This design comes from an exercise in tuning for small area on the open sky130 flow, not from production work. Only simulation tests tie the RTL to the original design; equivalence was not proved. Some runs may be left out. An edit can pass the tests and still lose a function that they never use.

Run 1, drive-strength map:
(1.5 px per um)
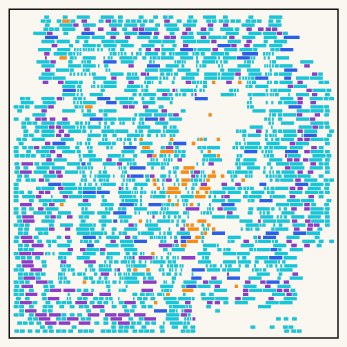
Run 1, track usage over the die:
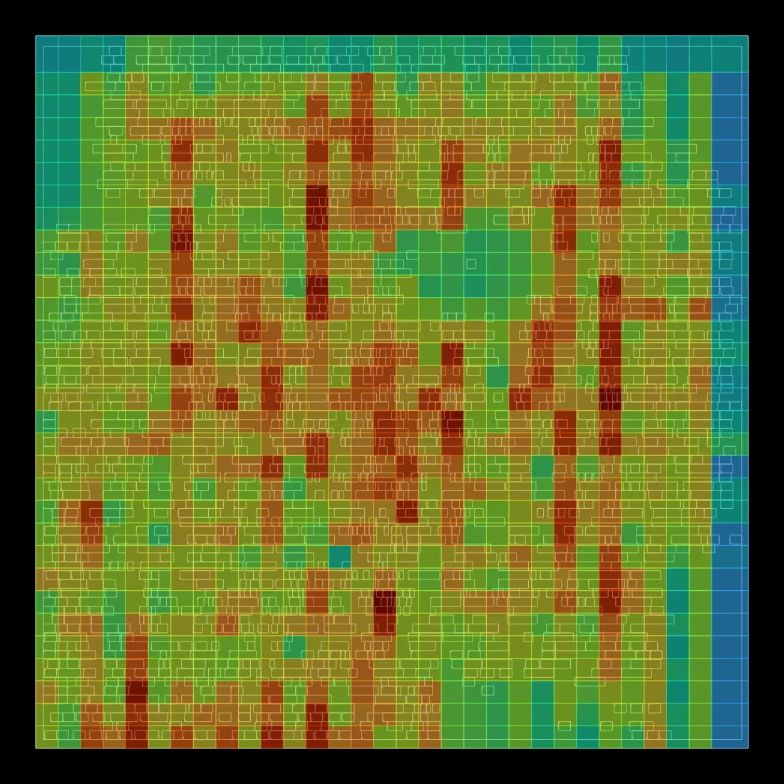
Run 1, sequential cells coloured by netlist name:
(2 px per um) Other sequential cells in the stronger grey, the rest of the logic in the fainter grey.
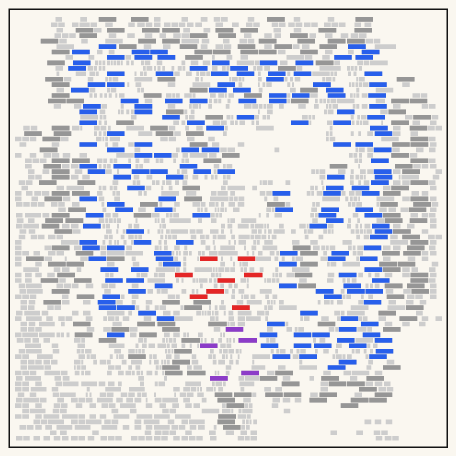
Run 1, gate-type map:
(3 px per um)
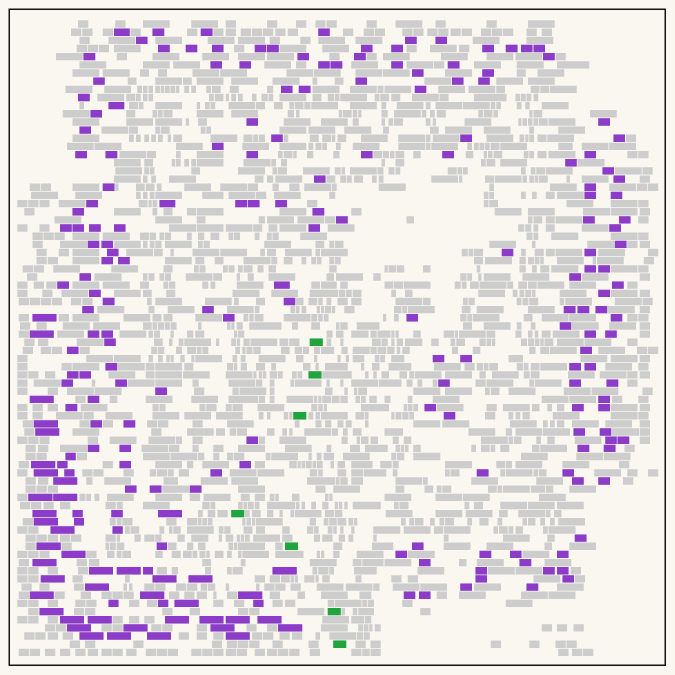
--- config.mk ---
export PLATFORM = sky130hd
export DESIGN_NAME = Top_SR
export DESIGN_NICKNAME = Top_SR
export VERILOG_FILES = /design/flow/design.v
export SDC_FILE = /design/flow/constraint.sdc
export NUM_CORES = 4
export LEC_CHECK = 0
export CAP_MARGIN = 20
export CORE_MARGIN = 2
export CORE_UTILIZATION = 40
export SLEW_MARGIN = 20
--- constraint.sdc ---
create_clock -name core_clock -period 5.0 [get_ports {clk_in}]
set_input_delay 1.0000 -clock core_clock [delete_from_list [all_inputs] [get_ports {clk_in}]]
set_output_delay 1.0000 -clock core_clock [all_outputs]
set_load 0.01 [all_outputs]
--- design.v ---
`timescale 1ns / 1ps
module Clock_Div(
    input clk_in,
    input [3:0] div,
    input rst,
    output reg clk_out,
    output reg rise,
    output reg fall
    );
 reg [2:0] count;
 reg clk_div2;
 reg clk_div4;
 reg clk_div8;
 reg clk_next;
 always@(posedge clk_in or posedge rst)
  begin
   if(rst)
    begin
     count<=3'b0;
    end
   else
    begin
     if(count==3'b111)
      begin
       count<=3'b0;
      end
     else
      begin
       count<=count+1'b1;
      end
    end
  end
 always@(posedge clk_in or posedge rst)
  begin
   if(rst)
    begin
     clk_div2<=1'b0;
     clk_div4<=1'b0;
     clk_div8<=1'b0;
    end
   else
    begin
     clk_div2<=count[0];
     clk_div4<=count[1];
     clk_div8<=count[2];
    end
  end
 always@(*)
  begin
   case(div)
    4'b0100: begin clk_out=clk_div4; clk_next=count[1]; end
    4'b1000: begin clk_out=clk_div8; clk_next=count[2]; end
    default: begin clk_out=clk_div2; clk_next=count[0]; end
   endcase
   if(rst)
    begin
     clk_out=1'b0;
     clk_next=1'b0;
    end
   rise=~clk_out&clk_next;
   fall=clk_out&~clk_next;
  end
endmodule
`timescale 1ns / 1ps
module SR_Control(
    input [170-1:0] din,
    input clk,
    input clk_div,
    input rise,
    input rst,
    input start,
    output reg din_sr,
    output reg load_sr,
    output clk_sr
    );
reg [4:0] current_state_out, next_state_out;
reg [7:0] count;
parameter s0=5'b00001;
parameter s1=5'b00010;
parameter s2=5'b00100;
parameter s3=5'b01000;
parameter s4=5'b10000;
assign clk_sr=~rst&&~clk_div||~rst&&clk_div&&load_sr;    
always@(posedge clk or posedge rst)
 begin
  if(rst)
   begin
   current_state_out<=s0;
   end
  else if(rise)
   begin
   current_state_out<=next_state_out;
   end
 end  
always@(current_state_out or rst or start or count)
 begin
  if(rst)
   begin
    next_state_out=s0;
   end
  else
   begin
    case(current_state_out)
     s0:
       begin
        if(start) begin next_state_out=s1; end
        else begin next_state_out=s0; end
       end
     s1: begin next_state_out=s2; end
     s2:
       begin
        if(count==170) 
         begin
         next_state_out=s3;
         end
        else
         begin
         next_state_out=s2;
         end
       end
     s3:
       begin
       next_state_out=s4;
       end
     s4:
       begin
       next_state_out=s0;
       end
     default: next_state_out=s0;
    endcase
   end
 end
always@(posedge clk or posedge rst)
begin
 if(rst)
  begin
  count<=8'b0;
  din_sr<=1'b0;
  load_sr<=1'b0;
  end
 else if(rise)
  begin
   case(next_state_out)
    s0:
      begin
      count<=8'b0;
      din_sr<=1'b0;
      load_sr<=1'b0;
      end
    s1:
      begin
      count<=8'b0;
      din_sr<=1'b0;
      load_sr<=1'b0;
      end
    s2:
      begin
       count<=count+1'b1;
       din_sr<=din[count];
       load_sr<=1'b0;
      end
    s3:
      begin
      count<=8'b0;
      din_sr<=1'b0;
      load_sr<=1'b1;
      end
    s4:
      begin
      count<=8'b0;
      din_sr<=1'b0;
      load_sr<=1'b0;
      end
    default:
      begin
      count<=8'b0;
      din_sr<=1'b0;
      load_sr<=1'b0;
      end
   endcase
  end
end
endmodule
`timescale 1ns / 1ps
module Recieve_Data(
    input dout_sr,
    input clk,
    input fall,
    input rst,
    input load_sr,
    output reg [170-1:0] dout
    );
reg [2:0] current_state_in, next_state_in;
reg [170-1:0] dout_tmp;
reg [7:0] cnt;    
parameter s0=3'b001;
parameter s1=3'b010;
parameter s2=3'b100;
always@(posedge clk or posedge rst)
begin
if(rst)
 begin
 current_state_in<=s0;
 end
else if(fall)
 begin
 current_state_in<=next_state_in;
 end
end
always@(current_state_in or rst or load_sr or cnt)
begin
if(rst)
 begin
 next_state_in=s0;
 end
else
 begin
  case(current_state_in)
    s0: next_state_in=(load_sr==1'b1)?s1:s0; 
    s1: next_state_in=s2;     
    s2: next_state_in=(cnt==170)?s0:s2;
    default: next_state_in=s0;
  endcase
 end
end
always@(posedge clk or posedge rst)
begin
 if(rst)
 begin
  cnt<=8'b0;
  dout_tmp<=170'b0;
 end
 else if(fall)
 begin
  case(next_state_in)
   s0:
     begin
     cnt<=8'b0;
     dout_tmp<=170'b0;
     end
   s1:
     begin
     cnt<=8'b0;
     dout_tmp<=170'b0;
     end
   s2:
     begin
     cnt<=cnt+1'b1;
     dout_tmp[cnt]<=dout_sr;
     end
   default:
     begin
     cnt<=8'b0;
     dout_tmp<=170'b0;
     end
   endcase
 end
end
always@(posedge clk or posedge rst)
begin
 if(rst)
  begin
   dout<=170'b0;
  end
 else if(fall)
  begin
   if(cnt==170)
    begin
     dout<=dout_tmp;
    end
   else
    begin
     dout<=dout;
    end
  end
end
endmodule
`timescale 1ns / 1ps
module Top_SR(
    input clk_in,
    input rst,
    input [3:0] div,
    input start,
    input [170-1:0] din,
    input dout_sr,
    output clk_sr,
    output din_sr,
    output load_sr,
    output [170-1:0] dout
    );
wire clk_div;
wire rise;
wire fall;
Clock_Div clock_div_0(
        .clk_in(clk_in),
        .div(div),
        .rst(rst),
        .clk_out(clk_div),
        .rise(rise),
        .fall(fall)
        );
SR_Control sr_control_0(
         .din(din),
         .clk(clk_in),
         .clk_div(clk_div),
         .rise(rise),
         .rst(rst),
         .start(start),
         .din_sr(din_sr),
         .load_sr(load_sr),
         .clk_sr(clk_sr)
        );
Recieve_Data recieve_data_0(
        .dout_sr(dout_sr),
        .clk(clk_in),
        .fall(fall),
        .rst(rst),
        .load_sr(load_sr),
        .dout(dout)
        );                         
endmodule
--- run.sh ---
#!/bin/bash
# synth_recipe.tcl (not shown) runs the flow's synth.tcl, then flattens the netlist and writes it again
# the make line also repeats each setting of config.mk as NAME=value (left out here)
make -C /OpenROAD-flow-scripts/flow DESIGN_CONFIG=/design/flow/config.mk WORK_HOME=/design/flow/orfs CLKGATE_MAP_FILE= SYNTH_SCRIPT=/design/flow/synth_recipe.tcl finish
==> results_dict.tcl, run 1 <==
set metrics [dict create \
    min-delay-start "clock_div_0.count[2]$_DFF_PP0_" \
    status "timing/DRC/antenna clean" \
    drive_gt1_frac 0.1906 \
    synthArstFlopShare 1.000 \
    hold_class "flop to flop" \
    clock.fmax_mhz 247.8 \
    rrSetupSlack_ns 1.17 \
    synth_ff_type "dfrtp_1" \
    syn_area_sq_mm 0.01835 \
    hold_end "clock_div_0.clk_div8$_DFF_PP0_" \
    setup_viol 0 \
    synth_most_common_cell "dfrtp_1" \
    synth_common_cells "dfrtp_1 (370), mux2_2 (171), o21ai_0 (149)" \
    critPathMaxStageDelay_ns 0.51 \
    grt-ovfl-total 0 \
    avgSynthCellArea_sq_um 11.64 \
    syn_to_final_growth_pct 28.70 \
    worst_pin_slew_ns 1.112 \
    yosysTopAreaCell "dfrtp_1" \
    initial_core_util 0.4044 \
    clk_pin_slew_ns 0.05 \
    final_max_slew_viol_count 0 \
    die_x_um 218.2 \
    whs_path_depth 0 \
    cp_common_cell "clkdlybuf4s50_1" \
    ant_nets 0 \
    io_buffers 350 \
    grt_use_total 0.2313 \
    synth_edf_count 0 \
    synth.yosys.seq_area_share 0.5074 \
    wl_um 55270 \
    crit_arrival_ns 3.04 \
    yosys.cell_types.count 87 \
    worst_path_max_delay_cell "clkdlybuf4s50_1" \
    yosysTopAreaCellShare 0.5045 \
    crit_fanout 13 \
    post-route-drc-count 0 \
]
Notes on 'drive-strength map' above:
| size | colour | cells | share |
|---|---|---|---|
| _6 and larger | blue | 58 | 3.1% |
| _3 and _4 cells | orange | 57 | 3.0% |
| _2 cells | purple | 243 | 13% |
| _0 and _1 cells | cyan | 1,520 | 81% |

Notes on 'track usage over the die' above:
met1 usage: 0.3316
GRT busiest layer: met2
met3 Track Usage GR: 0.03354

Notes on 'sequential cells coloured by netlist name' above:
| signal | colour | placed flops |
|---|---|---|
| recieve_data_0.dout_tmp | blue | 170 |
| sr_control_0.current_state_out | purple | 5 |
| recieve_data_0.cnt | red | 8 |
not coloured: 189

Notes on 'gate-type map' above:
| family | colour | cells | most used |
|---|---|---|---|
| multiplexers | purple | 225 | mux2_2 |
| adder and majority cells | green | 7 | ha_1 |

[run 1: kinds of logic (layout without fill, tap and decap cells)]
family / Yosys count / in the layout / share of synthesized area
xor gates and xnor gates: 6 / 6 / 0.002864
adders and majority gates: 7 / 7 / 0.004772
AOI/OAI and AO/OA: 428 / 428 / 0.1654
DFF: 372 / 372 / 0.5074
buffers and inverters: 176 / 477 / 0.04540
other: 0 / 1 / 0
and+or+nand+nor: 363 / 363 / 0.1105
muxes: 225 / 225 / 0.1637
[run 1: layout make-up]
type	instances	area [sq um]
Antenna cell	1	2.502
Multi-Input combinational cell	1029	8302
Sequential cell	372	9315
Fill cell	3986	21760
Clock buffer	57	1169
Tap cell	600	750.7
Inverter	17	67.56
Timing Repair Buffer	388	3850
Clock inverter	15	162.7
[run 1: registers in the layout, indices dropped and copies added (netlist names)]
signal	flops
clock_div_0.clk_div2	1
sr_control_0.current_state_out	5
sr_control_0.din_sr	1
recieve_data_0.current_state_in	3
recieve_data_0.cnt	8
clock_div_0.clk_div8	1
recieve_data_0.dout_tmp	170
recieve_data_0.dout	170
clock_div_0.clk_div4	1
clock_div_0.count	3
sr_control_0.count	8
sr_control_0.load_sr	1
[run 1: metal layers]
| metal | global-route usage | routed length, um | share of wire | vias up |
|---|---|---|---|---|
| met2 | 0.3604 | 25470 | 0.46 | 577 |
| met5 | 0 | 0 | 0 | - |
| met3 | 0.03354 | 3345 | 0.061 | 85 |
| li1 | - | - | - | 6574 |
| met1 | 0.3316 | 25020 | 0.45 | 7337 |
| met4 | 0.07642 | 1440 | 0.026 | 0 |
[run 1: how the worst max path moves through the flow]
| stage | startpoint | endpoint | slack (ns) | cells after the start |
|---|---|---|---|---|
| 6_report | div[3] | clk_sr | 0.96 | 6 |
| 4_1_cts | div[3] | clk_sr | 0.95 | 6 |
| 3_5_place_dp | div[3] | recieve_data_0.dout_tmp[46]$_DFFE_PP0P_ | 0.90 | 8 |
| 5_1_grt | div[3] | clk_sr | 0.84 | 6 |
| 2_1_floorplan | rst | recieve_data_0.dout[0]$_DFFE_PP0P_ | -3.12 | 7 |
| 3_3_place_gp | div[3] | clk_sr | 0.97 | 6 |
[run 1: stage by stage]
stage,TNS (ns),hold slack [ns],area (sq um),setup slack (ns),instances
floorplan,-1419.78,0.3728,18520,-3.125,1577
global placement,0,0.3957,22240,0.9700,2405
detailed placement,0,0.3967,22250,0.8992,2405
CTS,0,0.4088,23590,0.9503,2477
global route,0,0.4327,23620,0.8431,2478
finish,0,0.4104,23620,0.9638,2479
[run 1: cell usage in the layout, fill, tap and decap left out, types with 25 or more instances in the layout]
cell / n
a22o_1: 90
buf_4: 33
clkbuf_16: 43
clkdlybuf4s50_1: 350
dfrtp_1: 367
mux2_2: 167
mux4_2: 43
nand2_1: 48
nand4_1: 25
nor2_1: 63
nor3_1: 60
nor4_1: 74
o21ai_0: 149
o21ai_1: 35
o2bb2ai_1: 30
==> run 1 -> run 2 <==
==> design.v (replaced) <==
`timescale 1ns / 1ps
module Clock_Div(
    input clk_in,
    input [3:0] div,
    input rst,
    output reg clk_out,
    output rise,
    output fall
    );
 reg [2:0] count;
 wire clk_next = (div == 4'b0100) ? count[1] :
                 (div == 4'b1000) ? count[2] : count[0];
 always @(posedge clk_in or posedge rst)
  if (rst) begin
   count   <= 3'b0;
   clk_out <= 1'b0;
  end else begin
   count   <= count + 1'b1;
   clk_out <= clk_next;
  end
 assign rise = ~clk_out & clk_next;
 assign fall = clk_out & ~clk_next;
endmodule
`timescale 1ns / 1ps
module SR_Control(
    input [170-1:0] din,
    input clk,
    input clk_div,
    input rise,
    input rst,
    input start,
    output reg din_sr,
    output load_sr,
    output clk_sr
    );
 reg [7:0] c;
 wire idle = (c == 8'd173);
 assign load_sr = (c == 8'd171);
 assign clk_sr = ~rst & (~clk_div | load_sr);
 always @(posedge clk or posedge rst)
  if (rst) begin
   c      <= 8'd173;
   din_sr <= 1'b0;
  end else if (rise) begin
   if (idle) begin
    if (start) c <= 8'd0;
   end else
    c <= c + 1'b1;
   din_sr <= (c < 170) ? din[c] : 1'b0;
  end
endmodule
`timescale 1ns / 1ps
module Recieve_Data(
    input dout_sr,
    input clk,
    input fall,
    input rst,
    input load_sr,
    output reg [170-1:0] dout
    );
 reg [170-1:0] dout_tmp;
 reg [7:0] r;
 wire idle = (r == 8'd171);
 always @(posedge clk or posedge rst)
  if (rst)
   r <= 8'd171;
  else if (fall) begin
   if (idle) begin
    if (load_sr) r <= 8'd0;
   end else
    r <= r + 1'b1;
  end
 always @(posedge clk)
  if (fall)
   dout_tmp <= {dout_sr, dout_tmp[170-1:1]};
 always @(posedge clk or posedge rst)
  if (rst)
   dout <= 170'b0;
  else if (fall && r == 8'd170)
   dout <= dout_tmp;
endmodule
`timescale 1ns / 1ps
module Top_SR(
    input clk_in,
    input rst,
    input [3:0] div,
    input start,
    input [170-1:0] din,
    input dout_sr,
    output clk_sr,
    output din_sr,
    output load_sr,
    output [170-1:0] dout
    );
wire clk_div;
wire rise;
wire fall;
Clock_Div clock_div_0(
        .clk_in(clk_in),
        .div(div),
        .rst(rst),
        .clk_out(clk_div),
        .rise(rise),
        .fall(fall)
        );
SR_Control sr_control_0(
         .din(din),
         .clk(clk_in),
         .clk_div(clk_div),
         .rise(rise),
         .rst(rst),
         .start(start),
         .din_sr(din_sr),
         .load_sr(load_sr),
         .clk_sr(clk_sr)
        );
Recieve_Data recieve_data_0(
        .dout_sr(dout_sr),
        .clk(clk_in),
        .fall(fall),
        .rst(rst),
        .load_sr(load_sr),
        .dout(dout)
        );                         
endmodule
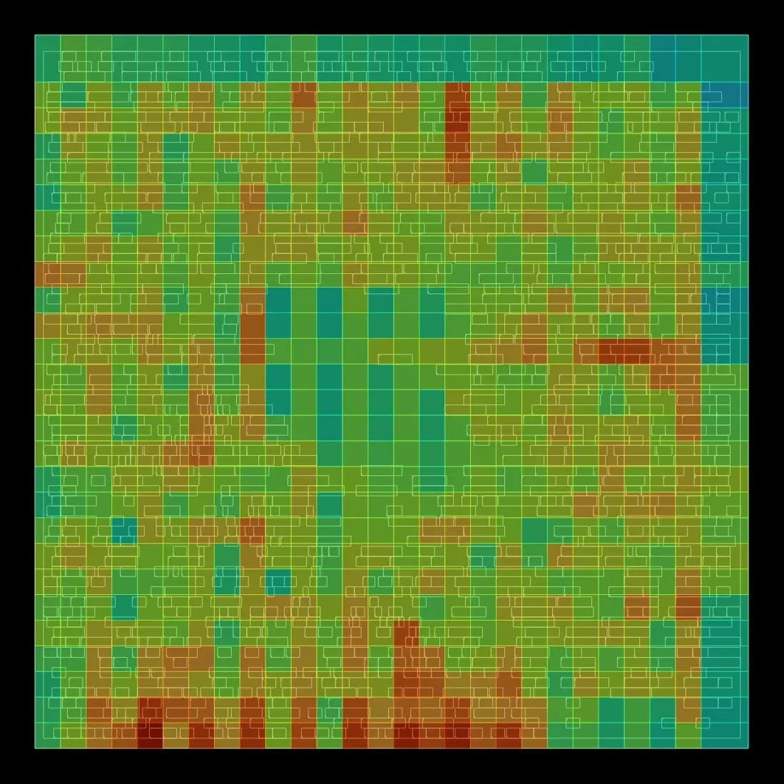
Run 2: track usage over the die
fin util: 0.5571
met1 usage: 0.2440
met3 Track Usage GR: 0.04659
met2 Track Usage GR: 0.2612
Total GRT Usage: 0.1724

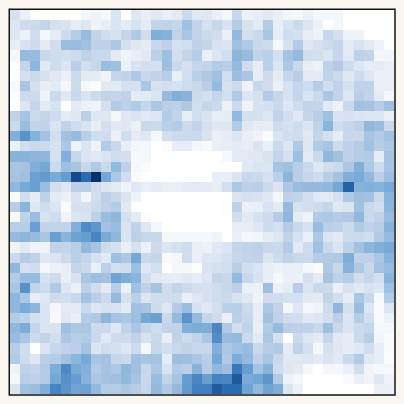
Run 2: signal metal coverage by tile
(2 px per um) The die is cut into 38 by 38 equal tiles; white is low, dark blue is high, scaled to the fullest tile. Values are wire area over tile area, all layers added.
emptiest ninth of the die: middle
mean over tiles: 0.14
nearly empty tiles: 7.2%
tiles over half the peak: 4.0%

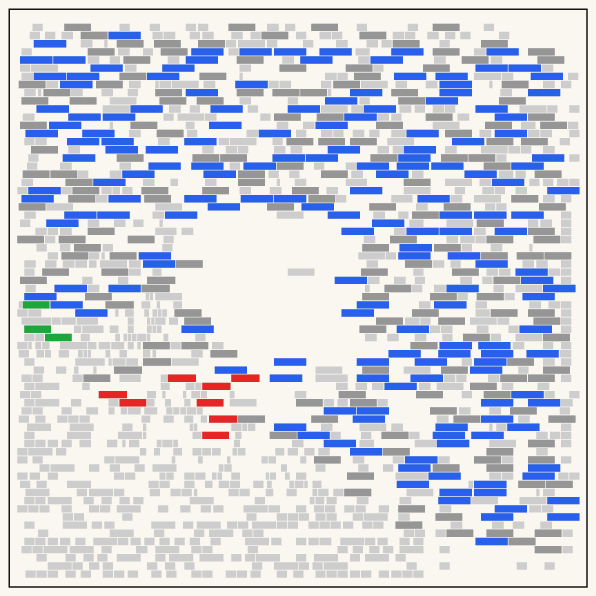
Run 2: sequential cells coloured by netlist name
(3 px per um) Other sequential cells in the stronger grey, the rest of the logic in the fainter grey.
| signal | colour | placed flops |
|---|---|---|
| clock_div_0.count | green | 3 |
| recieve_data_0.dout_tmp | blue | 170 |
| sr_control_0.c | red | 8 |
not coloured: 180
sequential cell area share: 0.5117
Register Area: 0.009897 sq mm

==> run 2 against run 1 <==
Net effect: hold slack improved by 0.022 ns; via count fell by 45%; non-clock buffer count is 26 lower; first-iteration DRC count decreased by 66%; clock skew fell by 0.0049 ns; critical path depth is 2 lower; fmax grew 4.7%; clock-buffer cell count grew 3; sequential share of layout area increased by 12 points; largest cell class unchanged.
==> results_dict.tcl, run 2 <==
set metrics [dict create \
    status "timing/DRC/antenna clean" \
    worst_path_max_delay_cell "dfstp_2" \
    synth.yosys.seq_area_share 0.6992 \
    postCtsSetupBuffers 0 \
    multi_input_comb_area_sq_mm 0.003884 \
    drt_iter0_markers 449 \
    grt_pass1_wl_um 48980 \
    avgSynthCellArea_sq_um 18.58 \
    synthArstFlopShare 0.5291 \
    synth_compound_area_frac 0.02130 \
    fp.dieArea_sq_mm 0.03691 \
    syn_area_sq_mm 0.01415 \
    firstDrtPassIters 4 \
    synth-simple-area-share 0.02669 \
    cp.required_ns 4.00 \
    yosys.cell_types.count 53 \
    mostFrequentLayoutCells "clkdlybuf4s50_1 (350), dfrtp_1 (181), edfxtp_1 (170)" \
    hold_class "flop to flop" \
    core_sq_mm 0.03471 \
    fin_nets 1309 \
    worstSkewPairLatency_ns 0.52 \
    synth_top_family_by_area "multiplexers" \
    top_regs "recieve_data_0.dout: 170 flops, recieve_data_0.dout_tmp: 170 flops" \
    syn_nets 945 \
    grt_start_max_net_pins 171 \
    wl_per_cell_um 19.57 \
    timing.rr.start "sr_control_0.c[0]$_DFFE_PP1P_" \
    yosys_warnings 3 \
    clock_skew_ns 0.01141 \
    critPathMaxStageDelay_ns 1.03 \
    fp-row-count 68 \
    cp_cell_sequence "ha_1, nand4b_1, a21oi_1, clkdlybuf4s50_1" \
    final.setup.worst_slack_ns 1.144 \
    hpwl_um 21520 \
    whs_ns 0.4319 \
    relSlewSlack 0.2789 \
    io_buffers 350 \
    crit_start "sr_control_0.c[0]$_DFFE_PP1P_" \
    yosysTopAreaCell "edfxtp_1" \
    ant_nets 0 \
    worst-path-buf-inv 1 \
    crit_arrival_ns 2.86 \
    synth_most_common_cell "dfrtp_1" \
    die_x_um 192.1 \
    clock_sinks 361 \
    synth_mux_area_frac 0.2142 \
    cts.repair.resized 0 \
    synth_common_cells "dfrtp_1 (181), edfxtp_1 (170), mux2_1 (100)" \
    post-route-drc-count 0 \
    worst_pin_slew_ns 1.082 \
    syn_to_final_growth_pct 36.63 \
    cts_max_level 2 \
    die_h_um 192.1 \
    wl_um 31520 \
    fin_crit_ns 3.856 \
    hold_viol 0 \
    synth_edf_count 170 \
    drive_gt1_frac 0.1739 \
    vias 8025 \
    fillers 2854 \
    first_global_vias 8357 \
    antenna_found_initial 1 \
    setup.worst_path.start_class "flop" \
    tns_ns 0 \
    crit_type "flop to output pin" \
    clock.fmax_mhz 259.3 \
    synth_xor_xnor_area_share 0.007425 \
    min-delay-start "recieve_data_0.dout_tmp[39]$_DFFE_PP_" \
    yosysTopAreaCellShare 0.3606 \
    end_kind "output pin" \
    cts.hold.buffers_added 0 \
    place_ws_ns 0.9806 \
    gp_congestion 0.8169 \
    ys_seq_elements 361 \
    synth_ff_type "dfrtp_1" \
    final_max_slew_viol_count 0 \
    ios 351 \
    synth_area_leaders "edfxtp_1 (36%), dfrtp_1 (32%), mux2_1 (8.0%)" \
    maxCapViolCount 0 \
    cts_tree "done" \
    initial_core_util 0.4078 \
    layout_commonest_cell "clkdlybuf4s50_1" \
    period_share 0.7712 \
    antenna_cells 0 \
    crit_fanout 25 \
    rsz0062_at_grt "false" \
    clk_pin_slew_ns 0.06 \
    via_per_inst 4.981 \
    critPathTopFamily "flip-flops" \
    grt-ovfl-total 0 \
    cts_root_buf "clkbuf_16" \
    setup_viol 0 \
    cts_buffers 38 \
    synth_fa_ha_area_frac 0.004420 \
    clockBufferDepth 3 \
    synthCells 762 \
]
## run 2: cell types whose count changed after synthesis, sizes merged, moves of 37 or more
cell / before / now
a22o: 90 / 0
buf: 84 / 32
clkbuf: 75 / 6
dfrtp: 370 / 181
edfxtp: 0 / 170
nand2: 52 / 15
nor2: 65 / 8
nor3: 64 / 5
nor4: 79 / 1
o21ai: 186 / 8
## run 2: final cells by class
cell class	instances	share of cell area
clock buffer	60	0.05971
tap	455	0.02944
inverter	11	0.002588
sequential	361	0.5117
clock inverter	10	0.006017
timing repair buffer	362	0.1897
multi-input combinational	352	0.2008
## run 2: stage by stage
step	util	instance area [sq um]	cells
global placement	0.5205	18070	1541
detailed placement	0.5205	18070	1541
finish	0.5571	19340	1611
floorplan	-	14160	762
CTS	0.5571	19340	1611
global route	0.5571	19340	1611
## run 2: per-layer routing
| metal | routed length (um) | track usage | vias to the layer above |
|---|---|---|---|
| met1 | 14380 | 0.2440 | 4103 |
| li1 | - | - | 3644 |
| met5 | 13 | 0 | - |
| met4 | 682 | 0.05109 | 2 |
| met3 | 2073 | 0.04659 | 51 |
| met2 | 14370 | 0.2612 | 225 |
## run 2: kinds of logic after synthesis
kind of cell | count (synthesis)
AO/OA/AOI/OAI | 38
flip-flops | 361
AND/OR/NAND/NOR | 66
multiplexers | 231
XOR/XNOR | 12
buffers and inverters | 49
adder cells (fa/ha/maj) | 5
## run 2: worst paths after layout
kind | end | cells past startpoint | slack [ns]
worst min-delay path | recieve_data_0.dout_tmp[38]$_DFFE_PP_ | 0 | 0.43
worst min register to register | recieve_data_0.dout_tmp[38]$_DFFE_PP_ | 0 | 0.43
worst max-delay path | clk_sr | 4 | 1.14
max in group asynchronous | recieve_data_0.dout[144]$_DFFE_PP0P_ | 3 | 3.42
worst max register to register | sr_control_0.din_sr$_DFFE_PP0P_ | 7 | 1.77
min in group asynchronous | sr_control_0.c[1]$_DFFE_PP0P_ | 3 | 0.99
==> run 2 -> run 3 <==
--- a/design.v
+++ b/design.v
@@ -56,11 +56,14 @@
     input fall,
     input rst,
     input load_sr,
-    output reg [170-1:0] dout
+    output [170-1:0] dout
     );
- reg [170-1:0] dout_tmp;
+ reg [170-1:0] tmp_n;
+ reg [170-1:0] dout_n;
+ reg nvalid;
  reg [7:0] r;
  wire idle = (r == 8'd171);
+ wire done = fall && (r == 8'd170);
  always @(posedge clk or posedge rst)
   if (rst)
    r <= 8'd171;
@@ -70,14 +73,18 @@
    end else
     r <= r + 1'b1;
   end
+ always @(posedge clk or posedge rst)
+  if (rst)
+   nvalid <= 1'b1;
+  else if (done)
+   nvalid <= 1'b0;
  always @(posedge clk)
   if (fall)
-   dout_tmp <= {dout_sr, dout_tmp[170-1:1]};
- always @(posedge clk or posedge rst)
-  if (rst)
-   dout <= 170'b0;
-  else if (fall && r == 8'd170)
-   dout <= dout_tmp;
+   tmp_n <= {~dout_sr, tmp_n[170-1:1]};
+ always @(posedge clk)
+  if (done)
+   dout_n <= tmp_n;
+ assign dout = ~(dout_n | {170{nvalid}});
 endmodule
 `timescale 1ns / 1ps
 module Top_SR(
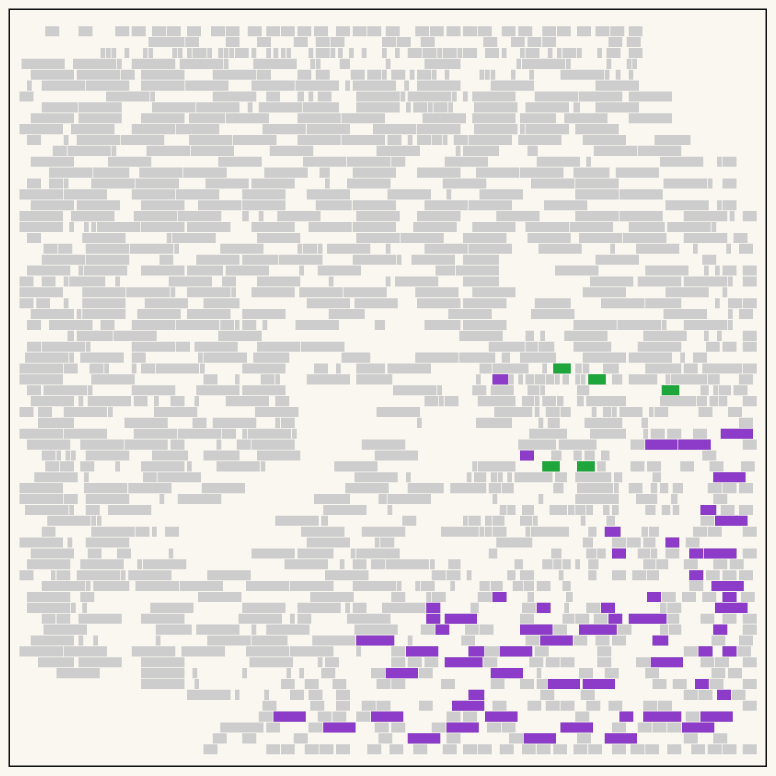
Run 3: gate-type map
(4 px per um)
| family | colour | cells | most used |
|---|---|---|---|
| adder and majority cells | green | 5 | ha_1 |
| multiplexers | purple | 61 | mux4_2 |
most common cell after layout, fill and taps aside: clkdlybuf4s50_1
final std cells w/o fill: 1,612
multi-input combinational area share: 0.1416

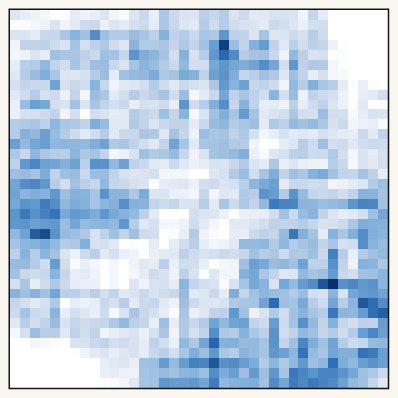
Run 3: signal metal coverage by tile
(2 px per um) The die is cut into 38 by 38 equal tiles; white is low, dark blue is high, scaled to the fullest tile. Values are wire area over tile area, all layers added.
tiles over half the peak: 13%
densest ninth of the die: bottom right
mean over tiles: 0.15
fullest tile: 0.52
mean routed wirelength per cell: 19.95 um
Post-Route WL: 32,170 um
vias: 7,877
Total GRT Usage: 0.1787

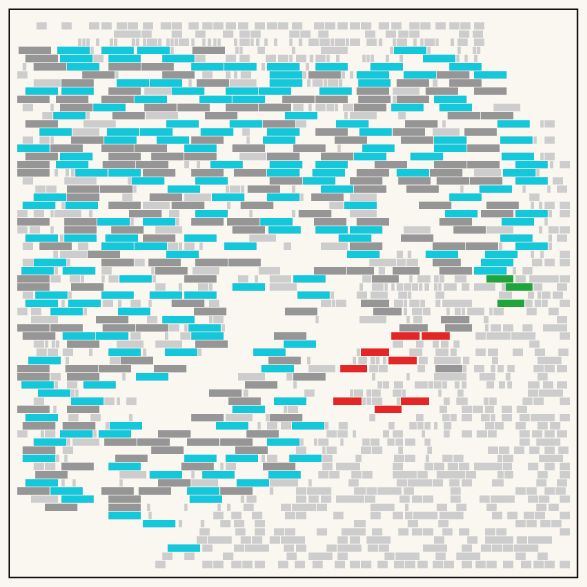
Run 3: sequential cells coloured by netlist name
(3 px per um) Other sequential cells in the stronger grey, the rest of the logic in the fainter grey.
| signal | colour | placed flops |
|---|---|---|
| clock_div_0.count | green | 3 |
| recieve_data_0.dout_n | cyan | 170 |
| sr_control_0.c | red | 8 |
not coloured: 181
Register Area: 0.01078 sq mm
sequential cell area share: 0.5712
fin util: 0.5614

==> run 3 against run 2 <==
Net effect: still clean on timing, DRC and antenna; cell count barely moved; area after synthesis down 3.4%; non-clock buffer count fell by 1; die area shrank 3.3%; utilization grew 0.42 points; first-iteration DRC count is 23% higher; sequential cell count is 1 higher; register-to-register slack better by 0.43 ns; clock-buffer cell count decreased by 15; critical path type unchanged.
==> results_dict.tcl, run 3 <==
set metrics [dict create \
    antenna_found_initial 0 \
    status "timing/DRC/antenna clean" \
    top_regs "recieve_data_0.dout_n: 170 flops, recieve_data_0.tmp_n: 170 flops" \
    grt-ovfl-total 0 \
    placed_area_sq_mm 0.01769 \
    maxCapViolCount 0 \
    timing.rr.start "sr_control_0.c[0]$_DFFE_PP1P_" \
    synth_edf_count 340 \
    grt_pass1_wl_um 49000 \
    antenna_cells 0 \
    ys_seq_elements 362 \
    core_sq_mm 0.03362 \
    syn_area_sq_mm 0.01368 \
    period_share 0.7451 \
    avgSynthCellArea_sq_um 17.67 \
    die_h_um 188.9 \
    fp.dieArea_sq_mm 0.03568 \
    yosys.cell_types.count 59 \
    end_kind "output pin" \
    clk_pin_slew_ns 0.06 \
    cts_buffers 37 \
    cts_max_level 2 \
    setup_viol 0 \
    drt_iter0_markers 553 \
    synth_ff_type "edfxtp_1" \
    crit_fanout 83 \
    yosys_warnings 3 \
    syn_nets 957 \
    die_x_um 188.9 \
    mostFrequentLayoutCells "clkdlybuf4s50_1 (350), edfxtp_1 (340), nor2_1 (183)" \
    setup.worst_path.start_class "flop" \
    synthArstFlopShare 0.06077 \
    tns_ns 0 \
    fp-row-count 67 \
    io_buffers 350 \
    first_global_vias 8358 \
    syn_to_final_growth_pct 37.99 \
    yosysTopAreaCellShare 0.7466 \
    clock.fmax_mhz 268.4 \
    yosysTopAreaCell "edfxtp_1" \
    via_per_inst 4.886 \
    synth_most_common_cell "edfxtp_1" \
    ios 351 \
    rsz0062_at_grt "false" \
    clock_sinks 362 \
    worst_pin_slew_ns 1.024 \
    clock_skew_ns 0.03088 \
    hpwl_um 21520 \
    min-delay-start "recieve_data_0.tmp_n[73]$_DFFE_PP_" \
    fin_crit_ns 3.726 \
    ant_nets 0 \
    synth_common_cells "edfxtp_1 (340), nor2_1 (183), mux4_2 (30)" \
    post-route-drc-count 0 \
    cts.hold.buffers_added 0 \
]
## run 3: final timing paths
check | to | slack, ns | depth (start not counted)
worst max-delay path | dout[160] | 1.27 | 3
worst min-delay path | recieve_data_0.tmp_n[72]$_DFFE_PP_ | 0.42 | 0
worst max register to register | sr_control_0.din_sr$_DFFE_PP0P_ | 2.20 | 7
worst min register to register | recieve_data_0.tmp_n[72]$_DFFE_PP_ | 0.42 | 0
max in group asynchronous | sr_control_0.c[1]$_DFFE_PP0P_ | 3.42 | 2
min in group asynchronous | clock_div_0.count[0]$_DFF_PP0_ | 1.01 | 2
## run 3: cells by family (layout without fill, tap and decap cells)
| family | count (synthesis) | after routing | share of synthesized area |
|---|---|---|---|
| flip-flops | 362 | 362 | 0.7878 |
| AND/OR/NAND/NOR | 241 | 241 | 0.07630 |
| multiplexers | 61 | 61 | 0.07859 |
| buffers and inverters | 48 | 438 | 0.01766 |
| AO/OA/AOI/OAI | 45 | 45 | 0.02736 |
| XOR/XNOR | 12 | 12 | 0.007685 |
| adder cells (fa/ha/maj) | 5 | 5 | 0.004575 |
## run 3: final cells by class
type,instances,area [sq um]
Clock buffer,45,987.2
Clock inverter,19,195.2
Fill cell,2624,14750
Inverter,13,52.55
Multi-Input combinational cell,364,2673
Sequential cell,362,10780
Tap cell,448,560.5
Timing Repair Buffer,361,3623
## run 3: critical path, cell delays in order, from the launching register on
cell             delay (ns)
dfstp_4                1.14
buf_4                  0.46
nor2_1                 0.11
clkdlybuf4s50_1        0.50
## run 3: metrics by stage
step                hold slack, ns    util  setup slack [ns]
global route                0.4342  0.5614             1.074
global placement            0.4083  0.5262             1.166
CTS                         0.4285  0.5614             1.191
floorplan                   0.4003       -            -1.328
detailed placement          0.4137  0.5262             1.102
finish                      0.4209  0.5614             1.274
## run 3: per-layer routing
layer  wire [um]  share of wire  track usage  vias up
met1       13710           0.43       0.2332     3901
met4         730          0.023      0.05439        0
li1            -              -            -     3671
met2       14810           0.46       0.2809      251
met3        2922          0.091      0.06506       54
met5           0              0            0        -
==> run 3 -> run 4 <==
==> flow/run.sh (new file) <==
#!/bin/bash
cat >> "$FLOW_CONFIG" <<'EOC'
export BUFFER_PORTS_ARGS = -buffer_cell sky130_fd_sc_hd__buf_1
export CTS_ARGS = -sink_clustering_enable -repair_clock_nets -dont_use_dummy_load -buf_list {sky130_fd_sc_hd__clkbuf_4 sky130_fd_sc_hd__clkbuf_8} -sink_clustering_size 20
EOC
bash standard.sh > standard.log 2>&1
==> standard.sh (new file) <==
#!/bin/bash
# synth_recipe.tcl (not shown) runs the flow's synth.tcl, then flattens the netlist and writes it again
# the make line also repeats each setting of config.mk as NAME=value (left out here)
make -C /OpenROAD-flow-scripts/flow DESIGN_CONFIG=/design/flow/config.mk WORK_HOME=/design/flow/orfs CLKGATE_MAP_FILE= SYNTH_SCRIPT=/design/flow/synth_recipe.tcl "${@:-finish}"
--- a/config.mk
+++ b/config.mk
@@ -9,3 +9,5 @@
 export CORE_MARGIN = 2
 export CORE_UTILIZATION = 40
 export SLEW_MARGIN = 20
+export BUFFER_PORTS_ARGS = -buffer_cell sky130_fd_sc_hd__buf_1
+export CTS_ARGS = -sink_clustering_enable -repair_clock_nets -dont_use_dummy_load -buf_list {sky130_fd_sc_hd__clkbuf_4 sky130_fd_sc_hd__clkbuf_8} -sink_clustering_size 20
removed: run.sh
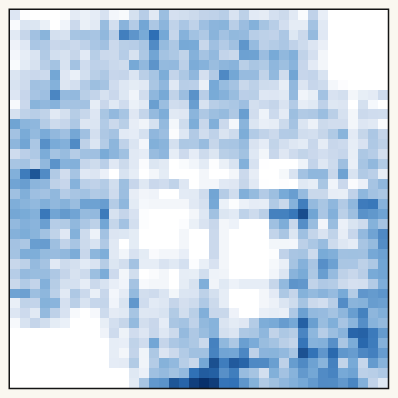
Run 4: signal metal coverage by tile
(2 px per um) The die is cut into 38 by 38 equal tiles; white is low, dark blue is high, scaled to the fullest tile. Values are wire area over tile area, all layers added.
densest ninth of the die: bottom right
tiles over half the peak: 11%
nearly empty tiles: 14%
fullest tile: 0.50
mean over tiles: 0.13

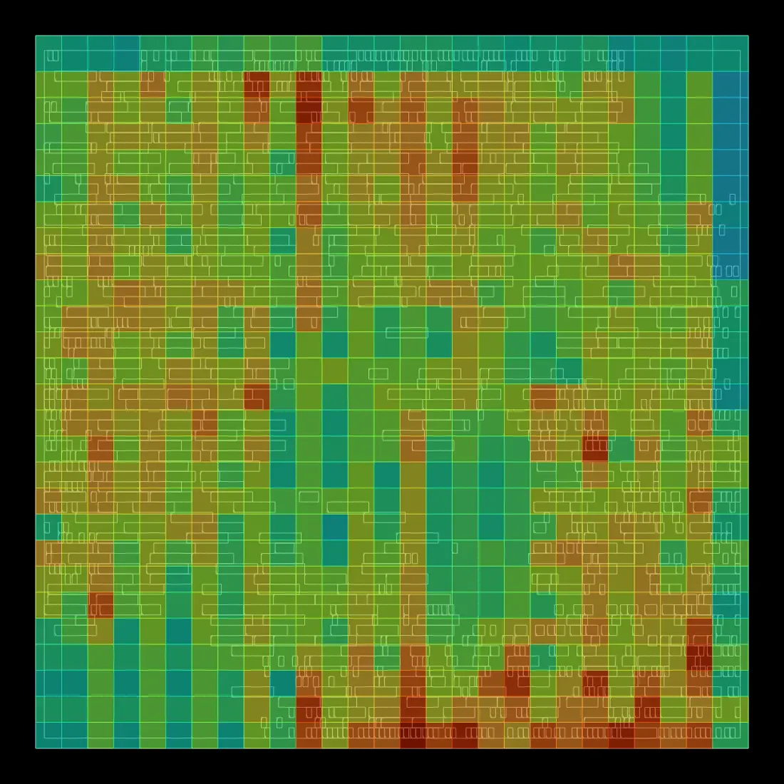
Run 4: track usage over the die
met3 Track Usage GR: 0.03559
met2 Track Usage GR: 0.2482

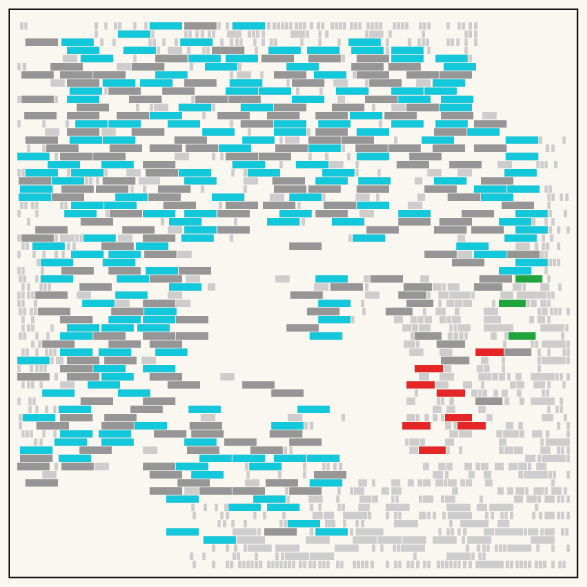
Run 4: sequential cells coloured by netlist name
(3 px per um) Other sequential cells in the stronger grey, the rest of the logic in the fainter grey.
| signal | colour | placed flops |
|---|---|---|
| clock_div_0.count | green | 3 |
| recieve_data_0.dout_n | cyan | 170 |
| sr_control_0.c | red | 8 |
not coloured: 181
sequential cell area share: 0.6639
fin util: 0.4830

==> run 4 against run 3 <==
Net effect: register-to-register slack lost 0.05 ns; worst setup slack gained 0.17 ns; still clean; via count grew 0.86%; critical endpoint is now dout[117]; largest cell class unchanged; sequential cell count is the same; clock-buffer cell count grew 10; clock skew grew 0.027 ns; first-iteration DRC count grew 8.0%.
==> results_dict.tcl, run 4 <==
set metrics [dict create \
    status "timing/DRC/antenna clean" \
    mostFrequentLayoutCells "buf_1 (350), edfxtp_1 (340), nor2_1 (183)" \
    yosysTopAreaCellShare 0.7466 \
    ant_nets 0 \
    rsz0062_at_grt "false" \
    critPathMaxStageDelay_ns 1.23 \
    cts_tree "done" \
    yosysTopAreaCell "edfxtp_1" \
    ios 351 \
    worst_path_max_delay_cell "dfstp_4" \
    final_cells 1602 \
    cts.repair.resized 0 \
    ys_seq_elements 362 \
    grt_pass1_wl_um 44550 \
    wl_per_cell_um 18.48 \
    cp.required_ns 4.00 \
    synthArstFlopShare 0.06077 \
    cp_cell_sequence "buf_4, nor2_1, buf_1" \
    final-seq-area_sq_mm 0.01078 \
    layout_commonest_cell "buf_1" \
    crit_arrival_ns 2.56 \
    clock.fmax_mhz 281.2 \
    antenna_found_initial 0 \
    hold_viol 0 \
    firstDrtPassIters 4 \
    crit_type "flop to output pin" \
    fp.dieArea_sq_mm 0.03568 \
    whs_path_depth 0 \
    synthCells 774 \
    post-route-drc-count 0 \
    core_sq_mm 0.03362 \
    io_buffers 350 \
    r2r_cells 7 \
    dp_cells 1547 \
    clockBufferDepth 3 \
    fillers 2965 \
    synth_area_leaders "edfxtp_1 (75%), nor2_1 (5.0%), mux4_2 (4.9%)" \
    end_kind "output pin" \
    grt_start_max_net_pins 175 \
    initial_core_util 0.4068 \
    setup_viol 0 \
    multi_input_comb_area_sq_mm 0.002673 \
    die_h_um 188.9 \
    drive_gt1_frac 0.1066 \
    die_x_um 188.9 \
    hold_class "flop to flop" \
    worstSkewPairLatency_ns 0.57 \
    top_regs "recieve_data_0.dout_n: 170 flops, recieve_data_0.tmp_n: 170 flops" \
    via_per_inst 4.959 \
    fin_crit_ns 3.556 \
    antenna_cells 0 \
    gp_congestion 0.8487 \
    grt-ovfl-total 0 \
    period_share 0.7111 \
    final_max_slew_viol_count 0 \
    synth_ff_type "edfxtp_1" \
    drt_iter0_markers 597 \
    vias 7945 \
    crit_fanout 103 \
    fp-row-count 67 \
    fin_nets 1339 \
    avgSynthCellArea_sq_um 17.67 \
    maxCapViolCount 0 \
    clock_skew_ns 0.05802 \
    relSlewSlack 0.2554 \
    yosys.cell_types.count 59 \
    hpwl_um 19230 \
    syn_to_final_growth_pct 18.72 \
    yosys_warnings 3 \
    cts_buffers 55 \
    setup.worst_path.start_class "flop" \
    cts_root_buf "clkbuf_8" \
    first_global_vias 7956 \
]
## run 4: final timing paths
check / from / to / slack [ns]
min in group asynchronous: rst / clock_div_0.count[0]$_DFF_PP0_ / 0.65
worst max register to register: sr_control_0.c[0]$_DFFE_PP1P_ / sr_control_0.din_sr$_DFFE_PP0P_ / 2.15
worst min-delay path: recieve_data_0.tmp_n[81]$_DFFE_PP_ / recieve_data_0.tmp_n[80]$_DFFE_PP_ / 0.42
worst max-delay path: recieve_data_0.nvalid$_DFFE_PP1P_ / dout[117] / 1.44
max in group asynchronous: rst / sr_control_0.c[1]$_DFFE_PP0P_ / 3.77
worst min register to register: recieve_data_0.tmp_n[81]$_DFFE_PP_ / recieve_data_0.tmp_n[80]$_DFFE_PP_ / 0.42
## run 4: logic make-up after synthesis
family / share of synthesized area
DFF: 0.7878
adders and majority gates: 0.004575
and+or+nand+nor: 0.07630
AOI/OAI and AO/OA: 0.02736
muxes: 0.07859
buffers and inverters: 0.01766
xor gates and xnor gates: 0.007685
## run 4: worst max-delay path: cells and delay by family, from the launching register on
family / cells / cell delay (ns)
AND/OR/NAND/NOR: 1 / 0.11
buffers and inverters: 2 / 0.61
flip-flops: 1 / 1.23
## run 4: routing by layer
layer  vias to the layer above  share of wire  track usage
met5                         -              0            0
met3                        45          0.067      0.03559
met2                       280           0.46       0.2482
li1                       3660              -            -
met1                      3960           0.45       0.2289
met4                         0          0.018      0.04567
## run 4: layout make-up
class                           count  area share
Clock buffer                       55     0.04662
Inverter                           13    0.003237
Multi-Input combinational cell    364      0.1646
Sequential cell                   362      0.6639
Tap cell                          448     0.03453
Timing Repair Buffer              360     0.08708
## run 4: per-stage QoR
stage | TNS (ns) | setup WS, ns | util | hold slack, ns | instance area, sq um
4_1_cts | 0 | 1.408 | 0.4830 | 0.4148 | 16240
3_3_place_gp | 0 | 1.624 | 0.4605 | 0.4047 | 15480
5_1_grt | 0 | 1.250 | 0.4830 | 0.4165 | 16240
3_5_place_dp | 0 | 1.563 | 0.4605 | 0.4193 | 15480
6_report | 0 | 1.444 | 0.4830 | 0.4242 | 16240
2_1_floorplan | -226.83 | -1.328 | - | 0.4003 | 13690
==> run 4 -> run 5 <==
==> flow/run.sh (replaced) <==
#!/bin/bash
cat >> "$FLOW_CONFIG" <<'EOC'
export BUFFER_PORTS_ARGS = -buffer_cell sky130_fd_sc_hd__buf_1
export CTS_ARGS = -sink_clustering_enable -repair_clock_nets -dont_use_dummy_load -buf_list sky130_fd_sc_hd__clkbuf_16 -sink_clustering_size 25 -sink_clustering_max_diameter 60
EOC
bash standard.sh > standard.log 2>&1
--- a/config.mk
+++ b/config.mk
@@ -10,4 +10,4 @@
 export CORE_UTILIZATION = 40
 export SLEW_MARGIN = 20
 export BUFFER_PORTS_ARGS = -buffer_cell sky130_fd_sc_hd__buf_1
-export CTS_ARGS = -sink_clustering_enable -repair_clock_nets -dont_use_dummy_load -buf_list {sky130_fd_sc_hd__clkbuf_4 sky130_fd_sc_hd__clkbuf_8} -sink_clustering_size 20
+export CTS_ARGS = -sink_clustering_enable -repair_clock_nets -dont_use_dummy_load -buf_list sky130_fd_sc_hd__clkbuf_16 -sink_clustering_size 25 -sink_clustering_max_diameter 60
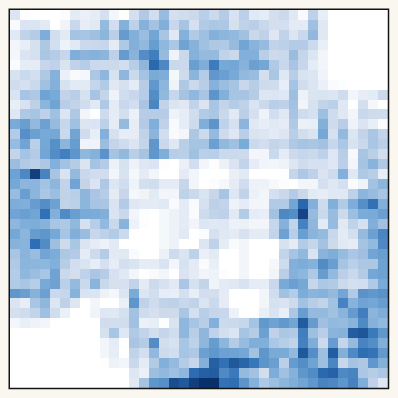
Run 5: signal metal coverage by tile
(2 px per um) The die is cut into 38 by 38 equal tiles; white is low, dark blue is high, scaled to the fullest tile. Values are wire area over tile area, all layers added.
mean over tiles: 0.13
tiles over half the peak: 13%
nearly empty tiles: 13%

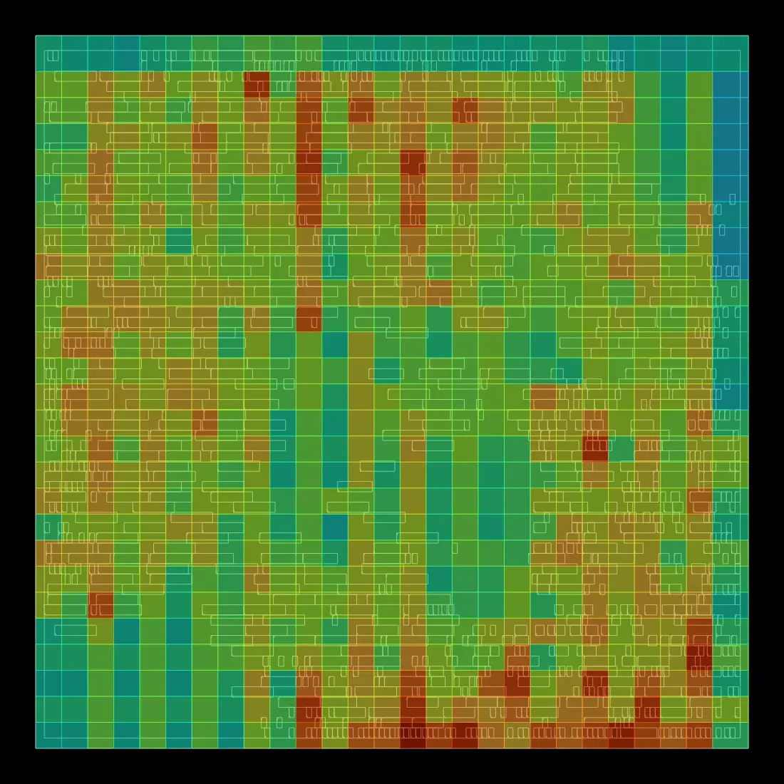
Run 5: track usage over the die
Total GRT Usage: 0.1576
met2 Track Usage GR: 0.2473
fin util: 0.4806

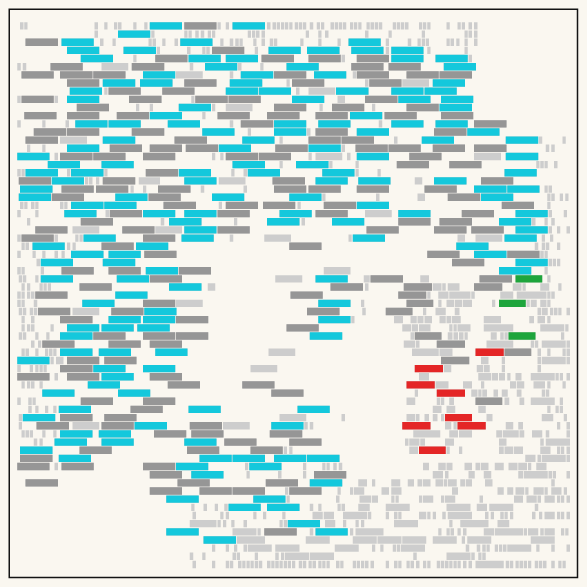
Run 5: sequential cells coloured by netlist name
(3 px per um) Other sequential cells in the stronger grey, the rest of the logic in the fainter grey.
| signal | colour | placed flops |
|---|---|---|
| sr_control_0.c | red | 8 |
| clock_div_0.count | green | 3 |
| recieve_data_0.dout_n | cyan | 170 |
not coloured: 181

==> run 5 against run 4 <==
Net effect: critical endpoint is now dout[132]; still clean on timing, DRC and antenna; area after synthesis unchanged; worst setup slack got worse by 0.021 ns; clock skew increased by 0.0093 ns; highest routed layer unchanged.
==> results_dict.tcl, run 5 <==
set metrics [dict create \
    setup.worst_path.start_class "flop" \
    crit_type "flop to output pin" \
    die_h_um 188.9 \
    wl_per_cell_um 18.54 \
    cts_root_buf "clkbuf_16" \
    avgSynthCellArea_sq_um 17.67 \
    synth_common_cells "edfxtp_1 (340), nor2_1 (183), mux4_2 (30)" \
    r2r_end "sr_control_0.c[6]$_DFFE_PP0P_" \
    layout_commonest_cell "buf_1" \
    timing.rr.start "sr_control_0.c[1]$_DFFE_PP0P_" \
    setup_viol 0 \
    synth_area_leaders "edfxtp_1 (75%), nor2_1 (5.0%), mux4_2 (4.9%)" \
    antenna_found_initial 0 \
    maxCapViolCount 0 \
    relSlewSlack 0.2811 \
    fillers 2947 \
    cts_max_level 1 \
    synth_edf_count 340 \
    grt-ovfl-total 0 \
    ys_seq_elements 362 \
    dp_cells 1547 \
    fp.dieArea_sq_mm 0.03568 \
    yosysTopAreaCell "edfxtp_1" \
    gp_congestion 0.8487 \
    cts_tree "done" \
    min-delay-start "recieve_data_0.tmp_n[83]$_DFFE_PP_" \
    post-route-drc-count 0 \
    cp.required_ns 4.00 \
    drt_iter0_markers 692 \
    yosys.cell_types.count 59 \
    crit_fanout 103 \
    ant_nets 0 \
    top_regs "recieve_data_0.dout_n: 170 flops, recieve_data_0.tmp_n: 170 flops" \
    rsz0062_at_grt "false" \
    drive_gt1_frac 0.08437 \
    synth.yosys.seq_area_share 0.7878 \
    postCtsSetupBuffers 0 \
    synth_ff_type "edfxtp_1" \
    initial_core_util 0.4068 \
    worstSkewPairLatency_ns 0.55 \
    vias 7822 \
    via_per_inst 4.970 \
    synthCells 774 \
    period_share 0.7152 \
    die_x_um 188.9 \
    r2r_cells 8 \
    grt_start_max_net_pins 175 \
    syn_to_final_growth_pct 18.12 \
    hold_viol 0 \
    clock_skew_ns 0.06729 \
    syn_nets 957 \
    clk_pin_slew_ns 0.05 \
    fp-row-count 67 \
    end_kind "output pin" \
    final_max_slew_viol_count 0 \
    yosys_warnings 3 \
    clock_sinks 362 \
    mostFrequentLayoutCells "buf_1 (350), edfxtp_1 (340), nor2_1 (183)" \
    worst_pin_slew_ns 1.078 \
    hpwl_um 19230 \
    cts_buffers 27 \
    first_global_vias 7738 \
    antenna_cells 0 \
    hold_end "recieve_data_0.dout_n[83]$_DFFE_PP_" \
    rrSetupSlack_ns 2.15 \
    firstDrtPassIters 4 \
    cts.hold.buffers_added 0 \
    status "timing/DRC/antenna clean" \
    io_buffers 350 \
]
run 5: worst max path at each step:
stage | from | to | slack (ns) | cells after the start
after global routing | recieve_data_0.nvalid$_DFFE_PP1P_ | dout[131] | 1.23 | 3
after CTS | recieve_data_0.nvalid$_DFFE_PP1P_ | dout[132] | 1.40 | 3
after floorplan | div[1] | recieve_data_0.dout_n[0]$_DFFE_PP_ | -1.33 | 5
after global placement | div[1] | recieve_data_0.dout_n[168]$_DFFE_PP_ | 1.62 | 7
final | recieve_data_0.nvalid$_DFFE_PP1P_ | dout[132] | 1.42 | 3
after detailed placement | div[1] | recieve_data_0.dout_n[169]$_DFFE_PP_ | 1.56 | 7
run 5: final cells by class:
cell class                 count  area (sq um)  area share
clock buffer                  27         675.6     0.04182
inverter                      13         52.55    0.003253
multi-input combinational    364          2673      0.1654
sequential                   362         10780      0.6673
tap                          448         560.5     0.03470
timing repair buffer         360          1414     0.08752
run 5: routing by layer:
metal / GRT usage / vias to the layer above / routed length, um
met5: 0 / - / 0
met2: 0.2473 / 246 / 13530
met1: 0.2314 / 3920 / 13320
met3: 0.02688 / 42 / 1803
li1: - / 3614 / -
met4: 0.03666 / 0 / 536
run 5: critical path: stages, from the launching register on:
cell	delay, ns
dfstp_4	1.23
buf_4	0.47
nor2_1	0.10
buf_1	0.15
run 5: cell families (layout without fill, tap and decap cells):
logic type / count (synthesis) / after routing / share of synthesized area
compound gates: 45 / 45 / 0.02736
xor+xnor: 12 / 12 / 0.007685
simple gates: 241 / 241 / 0.07630
fa+ha+maj: 5 / 5 / 0.004575
buf+inv: 48 / 400 / 0.01766
flops: 362 / 362 / 0.7878
mux: 61 / 61 / 0.07859
run 5: stage by stage:
stage	hold WS (ns)	setup WS (ns)	instance area [sq um]	setup TNS (ns)
5_1_grt	0.4328	1.234	16150	0
3_5_place_dp	0.4193	1.563	15480	0
3_3_place_gp	0.4047	1.624	15480	0
4_1_cts	0.4182	1.404	16150	0
2_1_floorplan	0.4003	-1.328	13690	-226.83
6_report	0.4193	1.424	16150	0
==> run 5 -> run 6 <==
==> flow/run.sh (replaced) <==
#!/bin/bash
cat >> "$FLOW_CONFIG" <<'EOC'
export BUFFER_PORTS_ARGS = -buffer_cell sky130_fd_sc_hd__buf_1
export CTS_ARGS = -sink_clustering_enable -repair_clock_nets -dont_use_dummy_load -buf_list sky130_fd_sc_hd__clkbuf_8 -sink_clustering_size 12 -sink_clustering_max_diameter 50
EOC
bash standard.sh > standard.log 2>&1
--- a/config.mk
+++ b/config.mk
@@ -10,4 +10,4 @@
 export CORE_UTILIZATION = 40
 export SLEW_MARGIN = 20
 export BUFFER_PORTS_ARGS = -buffer_cell sky130_fd_sc_hd__buf_1
-export CTS_ARGS = -sink_clustering_enable -repair_clock_nets -dont_use_dummy_load -buf_list sky130_fd_sc_hd__clkbuf_16 -sink_clustering_size 25 -sink_clustering_max_diameter 60
+export CTS_ARGS = -sink_clustering_enable -repair_clock_nets -dont_use_dummy_load -buf_list sky130_fd_sc_hd__clkbuf_8 -sink_clustering_size 12 -sink_clustering_max_diameter 50
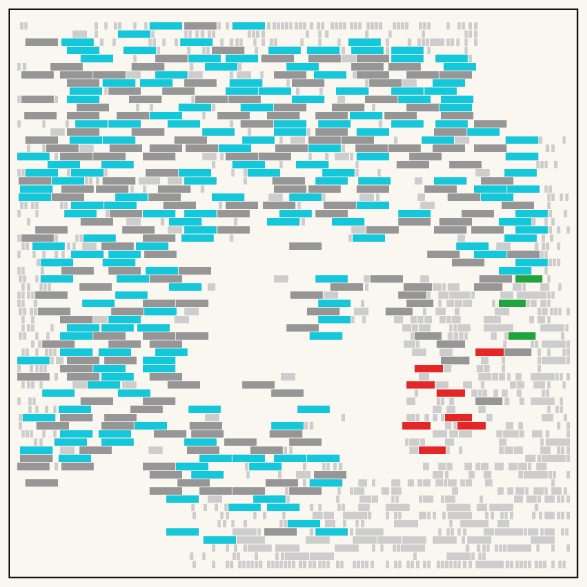
Run 6: sequential cells coloured by netlist name
(3 px per um) Other sequential cells in the stronger grey, the rest of the logic in the fainter grey.
| signal | colour | placed flops |
|---|---|---|
| recieve_data_0.dout_n | cyan | 170 |
| clock_div_0.count | green | 3 |
| sr_control_0.c | red | 8 |
sequential cell area share: 0.6725
fin util: 0.4768

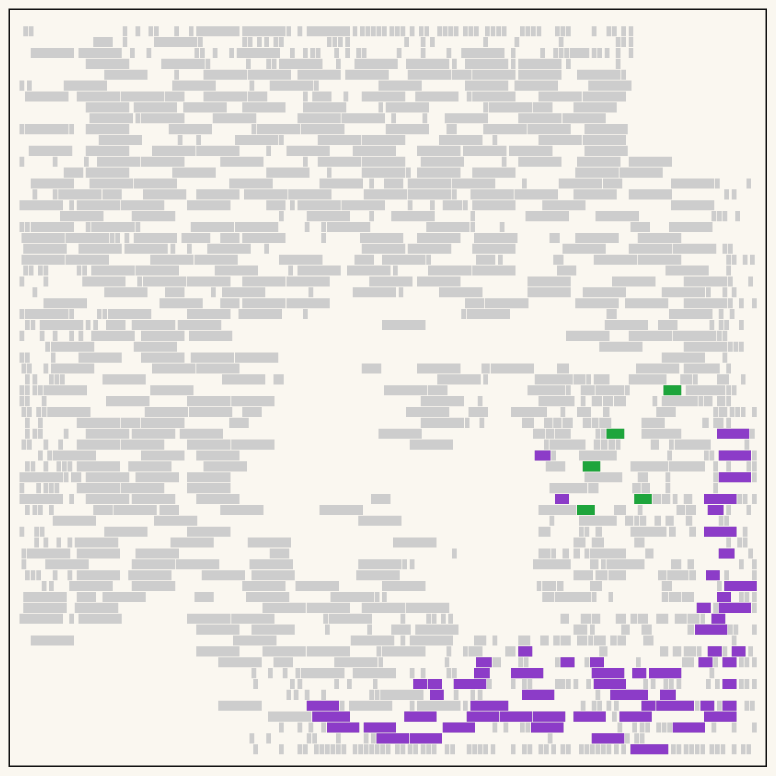
Run 6: gate-type map
(4 px per um)
| family | colour | cells | most used | where |
|---|---|---|---|---|
| adder and majority cells | green | 5 | ha_1 | right middle |
| multiplexers | purple | 61 | mux4_2 | bottom right |
multi-input combinational area share: 0.1667
final std cells w/o fill: 1,587
most common cell after layout, fill and taps aside: buf_1

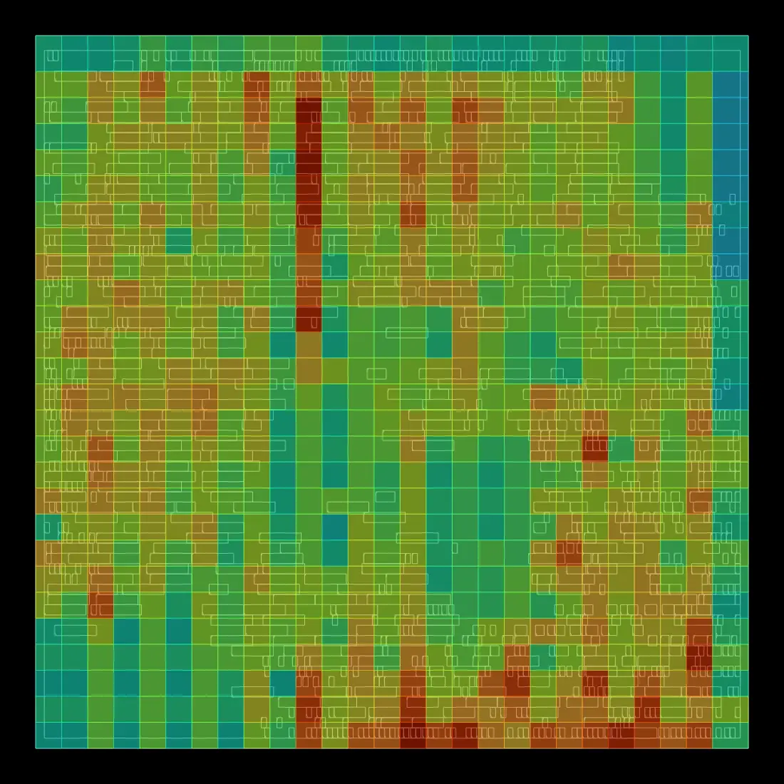
Run 6: track usage over the die
met1 usage: 0.2293
met3 Track Usage GR: 0.03355
mean routed wirelength per cell: 18.48 um

==> run 6 against run 5 <==
Net effect: hold slack got worse by 0.0093 ns; highest routed layer unchanged; synthesized cell count did not move; cell count grew 0.83%; worst setup slack better by 0.016 ns; clock skew is 0.013 ns lower; first-iteration DRC count is 6.8% lower; still clean; via count rose by 1.1%; sequential cell count stayed put; non-clock buffer count did not move.
==> results_dict.tcl, run 6 <==
set metrics [dict create \
    end_kind "output pin" \
    core_sq_mm 0.03362 \
    hold_class "flop to flop" \
    grt_start_max_net_pins 175 \
    die_h_um 188.9 \
    fillers 2977 \
    firstDrtPassIters 5 \
    drt_iter0_markers 645 \
    yosysTopAreaCellShare 0.7466 \
    cts.repair.resized 0 \
    crit_type "flop to output pin" \
    vias 7910 \
    placed_area_sq_mm 0.01548 \
    ys_seq_elements 362 \
    maxCapViolCount 0 \
    clockBufferDepth 3 \
    via_per_inst 4.984 \
    tns_ns 0 \
    synthCells 774 \
    multi_input_comb_area_sq_mm 0.002673 \
    setup_viol 0 \
    setup.worst_path.start_class "flop" \
    grt_pass1_wl_um 44130 \
    grt_use_total 0.1595 \
    ios 351 \
    cts_tree "done" \
    fp-row-count 67 \
    cts_max_level 2 \
    avgSynthCellArea_sq_um 17.67 \
    final_max_slew_viol_count 0 \
    yosysTopAreaCell "edfxtp_1" \
    initial_core_util 0.4068 \
    status "timing/DRC/antenna clean" \
    final_cell_area_sq_mm 0.01603 \
    synth_ff_type "edfxtp_1" \
    wl_um 29330 \
    ant_nets 0 \
    dp_cells 1547 \
    syn_area_sq_mm 0.01368 \
    postCtsSetupBuffers 0 \
    final.setup.worst_slack_ns 1.440 \
    synth_area_leaders "edfxtp_1 (75%), nor2_1 (5.0%), mux4_2 (4.9%)" \
    synth.yosys.seq_area_share 0.7878 \
    mostFrequentLayoutCells "buf_1 (350), edfxtp_1 (340), nor2_1 (183)" \
    critPathMaxStageDelay_ns 1.24 \
    worst-path-buf-inv 2 \
    yosys_warnings 3 \
    worstSkewPairLatency_ns 0.54 \
    synth_most_common_cell "edfxtp_1" \
    syn_to_final_growth_pct 17.21 \
    grt-ovfl-total 0 \
    antenna_found_initial 0 \
    crit_fanout 103 \
    die_x_um 188.9 \
    first_global_vias 7836 \
    period_share 0.7121 \
    cts_root_buf "clkbuf_8" \
    worst_pin_slew_ns 1.102 \
    place_ws_ns 1.563 \
    clk_pin_slew_ns 0.08 \
    clock_sinks 362 \
    syn_nets 957 \
    relSlewSlack 0.2653 \
    synthArstFlopShare 0.06077 \
    hpwl_um 19230 \
    rrSetupSlack_ns 2.15 \
    cp_cell_sequence "buf_4, nor2_1, buf_1" \
    fp.dieArea_sq_mm 0.03568 \
    critPathTopFamily "flip-flops" \
    clock_skew_ns 0.05470 \
    final-seq-area_sq_mm 0.01078 \
    clock.fmax_mhz 280.9 \
    cts_buffers 40 \
    rsz0062_at_grt "false" \
]
[run 6: area by class of cell]
class,instances,share of cell area
timing repair buffer,360,0.08821
multi-input combinational,364,0.1667
inverter,13,0.003278
clock buffer,40,0.03435
tap,448,0.03497
sequential,362,0.6725
[run 6: metrics by stage]
| stage | utilization | hold WS [ns] |
|---|---|---|
| after global routing | 0.4768 | 0.4224 |
| after floorplan | - | 0.4003 |
| after CTS | 0.4768 | 0.4114 |
| final | 0.4768 | 0.4100 |
| after global placement | 0.4605 | 0.4047 |
| after detailed placement | 0.4605 | 0.4193 |
[run 6: cell families (layout without fill, tap and decap cells)]
| group | after synthesis | in the layout | share of synthesized area |
|---|---|---|---|
| compound gates | 45 | 45 | 0.02736 |
| xor+xnor | 12 | 12 | 0.007685 |
| fa+ha+maj | 5 | 5 | 0.004575 |
| buf+inv | 48 | 413 | 0.01766 |
| flops | 362 | 362 | 0.7878 |
| mux | 61 | 61 | 0.07859 |
| simple gates | 241 | 241 | 0.07630 |
[run 6: path summary, 6_finish.rpt]
kind,start,endpoint,cells past startpoint
worst max-delay path,recieve_data_0.nvalid$_DFFE_PP1P_,dout[132],3
worst min-delay path,recieve_data_0.tmp_n[101]$_DFFE_PP_,recieve_data_0.tmp_n[100]$_DFFE_PP_,0
worst max register to register,sr_control_0.c[1]$_DFFE_PP0P_,sr_control_0.c[6]$_DFFE_PP0P_,8
worst min register to register,recieve_data_0.tmp_n[101]$_DFFE_PP_,recieve_data_0.tmp_n[100]$_DFFE_PP_,0
max in group asynchronous,rst,sr_control_0.c[1]$_DFFE_PP0P_,2
min in group asynchronous,rst,clock_div_0.count[2]$_DFF_PP0_,2
[run 6: per-layer routing]
metal  track usage  part of all wire  vias to the layer above
li1              -                 -                     3631
met1        0.2293              0.45                     3919
met2        0.2473              0.46                      301
met3       0.03355             0.070                       59
met4       0.04477             0.020                        0
met5             0                 0                        -
==> run 6 -> run 7 <==
--- a/design.v
+++ b/design.v
@@ -34,19 +34,26 @@
     output clk_sr
     );
  reg [7:0] c;
- wire idle = (c == 8'd173);
- assign load_sr = (c == 8'd171);
+ wire idle = ~c[7] & ~c[6];
+ wire [255:0] tbl = {3'b0, din, 83'b0};
+ wire [3:0] sel = 4'b1 << c[1:0];
+ wire [63:0] grp;
+ genvar g;
+ generate for (g = 0; g < 64; g = g + 1) begin : G
+  assign grp[g] = |(tbl[4*g +: 4] & sel);
+ end endgenerate
+ assign load_sr = (c == 8'd254);
  assign clk_sr = ~rst & (~clk_div | load_sr);
  always @(posedge clk or posedge rst)
   if (rst) begin
-   c      <= 8'd173;
+   c      <= 8'd0;
    din_sr <= 1'b0;
   end else if (rise) begin
    if (idle) begin
-    if (start) c <= 8'd0;
+    if (start) c <= 8'd83;
    end else
     c <= c + 1'b1;
-   din_sr <= (c < 170) ? din[c] : 1'b0;
+   din_sr <= grp[c[7:2]];
   end
 endmodule
 `timescale 1ns / 1ps
@@ -62,14 +69,14 @@
  reg [170-1:0] dout_n;
  reg nvalid;
  reg [7:0] r;
- wire idle = (r == 8'd171);
- wire done = fall && (r == 8'd170);
+ wire idle = ~r[7] & ~r[6];
+ wire done = fall & (&r);
  always @(posedge clk or posedge rst)
   if (rst)
-   r <= 8'd171;
+   r <= 8'd0;
   else if (fall) begin
    if (idle) begin
-    if (load_sr) r <= 8'd0;
+    if (load_sr) r <= 8'd85;
    end else
     r <= r + 1'b1;
   end
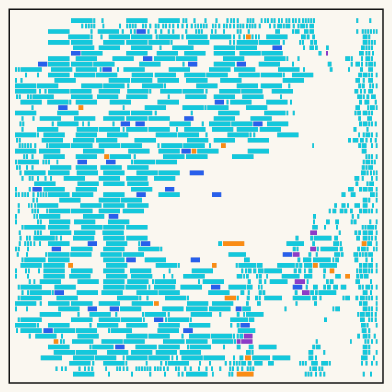
Run 7: drive-strength map
(2 px per um)
| size | colour | cells | share |
|---|---|---|---|
| _3 and _4 cells | orange | 17 | 1.4% |
| _2 cells | purple | 9 | 0.75% |
| _0 and _1 cells | cyan | 1,133 | 94% |
| _6 and larger | blue | 40 | 3.3% |
Non-clk bufs: 364
P&R area growth vs syn: 17.66%
Final WS setup: 1.512 ns

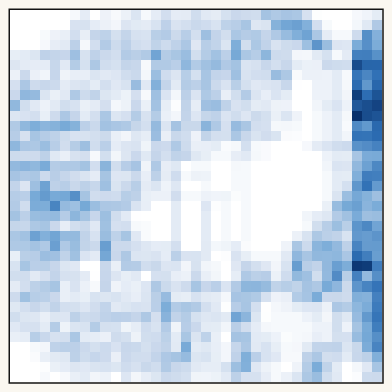
Run 7: signal metal coverage by tile
(2 px per um) The die is cut into 37 by 37 equal tiles; white is low, dark blue is high, scaled to the fullest tile. Values are wire area over tile area, all layers added.
nearly empty tiles: 12%
mean over tiles: 0.15
fullest tile: 0.69
densest ninth of the die: left middle

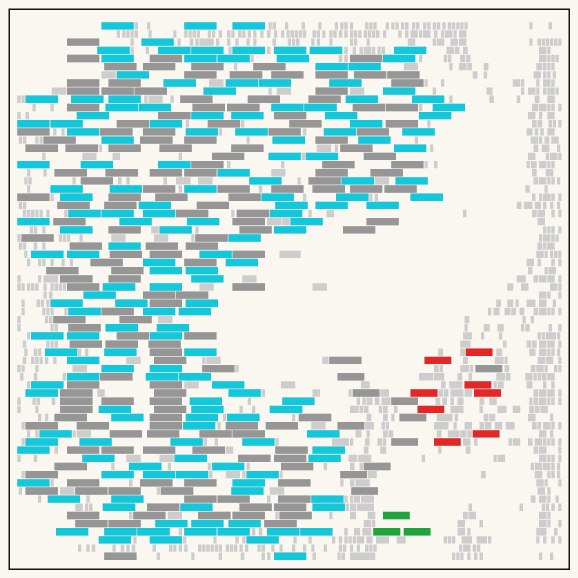
Run 7: sequential cells coloured by netlist name
(3 px per um) Other sequential cells in the stronger grey, the rest of the logic in the fainter grey.
| signal | colour | placed flops |
|---|---|---|
| clock_div_0.count | green | 3 |
| sr_control_0.c | red | 8 |
| recieve_data_0.dout_n | cyan | 170 |
not coloured: 181

==> run 7 against run 6 <==
Net effect: sequential share of layout area rose by 1.7 points; fmax grew 2.1%; die area is 2.9% lower; register-to-register slack improved by 0.08 ns; utilization grew 0.20 points; clock-buffer cell count fell by 2; area after synthesis is 2.9% lower; via count up 6.6%; critical endpoint is now dout[13]; largest cell class unchanged.
==> results_dict.tcl, run 7 <==
set metrics [dict create \
    crit_fanout 102 \
    fin_crit_ns 3.488 \
    synth-simple-area-share 0.09605 \
    grt-busiest-layer "met2" \
    fp-row-count 66 \
    vias 8434 \
    final_max_slew_viol_count 0 \
    yosys_warnings 3 \
    clock.fmax_mhz 286.7 \
    synth_compound_area_frac 0.06485 \
    synth_fa_ha_area_frac 0.005656 \
    antenna_cells 0 \
    drive_gt1_frac 0.05505 \
    via_per_inst 5.140 \
    fp.dieArea_sq_mm 0.03466 \
    relSlewSlack 0.3397 \
    postCtsSetupBuffers 0 \
    clockBufferDepth 3 \
    mostFrequentLayoutCells "buf_1 (350), edfxtp_1 (340), nor2_1 (184)" \
    final_cells 1641 \
    cts_buffers 38 \
    synth_most_common_cell "edfxtp_1" \
    first_global_vias 7868 \
    r2r_cells 8 \
    grt_start_max_net_pins 103 \
    final_cell_area_sq_mm 0.01562 \
    dp_cells 1603 \
    synth_ff_type "edfxtp_1" \
    setup.worst_path.start_class "flop" \
    avgSynthCellArea_sq_um 15.69 \
    worst_path_max_delay_cell "dfstp_4" \
    ant_nets 0 \
    drt_iter0_markers 618 \
    use_met2 0.2799 \
    status "timing/DRC/antenna clean" \
    yosysTopAreaCell "edfxtp_1" \
    multi_input_comb_area_sq_mm 0.002300 \
    ys_seq_elements 362 \
    ios 351 \
    core_sq_mm 0.03262 \
    io_buffers 350 \
    hpwl_um 21060 \
    cts.hold.buffers_added 0 \
    synth_xor_xnor_area_share 0.004619 \
]
run 7: changes by cell type in the layout (fill, tap and decap cells not counted), sizes merged, moves of 7 or more:
| cell | change |
|---|---|
| nor3 | +7 |
| mux2i | -20 |
| dfstp | -10 |
| mux4 | -35 |
| a22oi | +73 |
| nand3 | +35 |
| dfrtp | +10 |
| nand2 | +15 |
| nand4 | +10 |
run 7: path summary, 6_finish.rpt:
| kind | from | to | slack [ns] |
|---|---|---|---|
| max reg2reg | sr_control_0.c[0]$_DFFE_PP0P_ | sr_control_0.din_sr$_DFFE_PP0P_ | 2.23 |
| min | recieve_data_0.tmp_n[21]$_DFFE_PP_ | recieve_data_0.tmp_n[20]$_DFFE_PP_ | 0.39 |
| max in group asynchronous | rst | sr_control_0.c[5]$_DFFE_PP0P_ | 3.77 |
| min reg2reg | recieve_data_0.tmp_n[21]$_DFFE_PP_ | recieve_data_0.tmp_n[20]$_DFFE_PP_ | 0.39 |
| max | recieve_data_0.nvalid$_DFFE_PP1P_ | dout[13] | 1.51 |
| min in group asynchronous | rst | clock_div_0.count[0]$_DFF_PP0_ | 0.66 |
run 7: layout make-up:
cell class / count / share of cell area
multi-input combinational: 424 / 0.1472
clock buffer: 38 / 0.03349
sequential: 362 / 0.6893
timing repair buffer: 364 / 0.09164
tap: 442 / 0.03541
inverter: 11 / 0.002964
run 7: worst max-delay path: cells and delay by family, from the launching register on:
kind                   cells  cell delay (ns)
buffers and inverters      2             0.59
DFF                        1             1.27
and+or+nand+nor            1             0.11
run 7: cell families after synthesis:
logic type	after synthesis
compound gates	118
flops	362
fa+ha+maj	6
buf+inv	60
xor+xnor	7
mux	1
simple gates	292
run 7: through the flow:
stage | setup TNS, ns | worst slack, ns | util
detailed placement | 0 | 1.591 | 0.4628
global route | 0 | 1.315 | 0.4788
global placement | 0 | 1.632 | 0.4628
CTS | 0 | 1.428 | 0.4788
floorplan | -219.82 | -1.287 | -
finish | 0 | 1.512 | 0.4788
run 7: metal layers:
layer / vias up / part of all wire
li1: 3873 / -
met1: 4070 / 0.40
met2: 414 / 0.48
met3: 77 / 0.077
met4: 0 / 0.049
met5: - / 0
==> run 7 -> run 8 <==
==> flow/run.sh (replaced) <==
#!/bin/bash
cat >> "$FLOW_CONFIG" <<'EOC'
export BUFFER_PORTS_ARGS = -buffer_cell sky130_fd_sc_hd__buf_1
export CTS_ARGS = -sink_clustering_enable -repair_clock_nets -dont_use_dummy_load -buf_list sky130_fd_sc_hd__clkbuf_8 -sink_clustering_size 14 -sink_clustering_max_diameter 40
EOC
bash standard.sh > standard.log 2>&1
--- a/config.mk
+++ b/config.mk
@@ -10,4 +10,4 @@
 export CORE_UTILIZATION = 40
 export SLEW_MARGIN = 20
 export BUFFER_PORTS_ARGS = -buffer_cell sky130_fd_sc_hd__buf_1
-export CTS_ARGS = -sink_clustering_enable -repair_clock_nets -dont_use_dummy_load -buf_list sky130_fd_sc_hd__clkbuf_8 -sink_clustering_size 12 -sink_clustering_max_diameter 50
+export CTS_ARGS = -sink_clustering_enable -repair_clock_nets -dont_use_dummy_load -buf_list sky130_fd_sc_hd__clkbuf_8 -sink_clustering_size 14 -sink_clustering_max_diameter 40
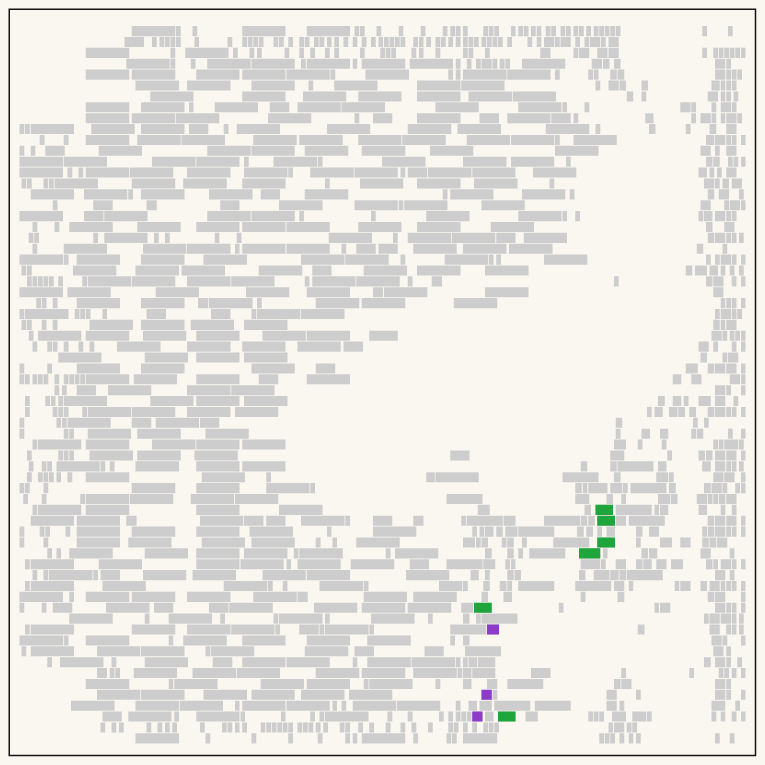
Run 8: gate-type map
(4 px per um)
| family | colour | cells | most used |
|---|---|---|---|
| adder and majority cells | green | 6 | ha_1 |
| AND-OR and OR-AND gates | purple | 3 | o21a_1 |
multi-input combinational area share: 0.1469
final std cells w/o fill: 1,644

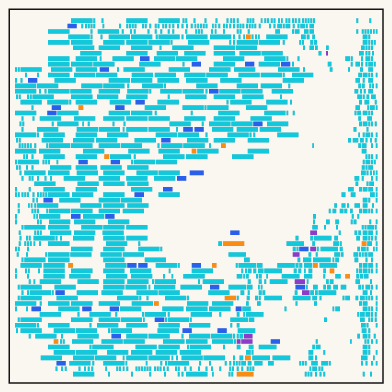
Run 8: drive-strength map
(2 px per um)
| size | colour | cells | share |
|---|---|---|---|
| _3 and _4 cells | orange | 17 | 1.4% |
| _0 and _1 cells | cyan | 1,133 | 94% |
| _6 and larger | blue | 43 | 3.6% |
| _2 cells | purple | 9 | 0.75% |
Final WS setup: 1.539 ns
fin area: 0.01566 sq mm

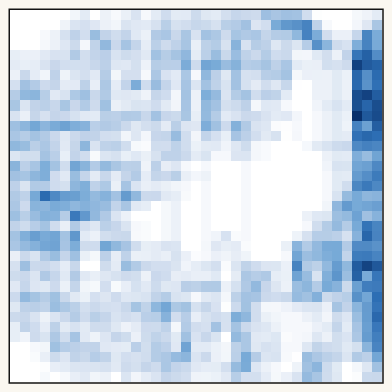
Run 8: signal metal coverage by tile
(2 px per um) The die is cut into 37 by 37 equal tiles; white is low, dark blue is high, scaled to the fullest tile. Values are wire area over tile area, all layers added.
mean over tiles: 0.15
densest ninth of the die: left middle
tiles over half the peak: 8.3%
mean routed wirelength per cell: 18.90 um
Post-Route WL: 31,070 um
vias: 8,453

==> run 8 against run 7 <==
Net effect: synthesized cell count unchanged; die area unchanged; cell count up 0.18%; critical path depth unchanged; register-to-register slack about the same; highest routed layer unchanged.
==> results_dict.tcl, run 8 <==
set metrics [dict create \
    crit_fanout 102 \
    synth-simple-area-share 0.09605 \
    period_share 0.6923 \
    grt_pass1_wl_um 42660 \
    gp_congestion 0.7676 \
    initial_core_util 0.4069 \
    ios 351 \
    ys_seq_elements 362 \
    antenna_found_initial 0 \
    cts_max_level 2 \
    rrSetupSlack_ns 2.22 \
    synthArstFlopShare 0.06077 \
    top_regs "recieve_data_0.dout_n: 170 flops, recieve_data_0.tmp_n: 170 flops" \
    cts_root_buf "clkbuf_8" \
    cts_tree "done" \
    status "timing/DRC/antenna clean" \
    layout_commonest_cell "buf_1" \
    whs_ns 0.4182 \
    hold_class "flop to flop" \
    synth_top_family_by_area "simple AND/OR/NAND/NOR gates" \
    cts_buffers 41 \
    rsz0062_at_grt "false" \
    yosys_warnings 3 \
    clockBufferDepth 3 \
    maxCapViolCount 0 \
    drive_gt1_frac 0.05740 \
    synth_area_leaders "edfxtp_1 (77%), nor2_1 (5.2%), a22oi_1 (4.2%)" \
    synth.yosys.seq_area_share 0.8107 \
    die_x_um 186.2 \
    clock_sinks 362 \
    clock_skew_ns 0.1060 \
    synth_common_cells "edfxtp_1 (340), nor2_1 (184), a22oi_1 (75)" \
    syn_nets 1030 \
    worst_path_max_delay_cell "dfstp_4" \
    synth_xor_xnor_area_share 0.004619 \
    core_sq_mm 0.03262 \
    post-route-drc-count 0 \
]
run 8: cell counts after synthesis:
Identical to the previous run, type by type.
run 8: final cells by class:
class | count | area [sq um]
Inverter | 11 | 46.29
Timing Repair Buffer | 364 | 1431
Multi-Input combinational cell | 424 | 2300
Tap cell | 442 | 553.0
Sequential cell | 362 | 10770
Fill cell | 2907 | 16960
Clock buffer | 41 | 564.3
run 8: routing by layer:
layer,share of wire,vias to the layer above,track usage
met3,0.075,71,0.03213
li1,-,3876,-
met5,0,-,0
met2,0.48,397,0.2781
met4,0.047,0,0.09039
met1,0.40,4109,0.2035
run 8: kinds of logic after synthesis:
kind of cell               after synthesis
muxes                                    1
DFF                                    362
adders and majority gates                6
and+or+nand+nor                        292
AOI/OAI and AO/OA                      118
xor gates and xnor gates                 7
buffers and inverters                   60
run 8: worst max-delay path: cells and delay by family, from the launching register on:
family	cells	cell delay [ns]
buffers and inverters	2	0.59
DFF	1	1.26
and+or+nand+nor	1	0.12
run 8: worst paths after layout:
kind,start,end,depth (start not counted)
hold / removal,recieve_data_0.tmp_n[18]$_DFFE_PP_,recieve_data_0.tmp_n[17]$_DFFE_PP_,0
max in group asynchronous,rst,recieve_data_0.r[5]$_DFFE_PP0P_,2
min in group asynchronous,rst,recieve_data_0.r[7]$_DFFE_PP0P_,2
hold reg to reg,recieve_data_0.tmp_n[18]$_DFFE_PP_,recieve_data_0.tmp_n[17]$_DFFE_PP_,0
setup / recovery,recieve_data_0.nvalid$_DFFE_PP1P_,dout[13],3
setup reg to reg,sr_control_0.c[0]$_DFFE_PP0P_,sr_control_0.din_sr$_DFFE_PP0P_,8
run 8: metrics by stage:
stage | utilization | setup WS, ns | cell area (sq um) | setup TNS (ns)
global route | 0.4801 | 1.340 | 15660 | 0
finish | 0.4801 | 1.539 | 15660 | 0
detailed placement | 0.4628 | 1.591 | 15100 | 0
floorplan | - | -1.287 | 13290 | -219.82
CTS | 0.4801 | 1.449 | 15660 | 0
global placement | 0.4628 | 1.632 | 15100 | 0
==> run 8 -> run 9 <==
==> flow/run.sh (replaced) <==
#!/bin/bash
cat >> "$FLOW_CONFIG" <<'EOC'
export BUFFER_PORTS_ARGS = -buffer_cell sky130_fd_sc_hd__buf_1
export CTS_ARGS = -sink_clustering_enable -repair_clock_nets -dont_use_dummy_load -buf_list sky130_fd_sc_hd__clkbuf_16 -sink_clustering_size 30 -sink_clustering_max_diameter 80
EOC
bash standard.sh > standard.log 2>&1
--- a/config.mk
+++ b/config.mk
@@ -10,4 +10,4 @@
 export CORE_UTILIZATION = 40
 export SLEW_MARGIN = 20
 export BUFFER_PORTS_ARGS = -buffer_cell sky130_fd_sc_hd__buf_1
-export CTS_ARGS = -sink_clustering_enable -repair_clock_nets -dont_use_dummy_load -buf_list sky130_fd_sc_hd__clkbuf_8 -sink_clustering_size 14 -sink_clustering_max_diameter 40
+export CTS_ARGS = -sink_clustering_enable -repair_clock_nets -dont_use_dummy_load -buf_list sky130_fd_sc_hd__clkbuf_16 -sink_clustering_size 30 -sink_clustering_max_diameter 80
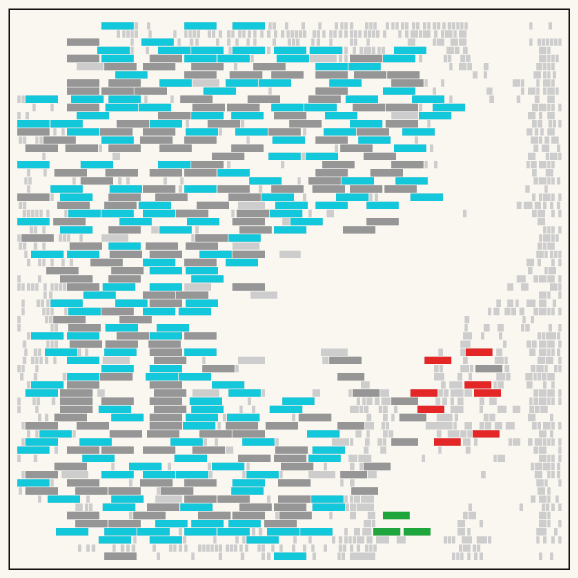
Run 9: sequential cells coloured by netlist name
(3 px per um) Other sequential cells in the stronger grey, the rest of the logic in the fainter grey.
| signal | colour | placed flops |
|---|---|---|
| recieve_data_0.dout_n | cyan | 170 |
| sr_control_0.c | red | 8 |
| clock_div_0.count | green | 3 |
not coloured: 181

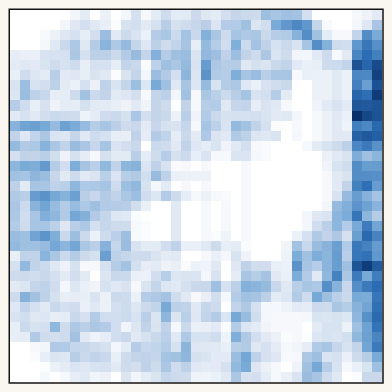
Run 9: signal metal coverage by tile
(2 px per um) The die is cut into 37 by 37 equal tiles; white is low, dark blue is high, scaled to the fullest tile. Values are wire area over tile area, all layers added.
emptiest ninth of the die: middle
densest ninth of the die: left middle
fullest tile: 0.65
tiles over half the peak: 8.3%
mean over tiles: 0.15
nearly empty tiles: 12%
Post-Route WL: 30,500 um
mean routed wirelength per cell: 18.83 um

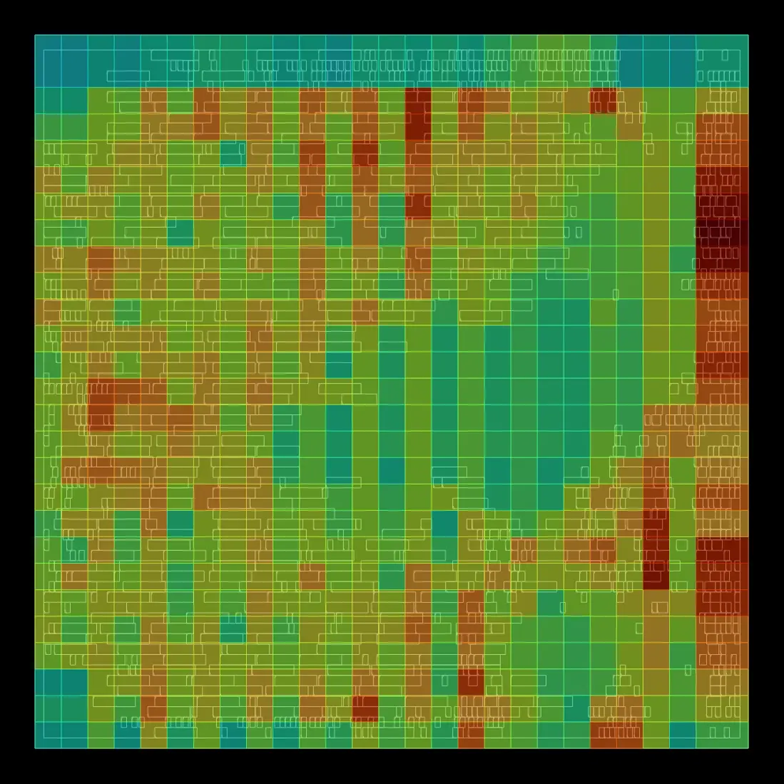
Run 9: track usage over the die
Total GRT Usage: 0.1617
met3 Track Usage GR: 0.02960
met2 Track Usage GR: 0.2760
fin util: 0.4758
met1 usage: 0.2004

==> run 9 against run 8 <==
Net effect: first-iteration DRC count is 4.0% lower; routed wire length down 1.8%; clock skew decreased by 0.037 ns; critical path depth unchanged; die area unchanged; final area down 0.89%; hold slack improved by 0.0064 ns; via count down 2.0%; non-clock buffer count did not move; global-route usage is 0.40 points lower.
==> results_dict.tcl, run 9 <==
set metrics [dict create \
    clk_pin_slew_ns 0.10 \
    fp.dieArea_sq_mm 0.03466 \
    synthCells 846 \
    cts_max_level 1 \
    synth_edf_count 340 \
    die_x_um 186.2 \
    firstDrtPassIters 5 \
    timing.rr.start "sr_control_0.c[0]$_DFFE_PP0P_" \
    period_share 0.6889 \
    r2r_end "sr_control_0.din_sr$_DFFE_PP0P_" \
    fin_crit_ns 3.445 \
    drive_gt1_frac 0.03820 \
    grt-ovfl-total 0 \
    mostFrequentLayoutCells "buf_1 (350), edfxtp_1 (340), nor2_1 (184)" \
    yosysTopAreaCellShare 0.7692 \
    tns_ns 0 \
    cts.hold.buffers_added 0 \
    final_max_slew_viol_count 0 \
    worstSkewPairLatency_ns 0.51 \
    multi_input_comb_area_sq_mm 0.002300 \
    crit_type "flop to output pin" \
    first_global_vias 7636 \
    yosys.cell_types.count 45 \
    cts_tree "done" \
    postCtsSetupBuffers 0 \
    final-seq-area_sq_mm 0.01077 \
    crit_arrival_ns 2.44 \
    gp_congestion 0.7676 \
    syn_nets 1030 \
    min-delay-start "recieve_data_0.tmp_n[137]$_DFFE_PP_" \
    cts.repair.resized 0 \
    maxCapViolCount 0 \
    fp-row-count 66 \
    synth_area_leaders "edfxtp_1 (77%), nor2_1 (5.2%), a22oi_1 (4.2%)" \
    setup.worst_path.start_class "flop" \
    ys_seq_elements 362 \
    status "timing/DRC/antenna clean" \
    r2r_cells 8 \
    vias 8280 \
    yosysTopAreaCell "edfxtp_1" \
    drt_iter0_markers 578 \
    endpoint "dout[95]" \
    rsz0062_at_grt "false" \
    fin_nets 1364 \
    antenna_found_initial 0 \
]
==> run 9: changes by cell type in the layout (fill, tap and decap cells not counted), sizes merged <==
| cell | previous run | this run |
|---|---|---|
| clkbuf | 41 | 17 |
==> run 9: cells by family after synthesis <==
| group | count (synthesis) | synth area share |
|---|---|---|
| AO/OA/AOI/OAI | 118 | 0.06485 |
| AND/OR/NAND/NOR | 292 | 0.09605 |
| flip-flops | 362 | 0.8107 |
| multiplexers | 1 | 0.0008483 |
| adder cells (fa/ha/maj) | 6 | 0.005655 |
| buffers and inverters | 60 | 0.01725 |
| XOR/XNOR | 7 | 0.004619 |
==> run 9: through the flow <==
stage | cell area [sq um] | cells | worst slack [ns] | utilization
after floorplan | 13290 | 846 | -1.287 | -
after global placement | 15100 | 1603 | 1.632 | 0.4628
after detailed placement | 15100 | 1603 | 1.591 | 0.4628
after CTS | 15520 | 1620 | 1.492 | 0.4758
after global routing | 15520 | 1620 | 1.374 | 0.4758
final | 15520 | 1620 | 1.555 | 0.4758
==> run 9: worst min path at each step <==
stage | end | slack, ns | cells after the start
CTS | recieve_data_0.dout_n[142]$_DFFE_PP_ | 0.43 | 0
floorplan | recieve_data_0.dout_n[0]$_DFFE_PP_ | 0.40 | 0
global route | recieve_data_0.dout_n[137]$_DFFE_PP_ | 0.43 | 0
finish | recieve_data_0.tmp_n[136]$_DFFE_PP_ | 0.42 | 0
global placement | recieve_data_0.dout_n[0]$_DFFE_PP_ | 0.40 | 0
detailed placement | recieve_data_0.dout_n[0]$_DFFE_PP_ | 0.40 | 0
==> run 9: critical path: cells and delay by family, from the launching register on <==
kind          cells  cell delay [ns]
flops             1             1.26
buf+inv           2             0.59
simple gates      1             0.11
==> run 9: layer usage <==
layer	track usage	share of wire
met5	0	0
met4	0.07685	0.046
met1	0.2004	0.40
met2	0.2760	0.48
met3	0.02960	0.080
==> run 9: cell type report <==
type / instances / area share
Clock buffer: 17 / 0.02741
Inverter: 11 / 0.002983
Multi-Input combinational cell: 424 / 0.1482
Sequential cell: 362 / 0.6936
Tap cell: 442 / 0.03563
Timing Repair Buffer: 364 / 0.09222
==> run 9 -> run 10 <==
--- a/design.v
+++ b/design.v
@@ -70,16 +70,22 @@
  reg nvalid;
  reg [7:0] r;
  wire idle = ~r[7] & ~r[6];
- wire done = fall & (&r);
+ wire done;
+ wire en = fall & (~idle | load_sr);
+ wire jump = fall & idle & load_sr;
+ wire [7:0] t;
+ assign t[0] = en;
+ genvar i;
+ generate for (i = 1; i < 8; i = i + 1) begin : T
+  assign t[i] = t[i-1] & r[i-1];
+ end endgenerate
+ wire [7:0] set = {1'b0, jump, 1'b0, jump, 1'b0, jump, 2'b0};
+ assign done = t[7] & r[7];
  always @(posedge clk or posedge rst)
   if (rst)
    r <= 8'd0;
-  else if (fall) begin
-   if (idle) begin
-    if (load_sr) r <= 8'd85;
-   end else
-    r <= r + 1'b1;
-  end
+  else
+   r <= r ^ (t | set);
  always @(posedge clk or posedge rst)
   if (rst)
    nvalid <= 1'b1;
--- a/config.mk
+++ b/config.mk
@@ -7,7 +7,8 @@
 export LEC_CHECK = 0
 export CAP_MARGIN = 20
 export CORE_MARGIN = 2
-export CORE_UTILIZATION = 40
+export CORE_UTILIZATION = 65
+export PLACE_DENSITY = 0.75
 export SLEW_MARGIN = 20
 export BUFFER_PORTS_ARGS = -buffer_cell sky130_fd_sc_hd__buf_1
 export CTS_ARGS = -sink_clustering_enable -repair_clock_nets -dont_use_dummy_load -buf_list sky130_fd_sc_hd__clkbuf_16 -sink_clustering_size 30 -sink_clustering_max_diameter 80
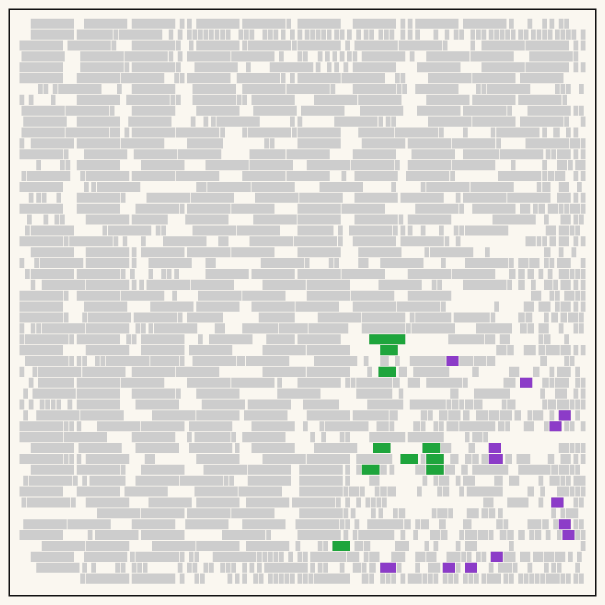
Run 10: gate-type map
(4 px per um)
| family | colour | cells | most used |
|---|---|---|---|
| AND-OR and OR-AND gates | purple | 13 | a22o_1 |
| adder and majority cells | green | 10 | ha_1 |
final std cells w/o fill: 1,412
multi-input combinational area share: 0.1412

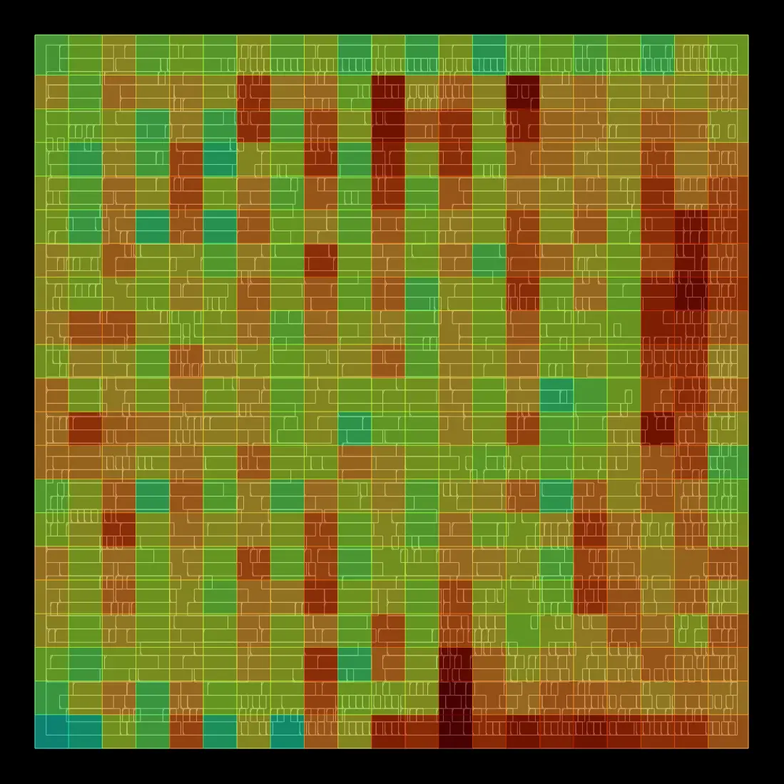
Run 10: track usage over the die
Total GRT Usage: 0.2522
mean routed wirelength per cell: 19.63 um
met1 usage: 0.3102

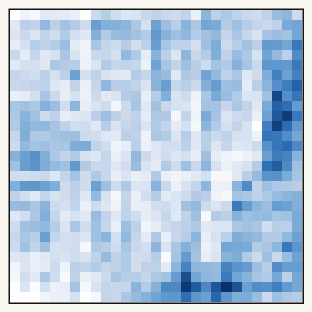
Run 10: signal metal coverage by tile
(2 px per um) The die is cut into 29 by 29 equal tiles; white is low, dark blue is high, scaled to the fullest tile. Values are wire area over tile area, all layers added.
fullest tile: 0.69
tiles over half the peak: 14%
mean over tiles: 0.22
nearly empty tiles: 1.1%

==> run 10 against run 9 <==
Net effect: register-to-register slack got worse by 1.1 ns; sequential share of layout area increased by 1.5 points; global-route usage increased by 9.1 points; non-clock buffer count increased by 3; highest routed layer unchanged.
==> results_dict.tcl, run 10 <==
set metrics [dict create \
    synth_compound_area_frac 0.07765 \
    top_regs "recieve_data_0.dout_n: 170 flops, recieve_data_0.tmp_n: 170 flops" \
    core_sq_mm 0.02004 \
    fp-row-count 52 \
    crit_fanout 39 \
    die_h_um 146.2 \
    synth_fa_ha_area_frac 0.009516 \
    hold_end "recieve_data_0.dout_n[133]$_DFFE_PP_" \
    avgSynthCellArea_sq_um 16.31 \
    firstDrtPassIters 6 \
    status "timing/DRC/antenna clean" \
    yosys_warnings 3 \
    worstSkewPairLatency_ns 0.50 \
    layout_commonest_cell "buf_1" \
    mostFrequentLayoutCells "buf_1 (350), edfxtp_1 (340), nor2_1 (177)" \
    whs_path_depth 0 \
    syn_to_final_growth_pct 15.62 \
    clock.fmax_mhz 256.9 \
    ys_seq_elements 362 \
    end_kind "flop" \
    r2r_end "recieve_data_0.dout_n[37]$_DFFE_PP_" \
    grt-ovfl-total 0 \
    hpwl_um 18980 \
    grt_start_max_net_pins 124 \
    worst_pin_slew_ns 0.8802 \
    first_global_vias 7879 \
    maxCapViolCount 0 \
    timing.rr.start "sr_control_0.c[4]$_DFFE_PP0P_" \
    whs_ns 0.4134 \
    final_max_slew_viol_count 0 \
    cp.required_ns 5.14 \
    critPathMaxStageDelay_ns 0.60 \
    drive_gt1_frac 0.03415 \
    clock_sinks 362 \
    hold_viol 0 \
    hold_class "flop to flop" \
    yosysTopAreaCell "edfxtp_1" \
    yosysTopAreaCellShare 0.7765 \
    antenna_found_initial 0 \
    via_per_inst 5.671 \
    gp_congestion 0.9533 \
    ant_nets 0 \
    rrSetupSlack_ns 1.11 \
    drt_iter0_markers 697 \
    cts_tree "done" \
    fp.dieArea_sq_mm 0.02138 \
    setup_viol 0 \
    multi_input_comb_area_sq_mm 0.002147 \
    min-delay-start "recieve_data_0.tmp_n[133]$_DFFE_PN_" \
]
## run 10: cell types whose count changed after synthesis, moves of 6 or more
cell / change
a21oi_1: +24
o21ai_1: -8
a22o_1: +8
buf_2: +6
nor2_1: -7
a222oi_1: +10
a22oi_1: -35
a221oi_1: +8
clkbuf_1: -14
nand4_1: -12
nand3_1: -33
## run 10: logic make-up (layout without fill, tap and decap cells)
family                     after synthesis  after routing
xor gates and xnor gates                 6              6
muxes                                    2              2
DFF                                    362            362
adders and majority gates               10             10
and+or+nand+nor                        226            226
AOI/OAI and AO/OA                      140            140
buffers and inverters                   60            396
## run 10: how the worst max path moves through the flow
stage	start	endpoint	slack (ns)
global placement	div[1]	recieve_data_0.dout_n[55]$_DFFE_PP_	0.83
CTS	sr_control_0.c[4]$_DFFE_PP0P_	recieve_data_0.dout_n[45]$_DFFE_PP_	1.10
floorplan	div[3]	recieve_data_0.tmp_n[0]$_DFFE_PN_	0.54
finish	sr_control_0.c[4]$_DFFE_PP0P_	recieve_data_0.dout_n[37]$_DFFE_PP_	1.11
detailed placement	div[1]	recieve_data_0.dout_n[53]$_DFFE_PP_	0.67
global route	sr_control_0.c[4]$_DFFE_PP0P_	recieve_data_0.dout_n[37]$_DFFE_PP_	0.78
## run 10: cell type report
cell class,instances,share of cell area
clock buffer,16,0.02634
timing repair buffer,367,0.09860
multi-input combinational,384,0.1412
tap,270,0.02222
inverter,13,0.003457
sequential,362,0.7081
## run 10: through the flow
stage | std cells | cell area [sq um] | util | setup slack [ns]
after CTS | 1411 | 15170 | 0.7572 | 1.103
final | 1412 | 15200 | 0.7586 | 1.108
after global placement | 1395 | 14770 | 0.7373 | 0.8288
after global routing | 1412 | 15200 | 0.7586 | 0.7796
after floorplan | 806 | 13170 | - | 0.5417
after detailed placement | 1395 | 14770 | 0.7373 | 0.6731
## run 10: per-layer routing
metal / GRT usage / share of wire
met5: 0 / 0
met4: 0.1092 / 0.043
met3: 0.05750 / 0.080
met2: 0.4354 / 0.50
met1: 0.3102 / 0.38
## run 10: critical path: cells and delay by family, from the launching register on
family	cells	cell delay [ns]
adder cells (fa/ha/maj)	5	0.92
flip-flops	1	0.60
AND/OR/NAND/NOR	5	1.12
AO/OA/AOI/OAI	1	0.19
buffers and inverters	2	0.73
==> run 10 -> run 11 <==
--- a/config.mk
+++ b/config.mk
@@ -7,8 +7,8 @@
 export LEC_CHECK = 0
 export CAP_MARGIN = 20
 export CORE_MARGIN = 2
-export CORE_UTILIZATION = 65
-export PLACE_DENSITY = 0.75
+export CORE_UTILIZATION = 75
+export PLACE_DENSITY = 0.85
 export SLEW_MARGIN = 20
 export BUFFER_PORTS_ARGS = -buffer_cell sky130_fd_sc_hd__buf_1
 export CTS_ARGS = -sink_clustering_enable -repair_clock_nets -dont_use_dummy_load -buf_list sky130_fd_sc_hd__clkbuf_16 -sink_clustering_size 30 -sink_clustering_max_diameter 80
==> run 11 against run 10 <==
Net effect: the run now fails in detailed placement (3_5_place_dp); area after synthesis unchanged; synthesized cell count unchanged.
==> results_dict.tcl, run 11 <==
set metrics [dict create \
    synth_edf_count 340 \
    fp-row-count 48 \
    synthArstFlopShare 0.06077 \
    ios 351 \
    die_x_um 136.4 \
    avgSynthCellArea_sq_um 16.31 \
    gp_congestion 1.031 \
    io_buffers 350 \
    synthCells 806 \
    yosysTopAreaCellShare 0.7765 \
    synth_most_common_cell "edfxtp_1" \
    synth_ff_type "edfxtp_1" \
    synth_area_leaders "edfxtp_1 (78%), nor2_1 (5.1%), dfrtp_1 (4.0%)" \
    die_h_um 136.4 \
    hpwl_um 22300 \
    syn_nets 994 \
    synth_common_cells "edfxtp_1 (340), nor2_1 (177), a22oi_1 (40)" \
    synth.yosys.seq_area_share 0.8184 \
    syn_area_sq_mm 0.01315 \
    yosys_warnings 3 \
    status "stopped before the end" \
    yosys.cell_types.count 47 \
    yosysTopAreaCell "edfxtp_1" \
    ys_seq_elements 362 \
    initial_core_util 0.7628 \
    lastStage "detailed placement (3_5_place_dp)" \
    error "[ERROR DPL-0033] detailed placement checks failed during check placement." \
]
## run 11: cell counts after synthesis
No cell type changed its count.
## run 11: how the worst max path moves through the flow
stage               from                                    to  slack (ns)  cells past startpoint
floorplan         div[3]     recieve_data_0.tmp_n[0]$_DFFE_PN_        0.54                      5
global placement  div[1]  recieve_data_0.dout_n[122]$_DFFE_PP_        0.89                     15
## run 11: per-stage QoR
step	std cells	setup WS (ns)	cell area, sq um	hold slack, ns
floorplan	806	0.5417	13170	0.4003
global placement	1347	0.8852	14700	0.4053
## run 11: logic make-up after synthesis
kind of cell	count (synthesis)	synth area share
xor gates and xnor gates	6	0.003997
DFF	362	0.8184
AOI/OAI and AO/OA	140	0.07765
buffers and inverters	60	0.01922
adders and majority gates	10	0.009516
and+or+nand+nor	226	0.06870
muxes	2	0.002474
==> run 11 -> run 12 <==
--- a/config.mk
+++ b/config.mk
@@ -7,8 +7,8 @@
 export LEC_CHECK = 0
 export CAP_MARGIN = 20
 export CORE_MARGIN = 2
-export CORE_UTILIZATION = 75
-export PLACE_DENSITY = 0.85
+export CORE_UTILIZATION = 70
+export PLACE_DENSITY = 0.8
 export SLEW_MARGIN = 20
 export BUFFER_PORTS_ARGS = -buffer_cell sky130_fd_sc_hd__buf_1
 export CTS_ARGS = -sink_clustering_enable -repair_clock_nets -dont_use_dummy_load -buf_list sky130_fd_sc_hd__clkbuf_16 -sink_clustering_size 30 -sink_clustering_max_diameter 80
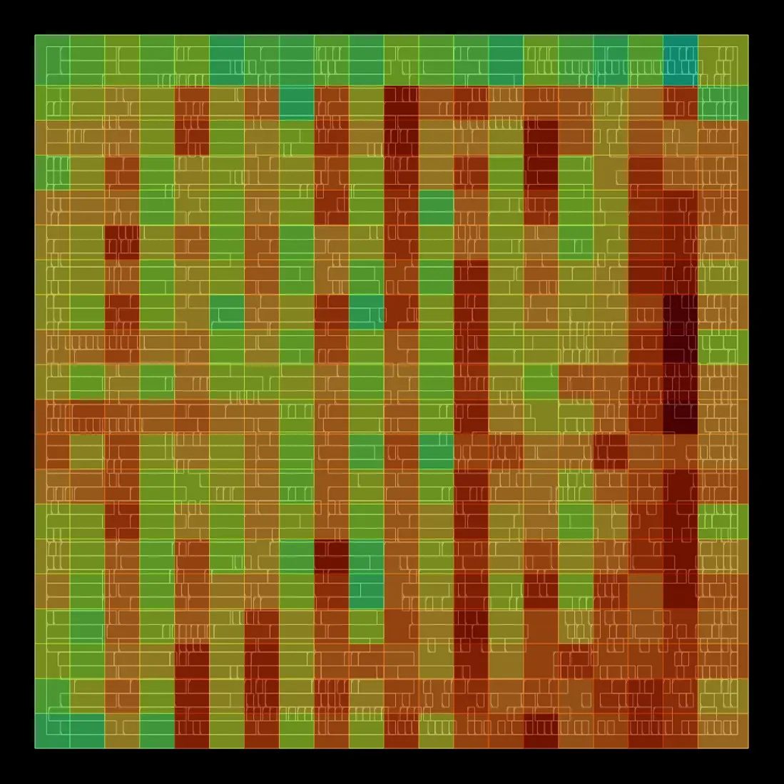
Run 12: track usage over the die
met3 Track Usage GR: 0.05978
met1 usage: 0.4082
met2 Track Usage GR: 0.5689
Total GRT Usage: 0.3234
fin util: 0.8164

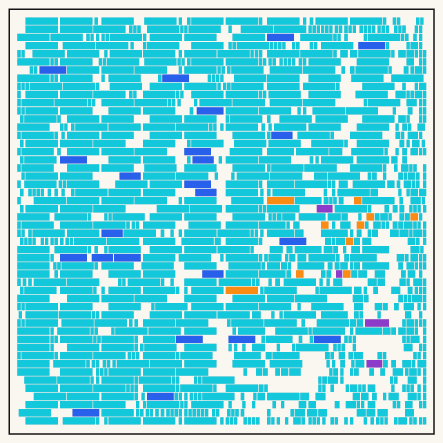
Run 12: drive-strength map
(3 px per um)
| size | colour | cells | share |
|---|---|---|---|
| _2 cells | purple | 4 | 0.35% |
| _3 and _4 cells | orange | 10 | 0.88% |
| _6 and larger | blue | 23 | 2.0% |
| _0 and _1 cells | cyan | 1,102 | 97% |
P&R area growth vs syn: 15.37%
Final WS setup: 1.004 ns
fin area: 0.01517 sq mm

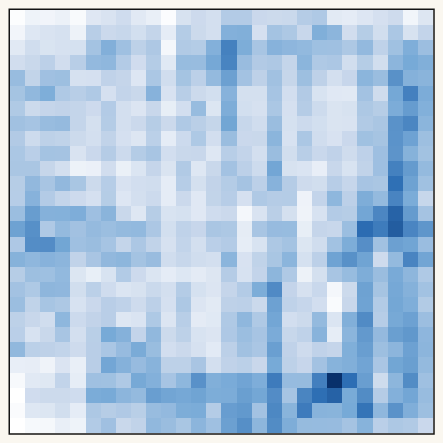
Run 12: signal metal coverage by tile
(3 px per um) The die is cut into 28 by 28 equal tiles; white is low, dark blue is high, scaled to the fullest tile. Values are wire area over tile area, all layers added.
densest ninth of the die: bottom right
mean over tiles: 0.28
fullest tile: 0.85
tiles over half the peak: 13%

==> run 12 against run 11 <==
Net effect: area after synthesis is the same; synthesized cell count is the same; now clean on timing, DRC and antenna.
==> results_dict.tcl, run 12 <==
set metrics [dict create \
    placed_area_sq_mm 0.01477 \
    synthArstFlopShare 0.06077 \
    maxCapViolCount 0 \
    ant_nets 0 \
    rsz0062_at_grt "false" \
    critPathTopFamily "simple AND/OR/NAND/NOR gates" \
    clk_pin_slew_ns 0.11 \
    grt-ovfl-total 0 \
    first_global_vias 8127 \
    cts_root_buf "clkbuf_16" \
    avgSynthCellArea_sq_um 16.31 \
    syn_nets 994 \
    hold_class "flop to flop" \
    yosys.cell_types.count 47 \
    syn_area_sq_mm 0.01315 \
    via_per_inst 6.198 \
    wl_per_cell_um 23.92 \
    place_ws_ns 0.6380 \
    cp_common_cell "ha_1" \
    gp_congestion 0.9338 \
    worst_pin_slew_ns 0.9205 \
    cts_buffers 16 \
    whs_ns 0.4248 \
    fp.dieArea_sq_mm 0.01990 \
    synth_edf_count 340 \
    hpwl_um 21430 \
    end_kind "flop" \
    worst_path_max_delay_cell "dfrtp_1" \
    clock_skew_ns 0.06053 \
    status "timing/DRC/antenna clean" \
    ios 351 \
    fin_crit_ns 3.996 \
    critPathMaxStageDelay_ns 0.58 \
    die_h_um 141.1 \
    hold_viol 0 \
    clock.fmax_mhz 250.2 \
    mostFrequentLayoutCells "buf_1 (350), edfxtp_1 (340), nor2_1 (177)" \
    cts_max_level 1 \
    fin_nets 1329 \
    io_buffers 350 \
    yosys_warnings 3 \
    vias 8516 \
    yosysTopAreaCellShare 0.7765 \
    tns_ns 0 \
    top_regs "recieve_data_0.dout_n: 170 flops, recieve_data_0.tmp_n: 170 flops" \
    grt_pass1_wl_um 47150 \
    relSlewSlack 0.3856 \
    final_max_slew_viol_count 0 \
    synthCells 806 \
    ys_seq_elements 362 \
    cp.required_ns 5.16 \
    crit_fanout 45 \
    wl_um 32870 \
    cts.repair.resized 0 \
    clock_sinks 362 \
    layout_commonest_cell "buf_1" \
    initial_core_util 0.7077 \
    fp-row-count 50 \
    firstDrtPassIters 6 \
    synth.yosys.seq_area_share 0.8184 \
    post-route-drc-count 0 \
    cp_cell_sequence "inv_1, nor3_1, nand4_1, a21oi_1, ha_1, ha_1, and2_1, ha_1, and2_1, ha_1, and2_1, ha_4, buf_12" \
    worstSkewPairLatency_ns 0.51 \
    period_share 0.7993 \
]
[run 12: path summary, 6_finish.rpt]
path	start	end	slack, ns	cells past startpoint
min in group asynchronous	rst	recieve_data_0.r[1]$_DFF_PP0_	0.70	2
min reg2reg	recieve_data_0.tmp_n[4]$_DFFE_PN_	recieve_data_0.dout_n[4]$_DFFE_PP_	0.42	0
max in group asynchronous	rst	sr_control_0.c[2]$_DFFE_PP0P_	3.67	2
max	sr_control_0.c[4]$_DFFE_PP0P_	recieve_data_0.dout_n[168]$_DFFE_PP_	1.00	13
min	recieve_data_0.tmp_n[4]$_DFFE_PN_	recieve_data_0.dout_n[4]$_DFFE_PP_	0.42	0
max reg2reg	sr_control_0.c[4]$_DFFE_PP0P_	recieve_data_0.dout_n[168]$_DFFE_PP_	1.00	13
[run 12: cell type report]
type | instances | area [sq um]
Sequential cell | 362 | 10770
Fill cell | 959 | 3411
Multi-Input combinational cell | 384 | 2150
Timing Repair Buffer | 364 | 1506
Clock buffer | 16 | 400.4
Tap cell | 234 | 292.8
Inverter | 13 | 52.55
Antenna cell | 1 | 2.502
[run 12: cell families after synthesis]
logic type,count (synthesis),share of synthesized area
DFF,362,0.8184
and+or+nand+nor,226,0.06870
AOI/OAI and AO/OA,140,0.07765
buffers and inverters,60,0.01922
adders and majority gates,10,0.009516
xor gates and xnor gates,6,0.003997
muxes,2,0.002474
[run 12: worst register-to-register path, cell delays in order (launching register included)]
cell and delay (ns):
dfrtp_1 0.58, inv_1 0.25, nor3_1 0.40, nand4_1 0.28
a21oi_1 0.22, ha_1 0.17, ha_1 0.16, and2_1 0.15
ha_1 0.17, and2_1 0.14, ha_1 0.17, and2_1 0.21
ha_4 0.47, buf_12 0.33
[run 12: per-stage QoR]
step	cells
floorplan	806
global placement	1357
detailed placement	1357
CTS	1373
global route	1374
finish	1374
[run 12: routing by layer]
| metal | vias to the layer above | part of all wire | GRT usage |
|---|---|---|---|
| li1 | 3702 | - | - |
| met1 | 4181 | 0.36 | 0.4082 |
| met2 | 549 | 0.51 | 0.5689 |
| met3 | 84 | 0.090 | 0.05978 |
| met4 | 0 | 0.040 | 0.1205 |
| met5 | - | 0 | 0 |

==> layout pictures side by side <==
Track usage over the die.
image #1
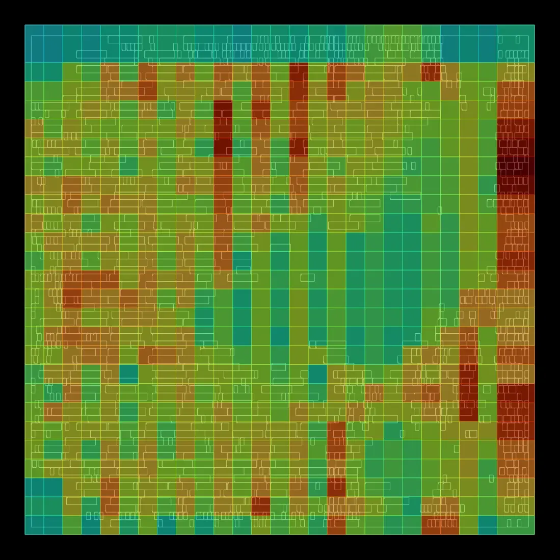
image #2
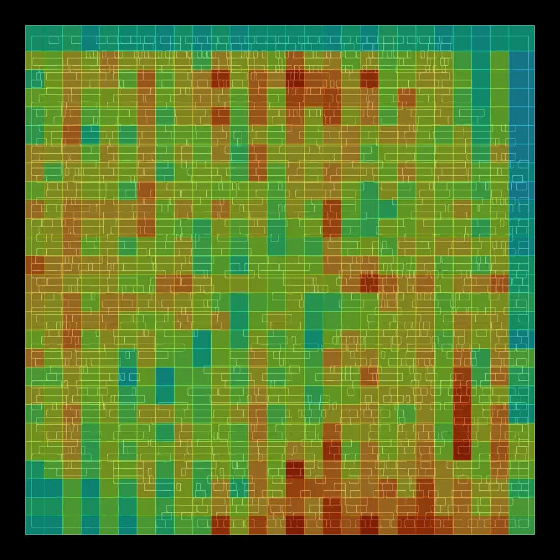
The one with the highest utilization is image #2.
run 3 -> image #2
run 7 -> image #1


==> screenshots <==
Sequential cells coloured by netlist name.
Plate I
(4 px per um) Other sequential cells in the stronger grey, the rest of the logic in the fainter grey.
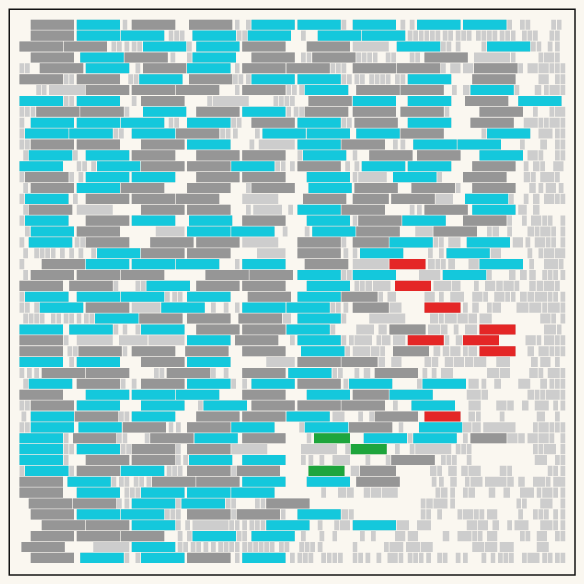
Plate II
(4 px per um) Other sequential cells in the stronger grey, the rest of the logic in the fainter grey.
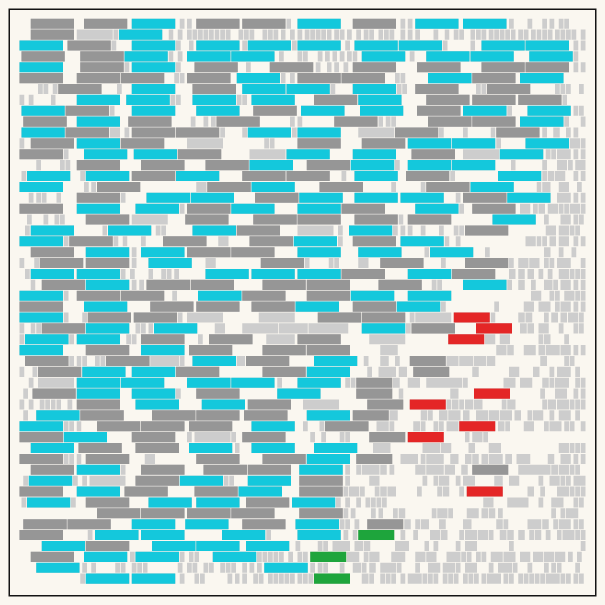
Plate III
(3 px per um) Other sequential cells in the stronger grey, the rest of the logic in the fainter grey.
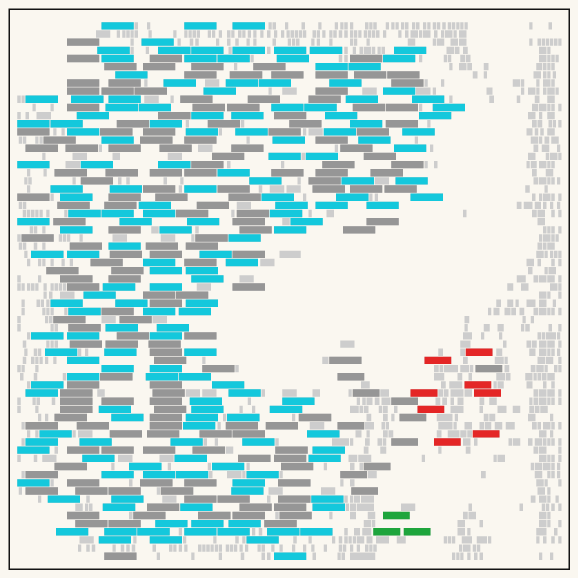
Plate III is run 8.
Plate II is run 10.
Plate I is run 12.

[re-timing with driven ports]
Ports are ideal in the flow. The routed layouts listed here were re-timed in OpenROAD. Step 1 (the two cells are an assumption about what drives the block):
set clk [get_ports {clk_in}]
set_driving_cell -lib_cell sky130_fd_sc_hd__clkbuf_16 $clk
set_driving_cell -lib_cell sky130_fd_sc_hd__buf_2 [delete_from_list [all_inputs] $clk]
Step 2 also shifts input and output timing later by t, the mid clock arrival at the registers, as if the neighbouring blocks saw the same clock. a / b / c = no drivers / after step 1 / after step 2; a / b = the first two.
run	shift t [ns]	setup slack, ns	hold WS [ns]	latest minus earliest clock arrival (ns)	cell pins on the clock port's net
run 1	0.597	0.964 / 0.943 / 0.943	0.410 / 0.410 / 0.410	0.021 / 0.022	1
run 2	0.570	1.144 / 1.095 / 1.040	0.432 / 0.432 / 0.432	0.015 / 0.016	1
run 3	0.553	1.274 / 1.224 / 1.135	0.421 / 0.421 / 0.421	0.031 / 0.031	1
run 4	0.578	1.444 / 1.400 / 1.592	0.424 / 0.424 / 0.424	0.066 / 0.067	1
run 5	0.566	1.424 / 1.375 / 1.595	0.419 / 0.419 / 0.419	0.072 / 0.073	1
run 6	0.566	1.440 / 1.391 / 1.593	0.410 / 0.410 / 0.410	0.058 / 0.059	1
run 7	0.559	1.512 / 1.468 / 1.572	0.387 / 0.387 / 0.387	0.078 / 0.079	1
run 8	0.555	1.539 / 1.497 / 1.598	0.418 / 0.418 / 0.418	0.106 / 0.106	1
run 9	0.522	1.555 / 1.509 / 1.638	0.425 / 0.425 / 0.425	0.069 / 0.069	1
run 10	0.522	1.108 / 1.108 / 0.674	0.413 / 0.413 / 0.413	0.053 / 0.053	1
run 12	0.524	1.004 / 1.004 / 0.608	0.425 / 0.425 / 0.425	0.061 / 0.061	1
After both steps every run listed still meets setup and hold. For run 10, which loses most, drivers alone change the setup slack by 0.000 ns; drivers and shift together by -0.434 ns.
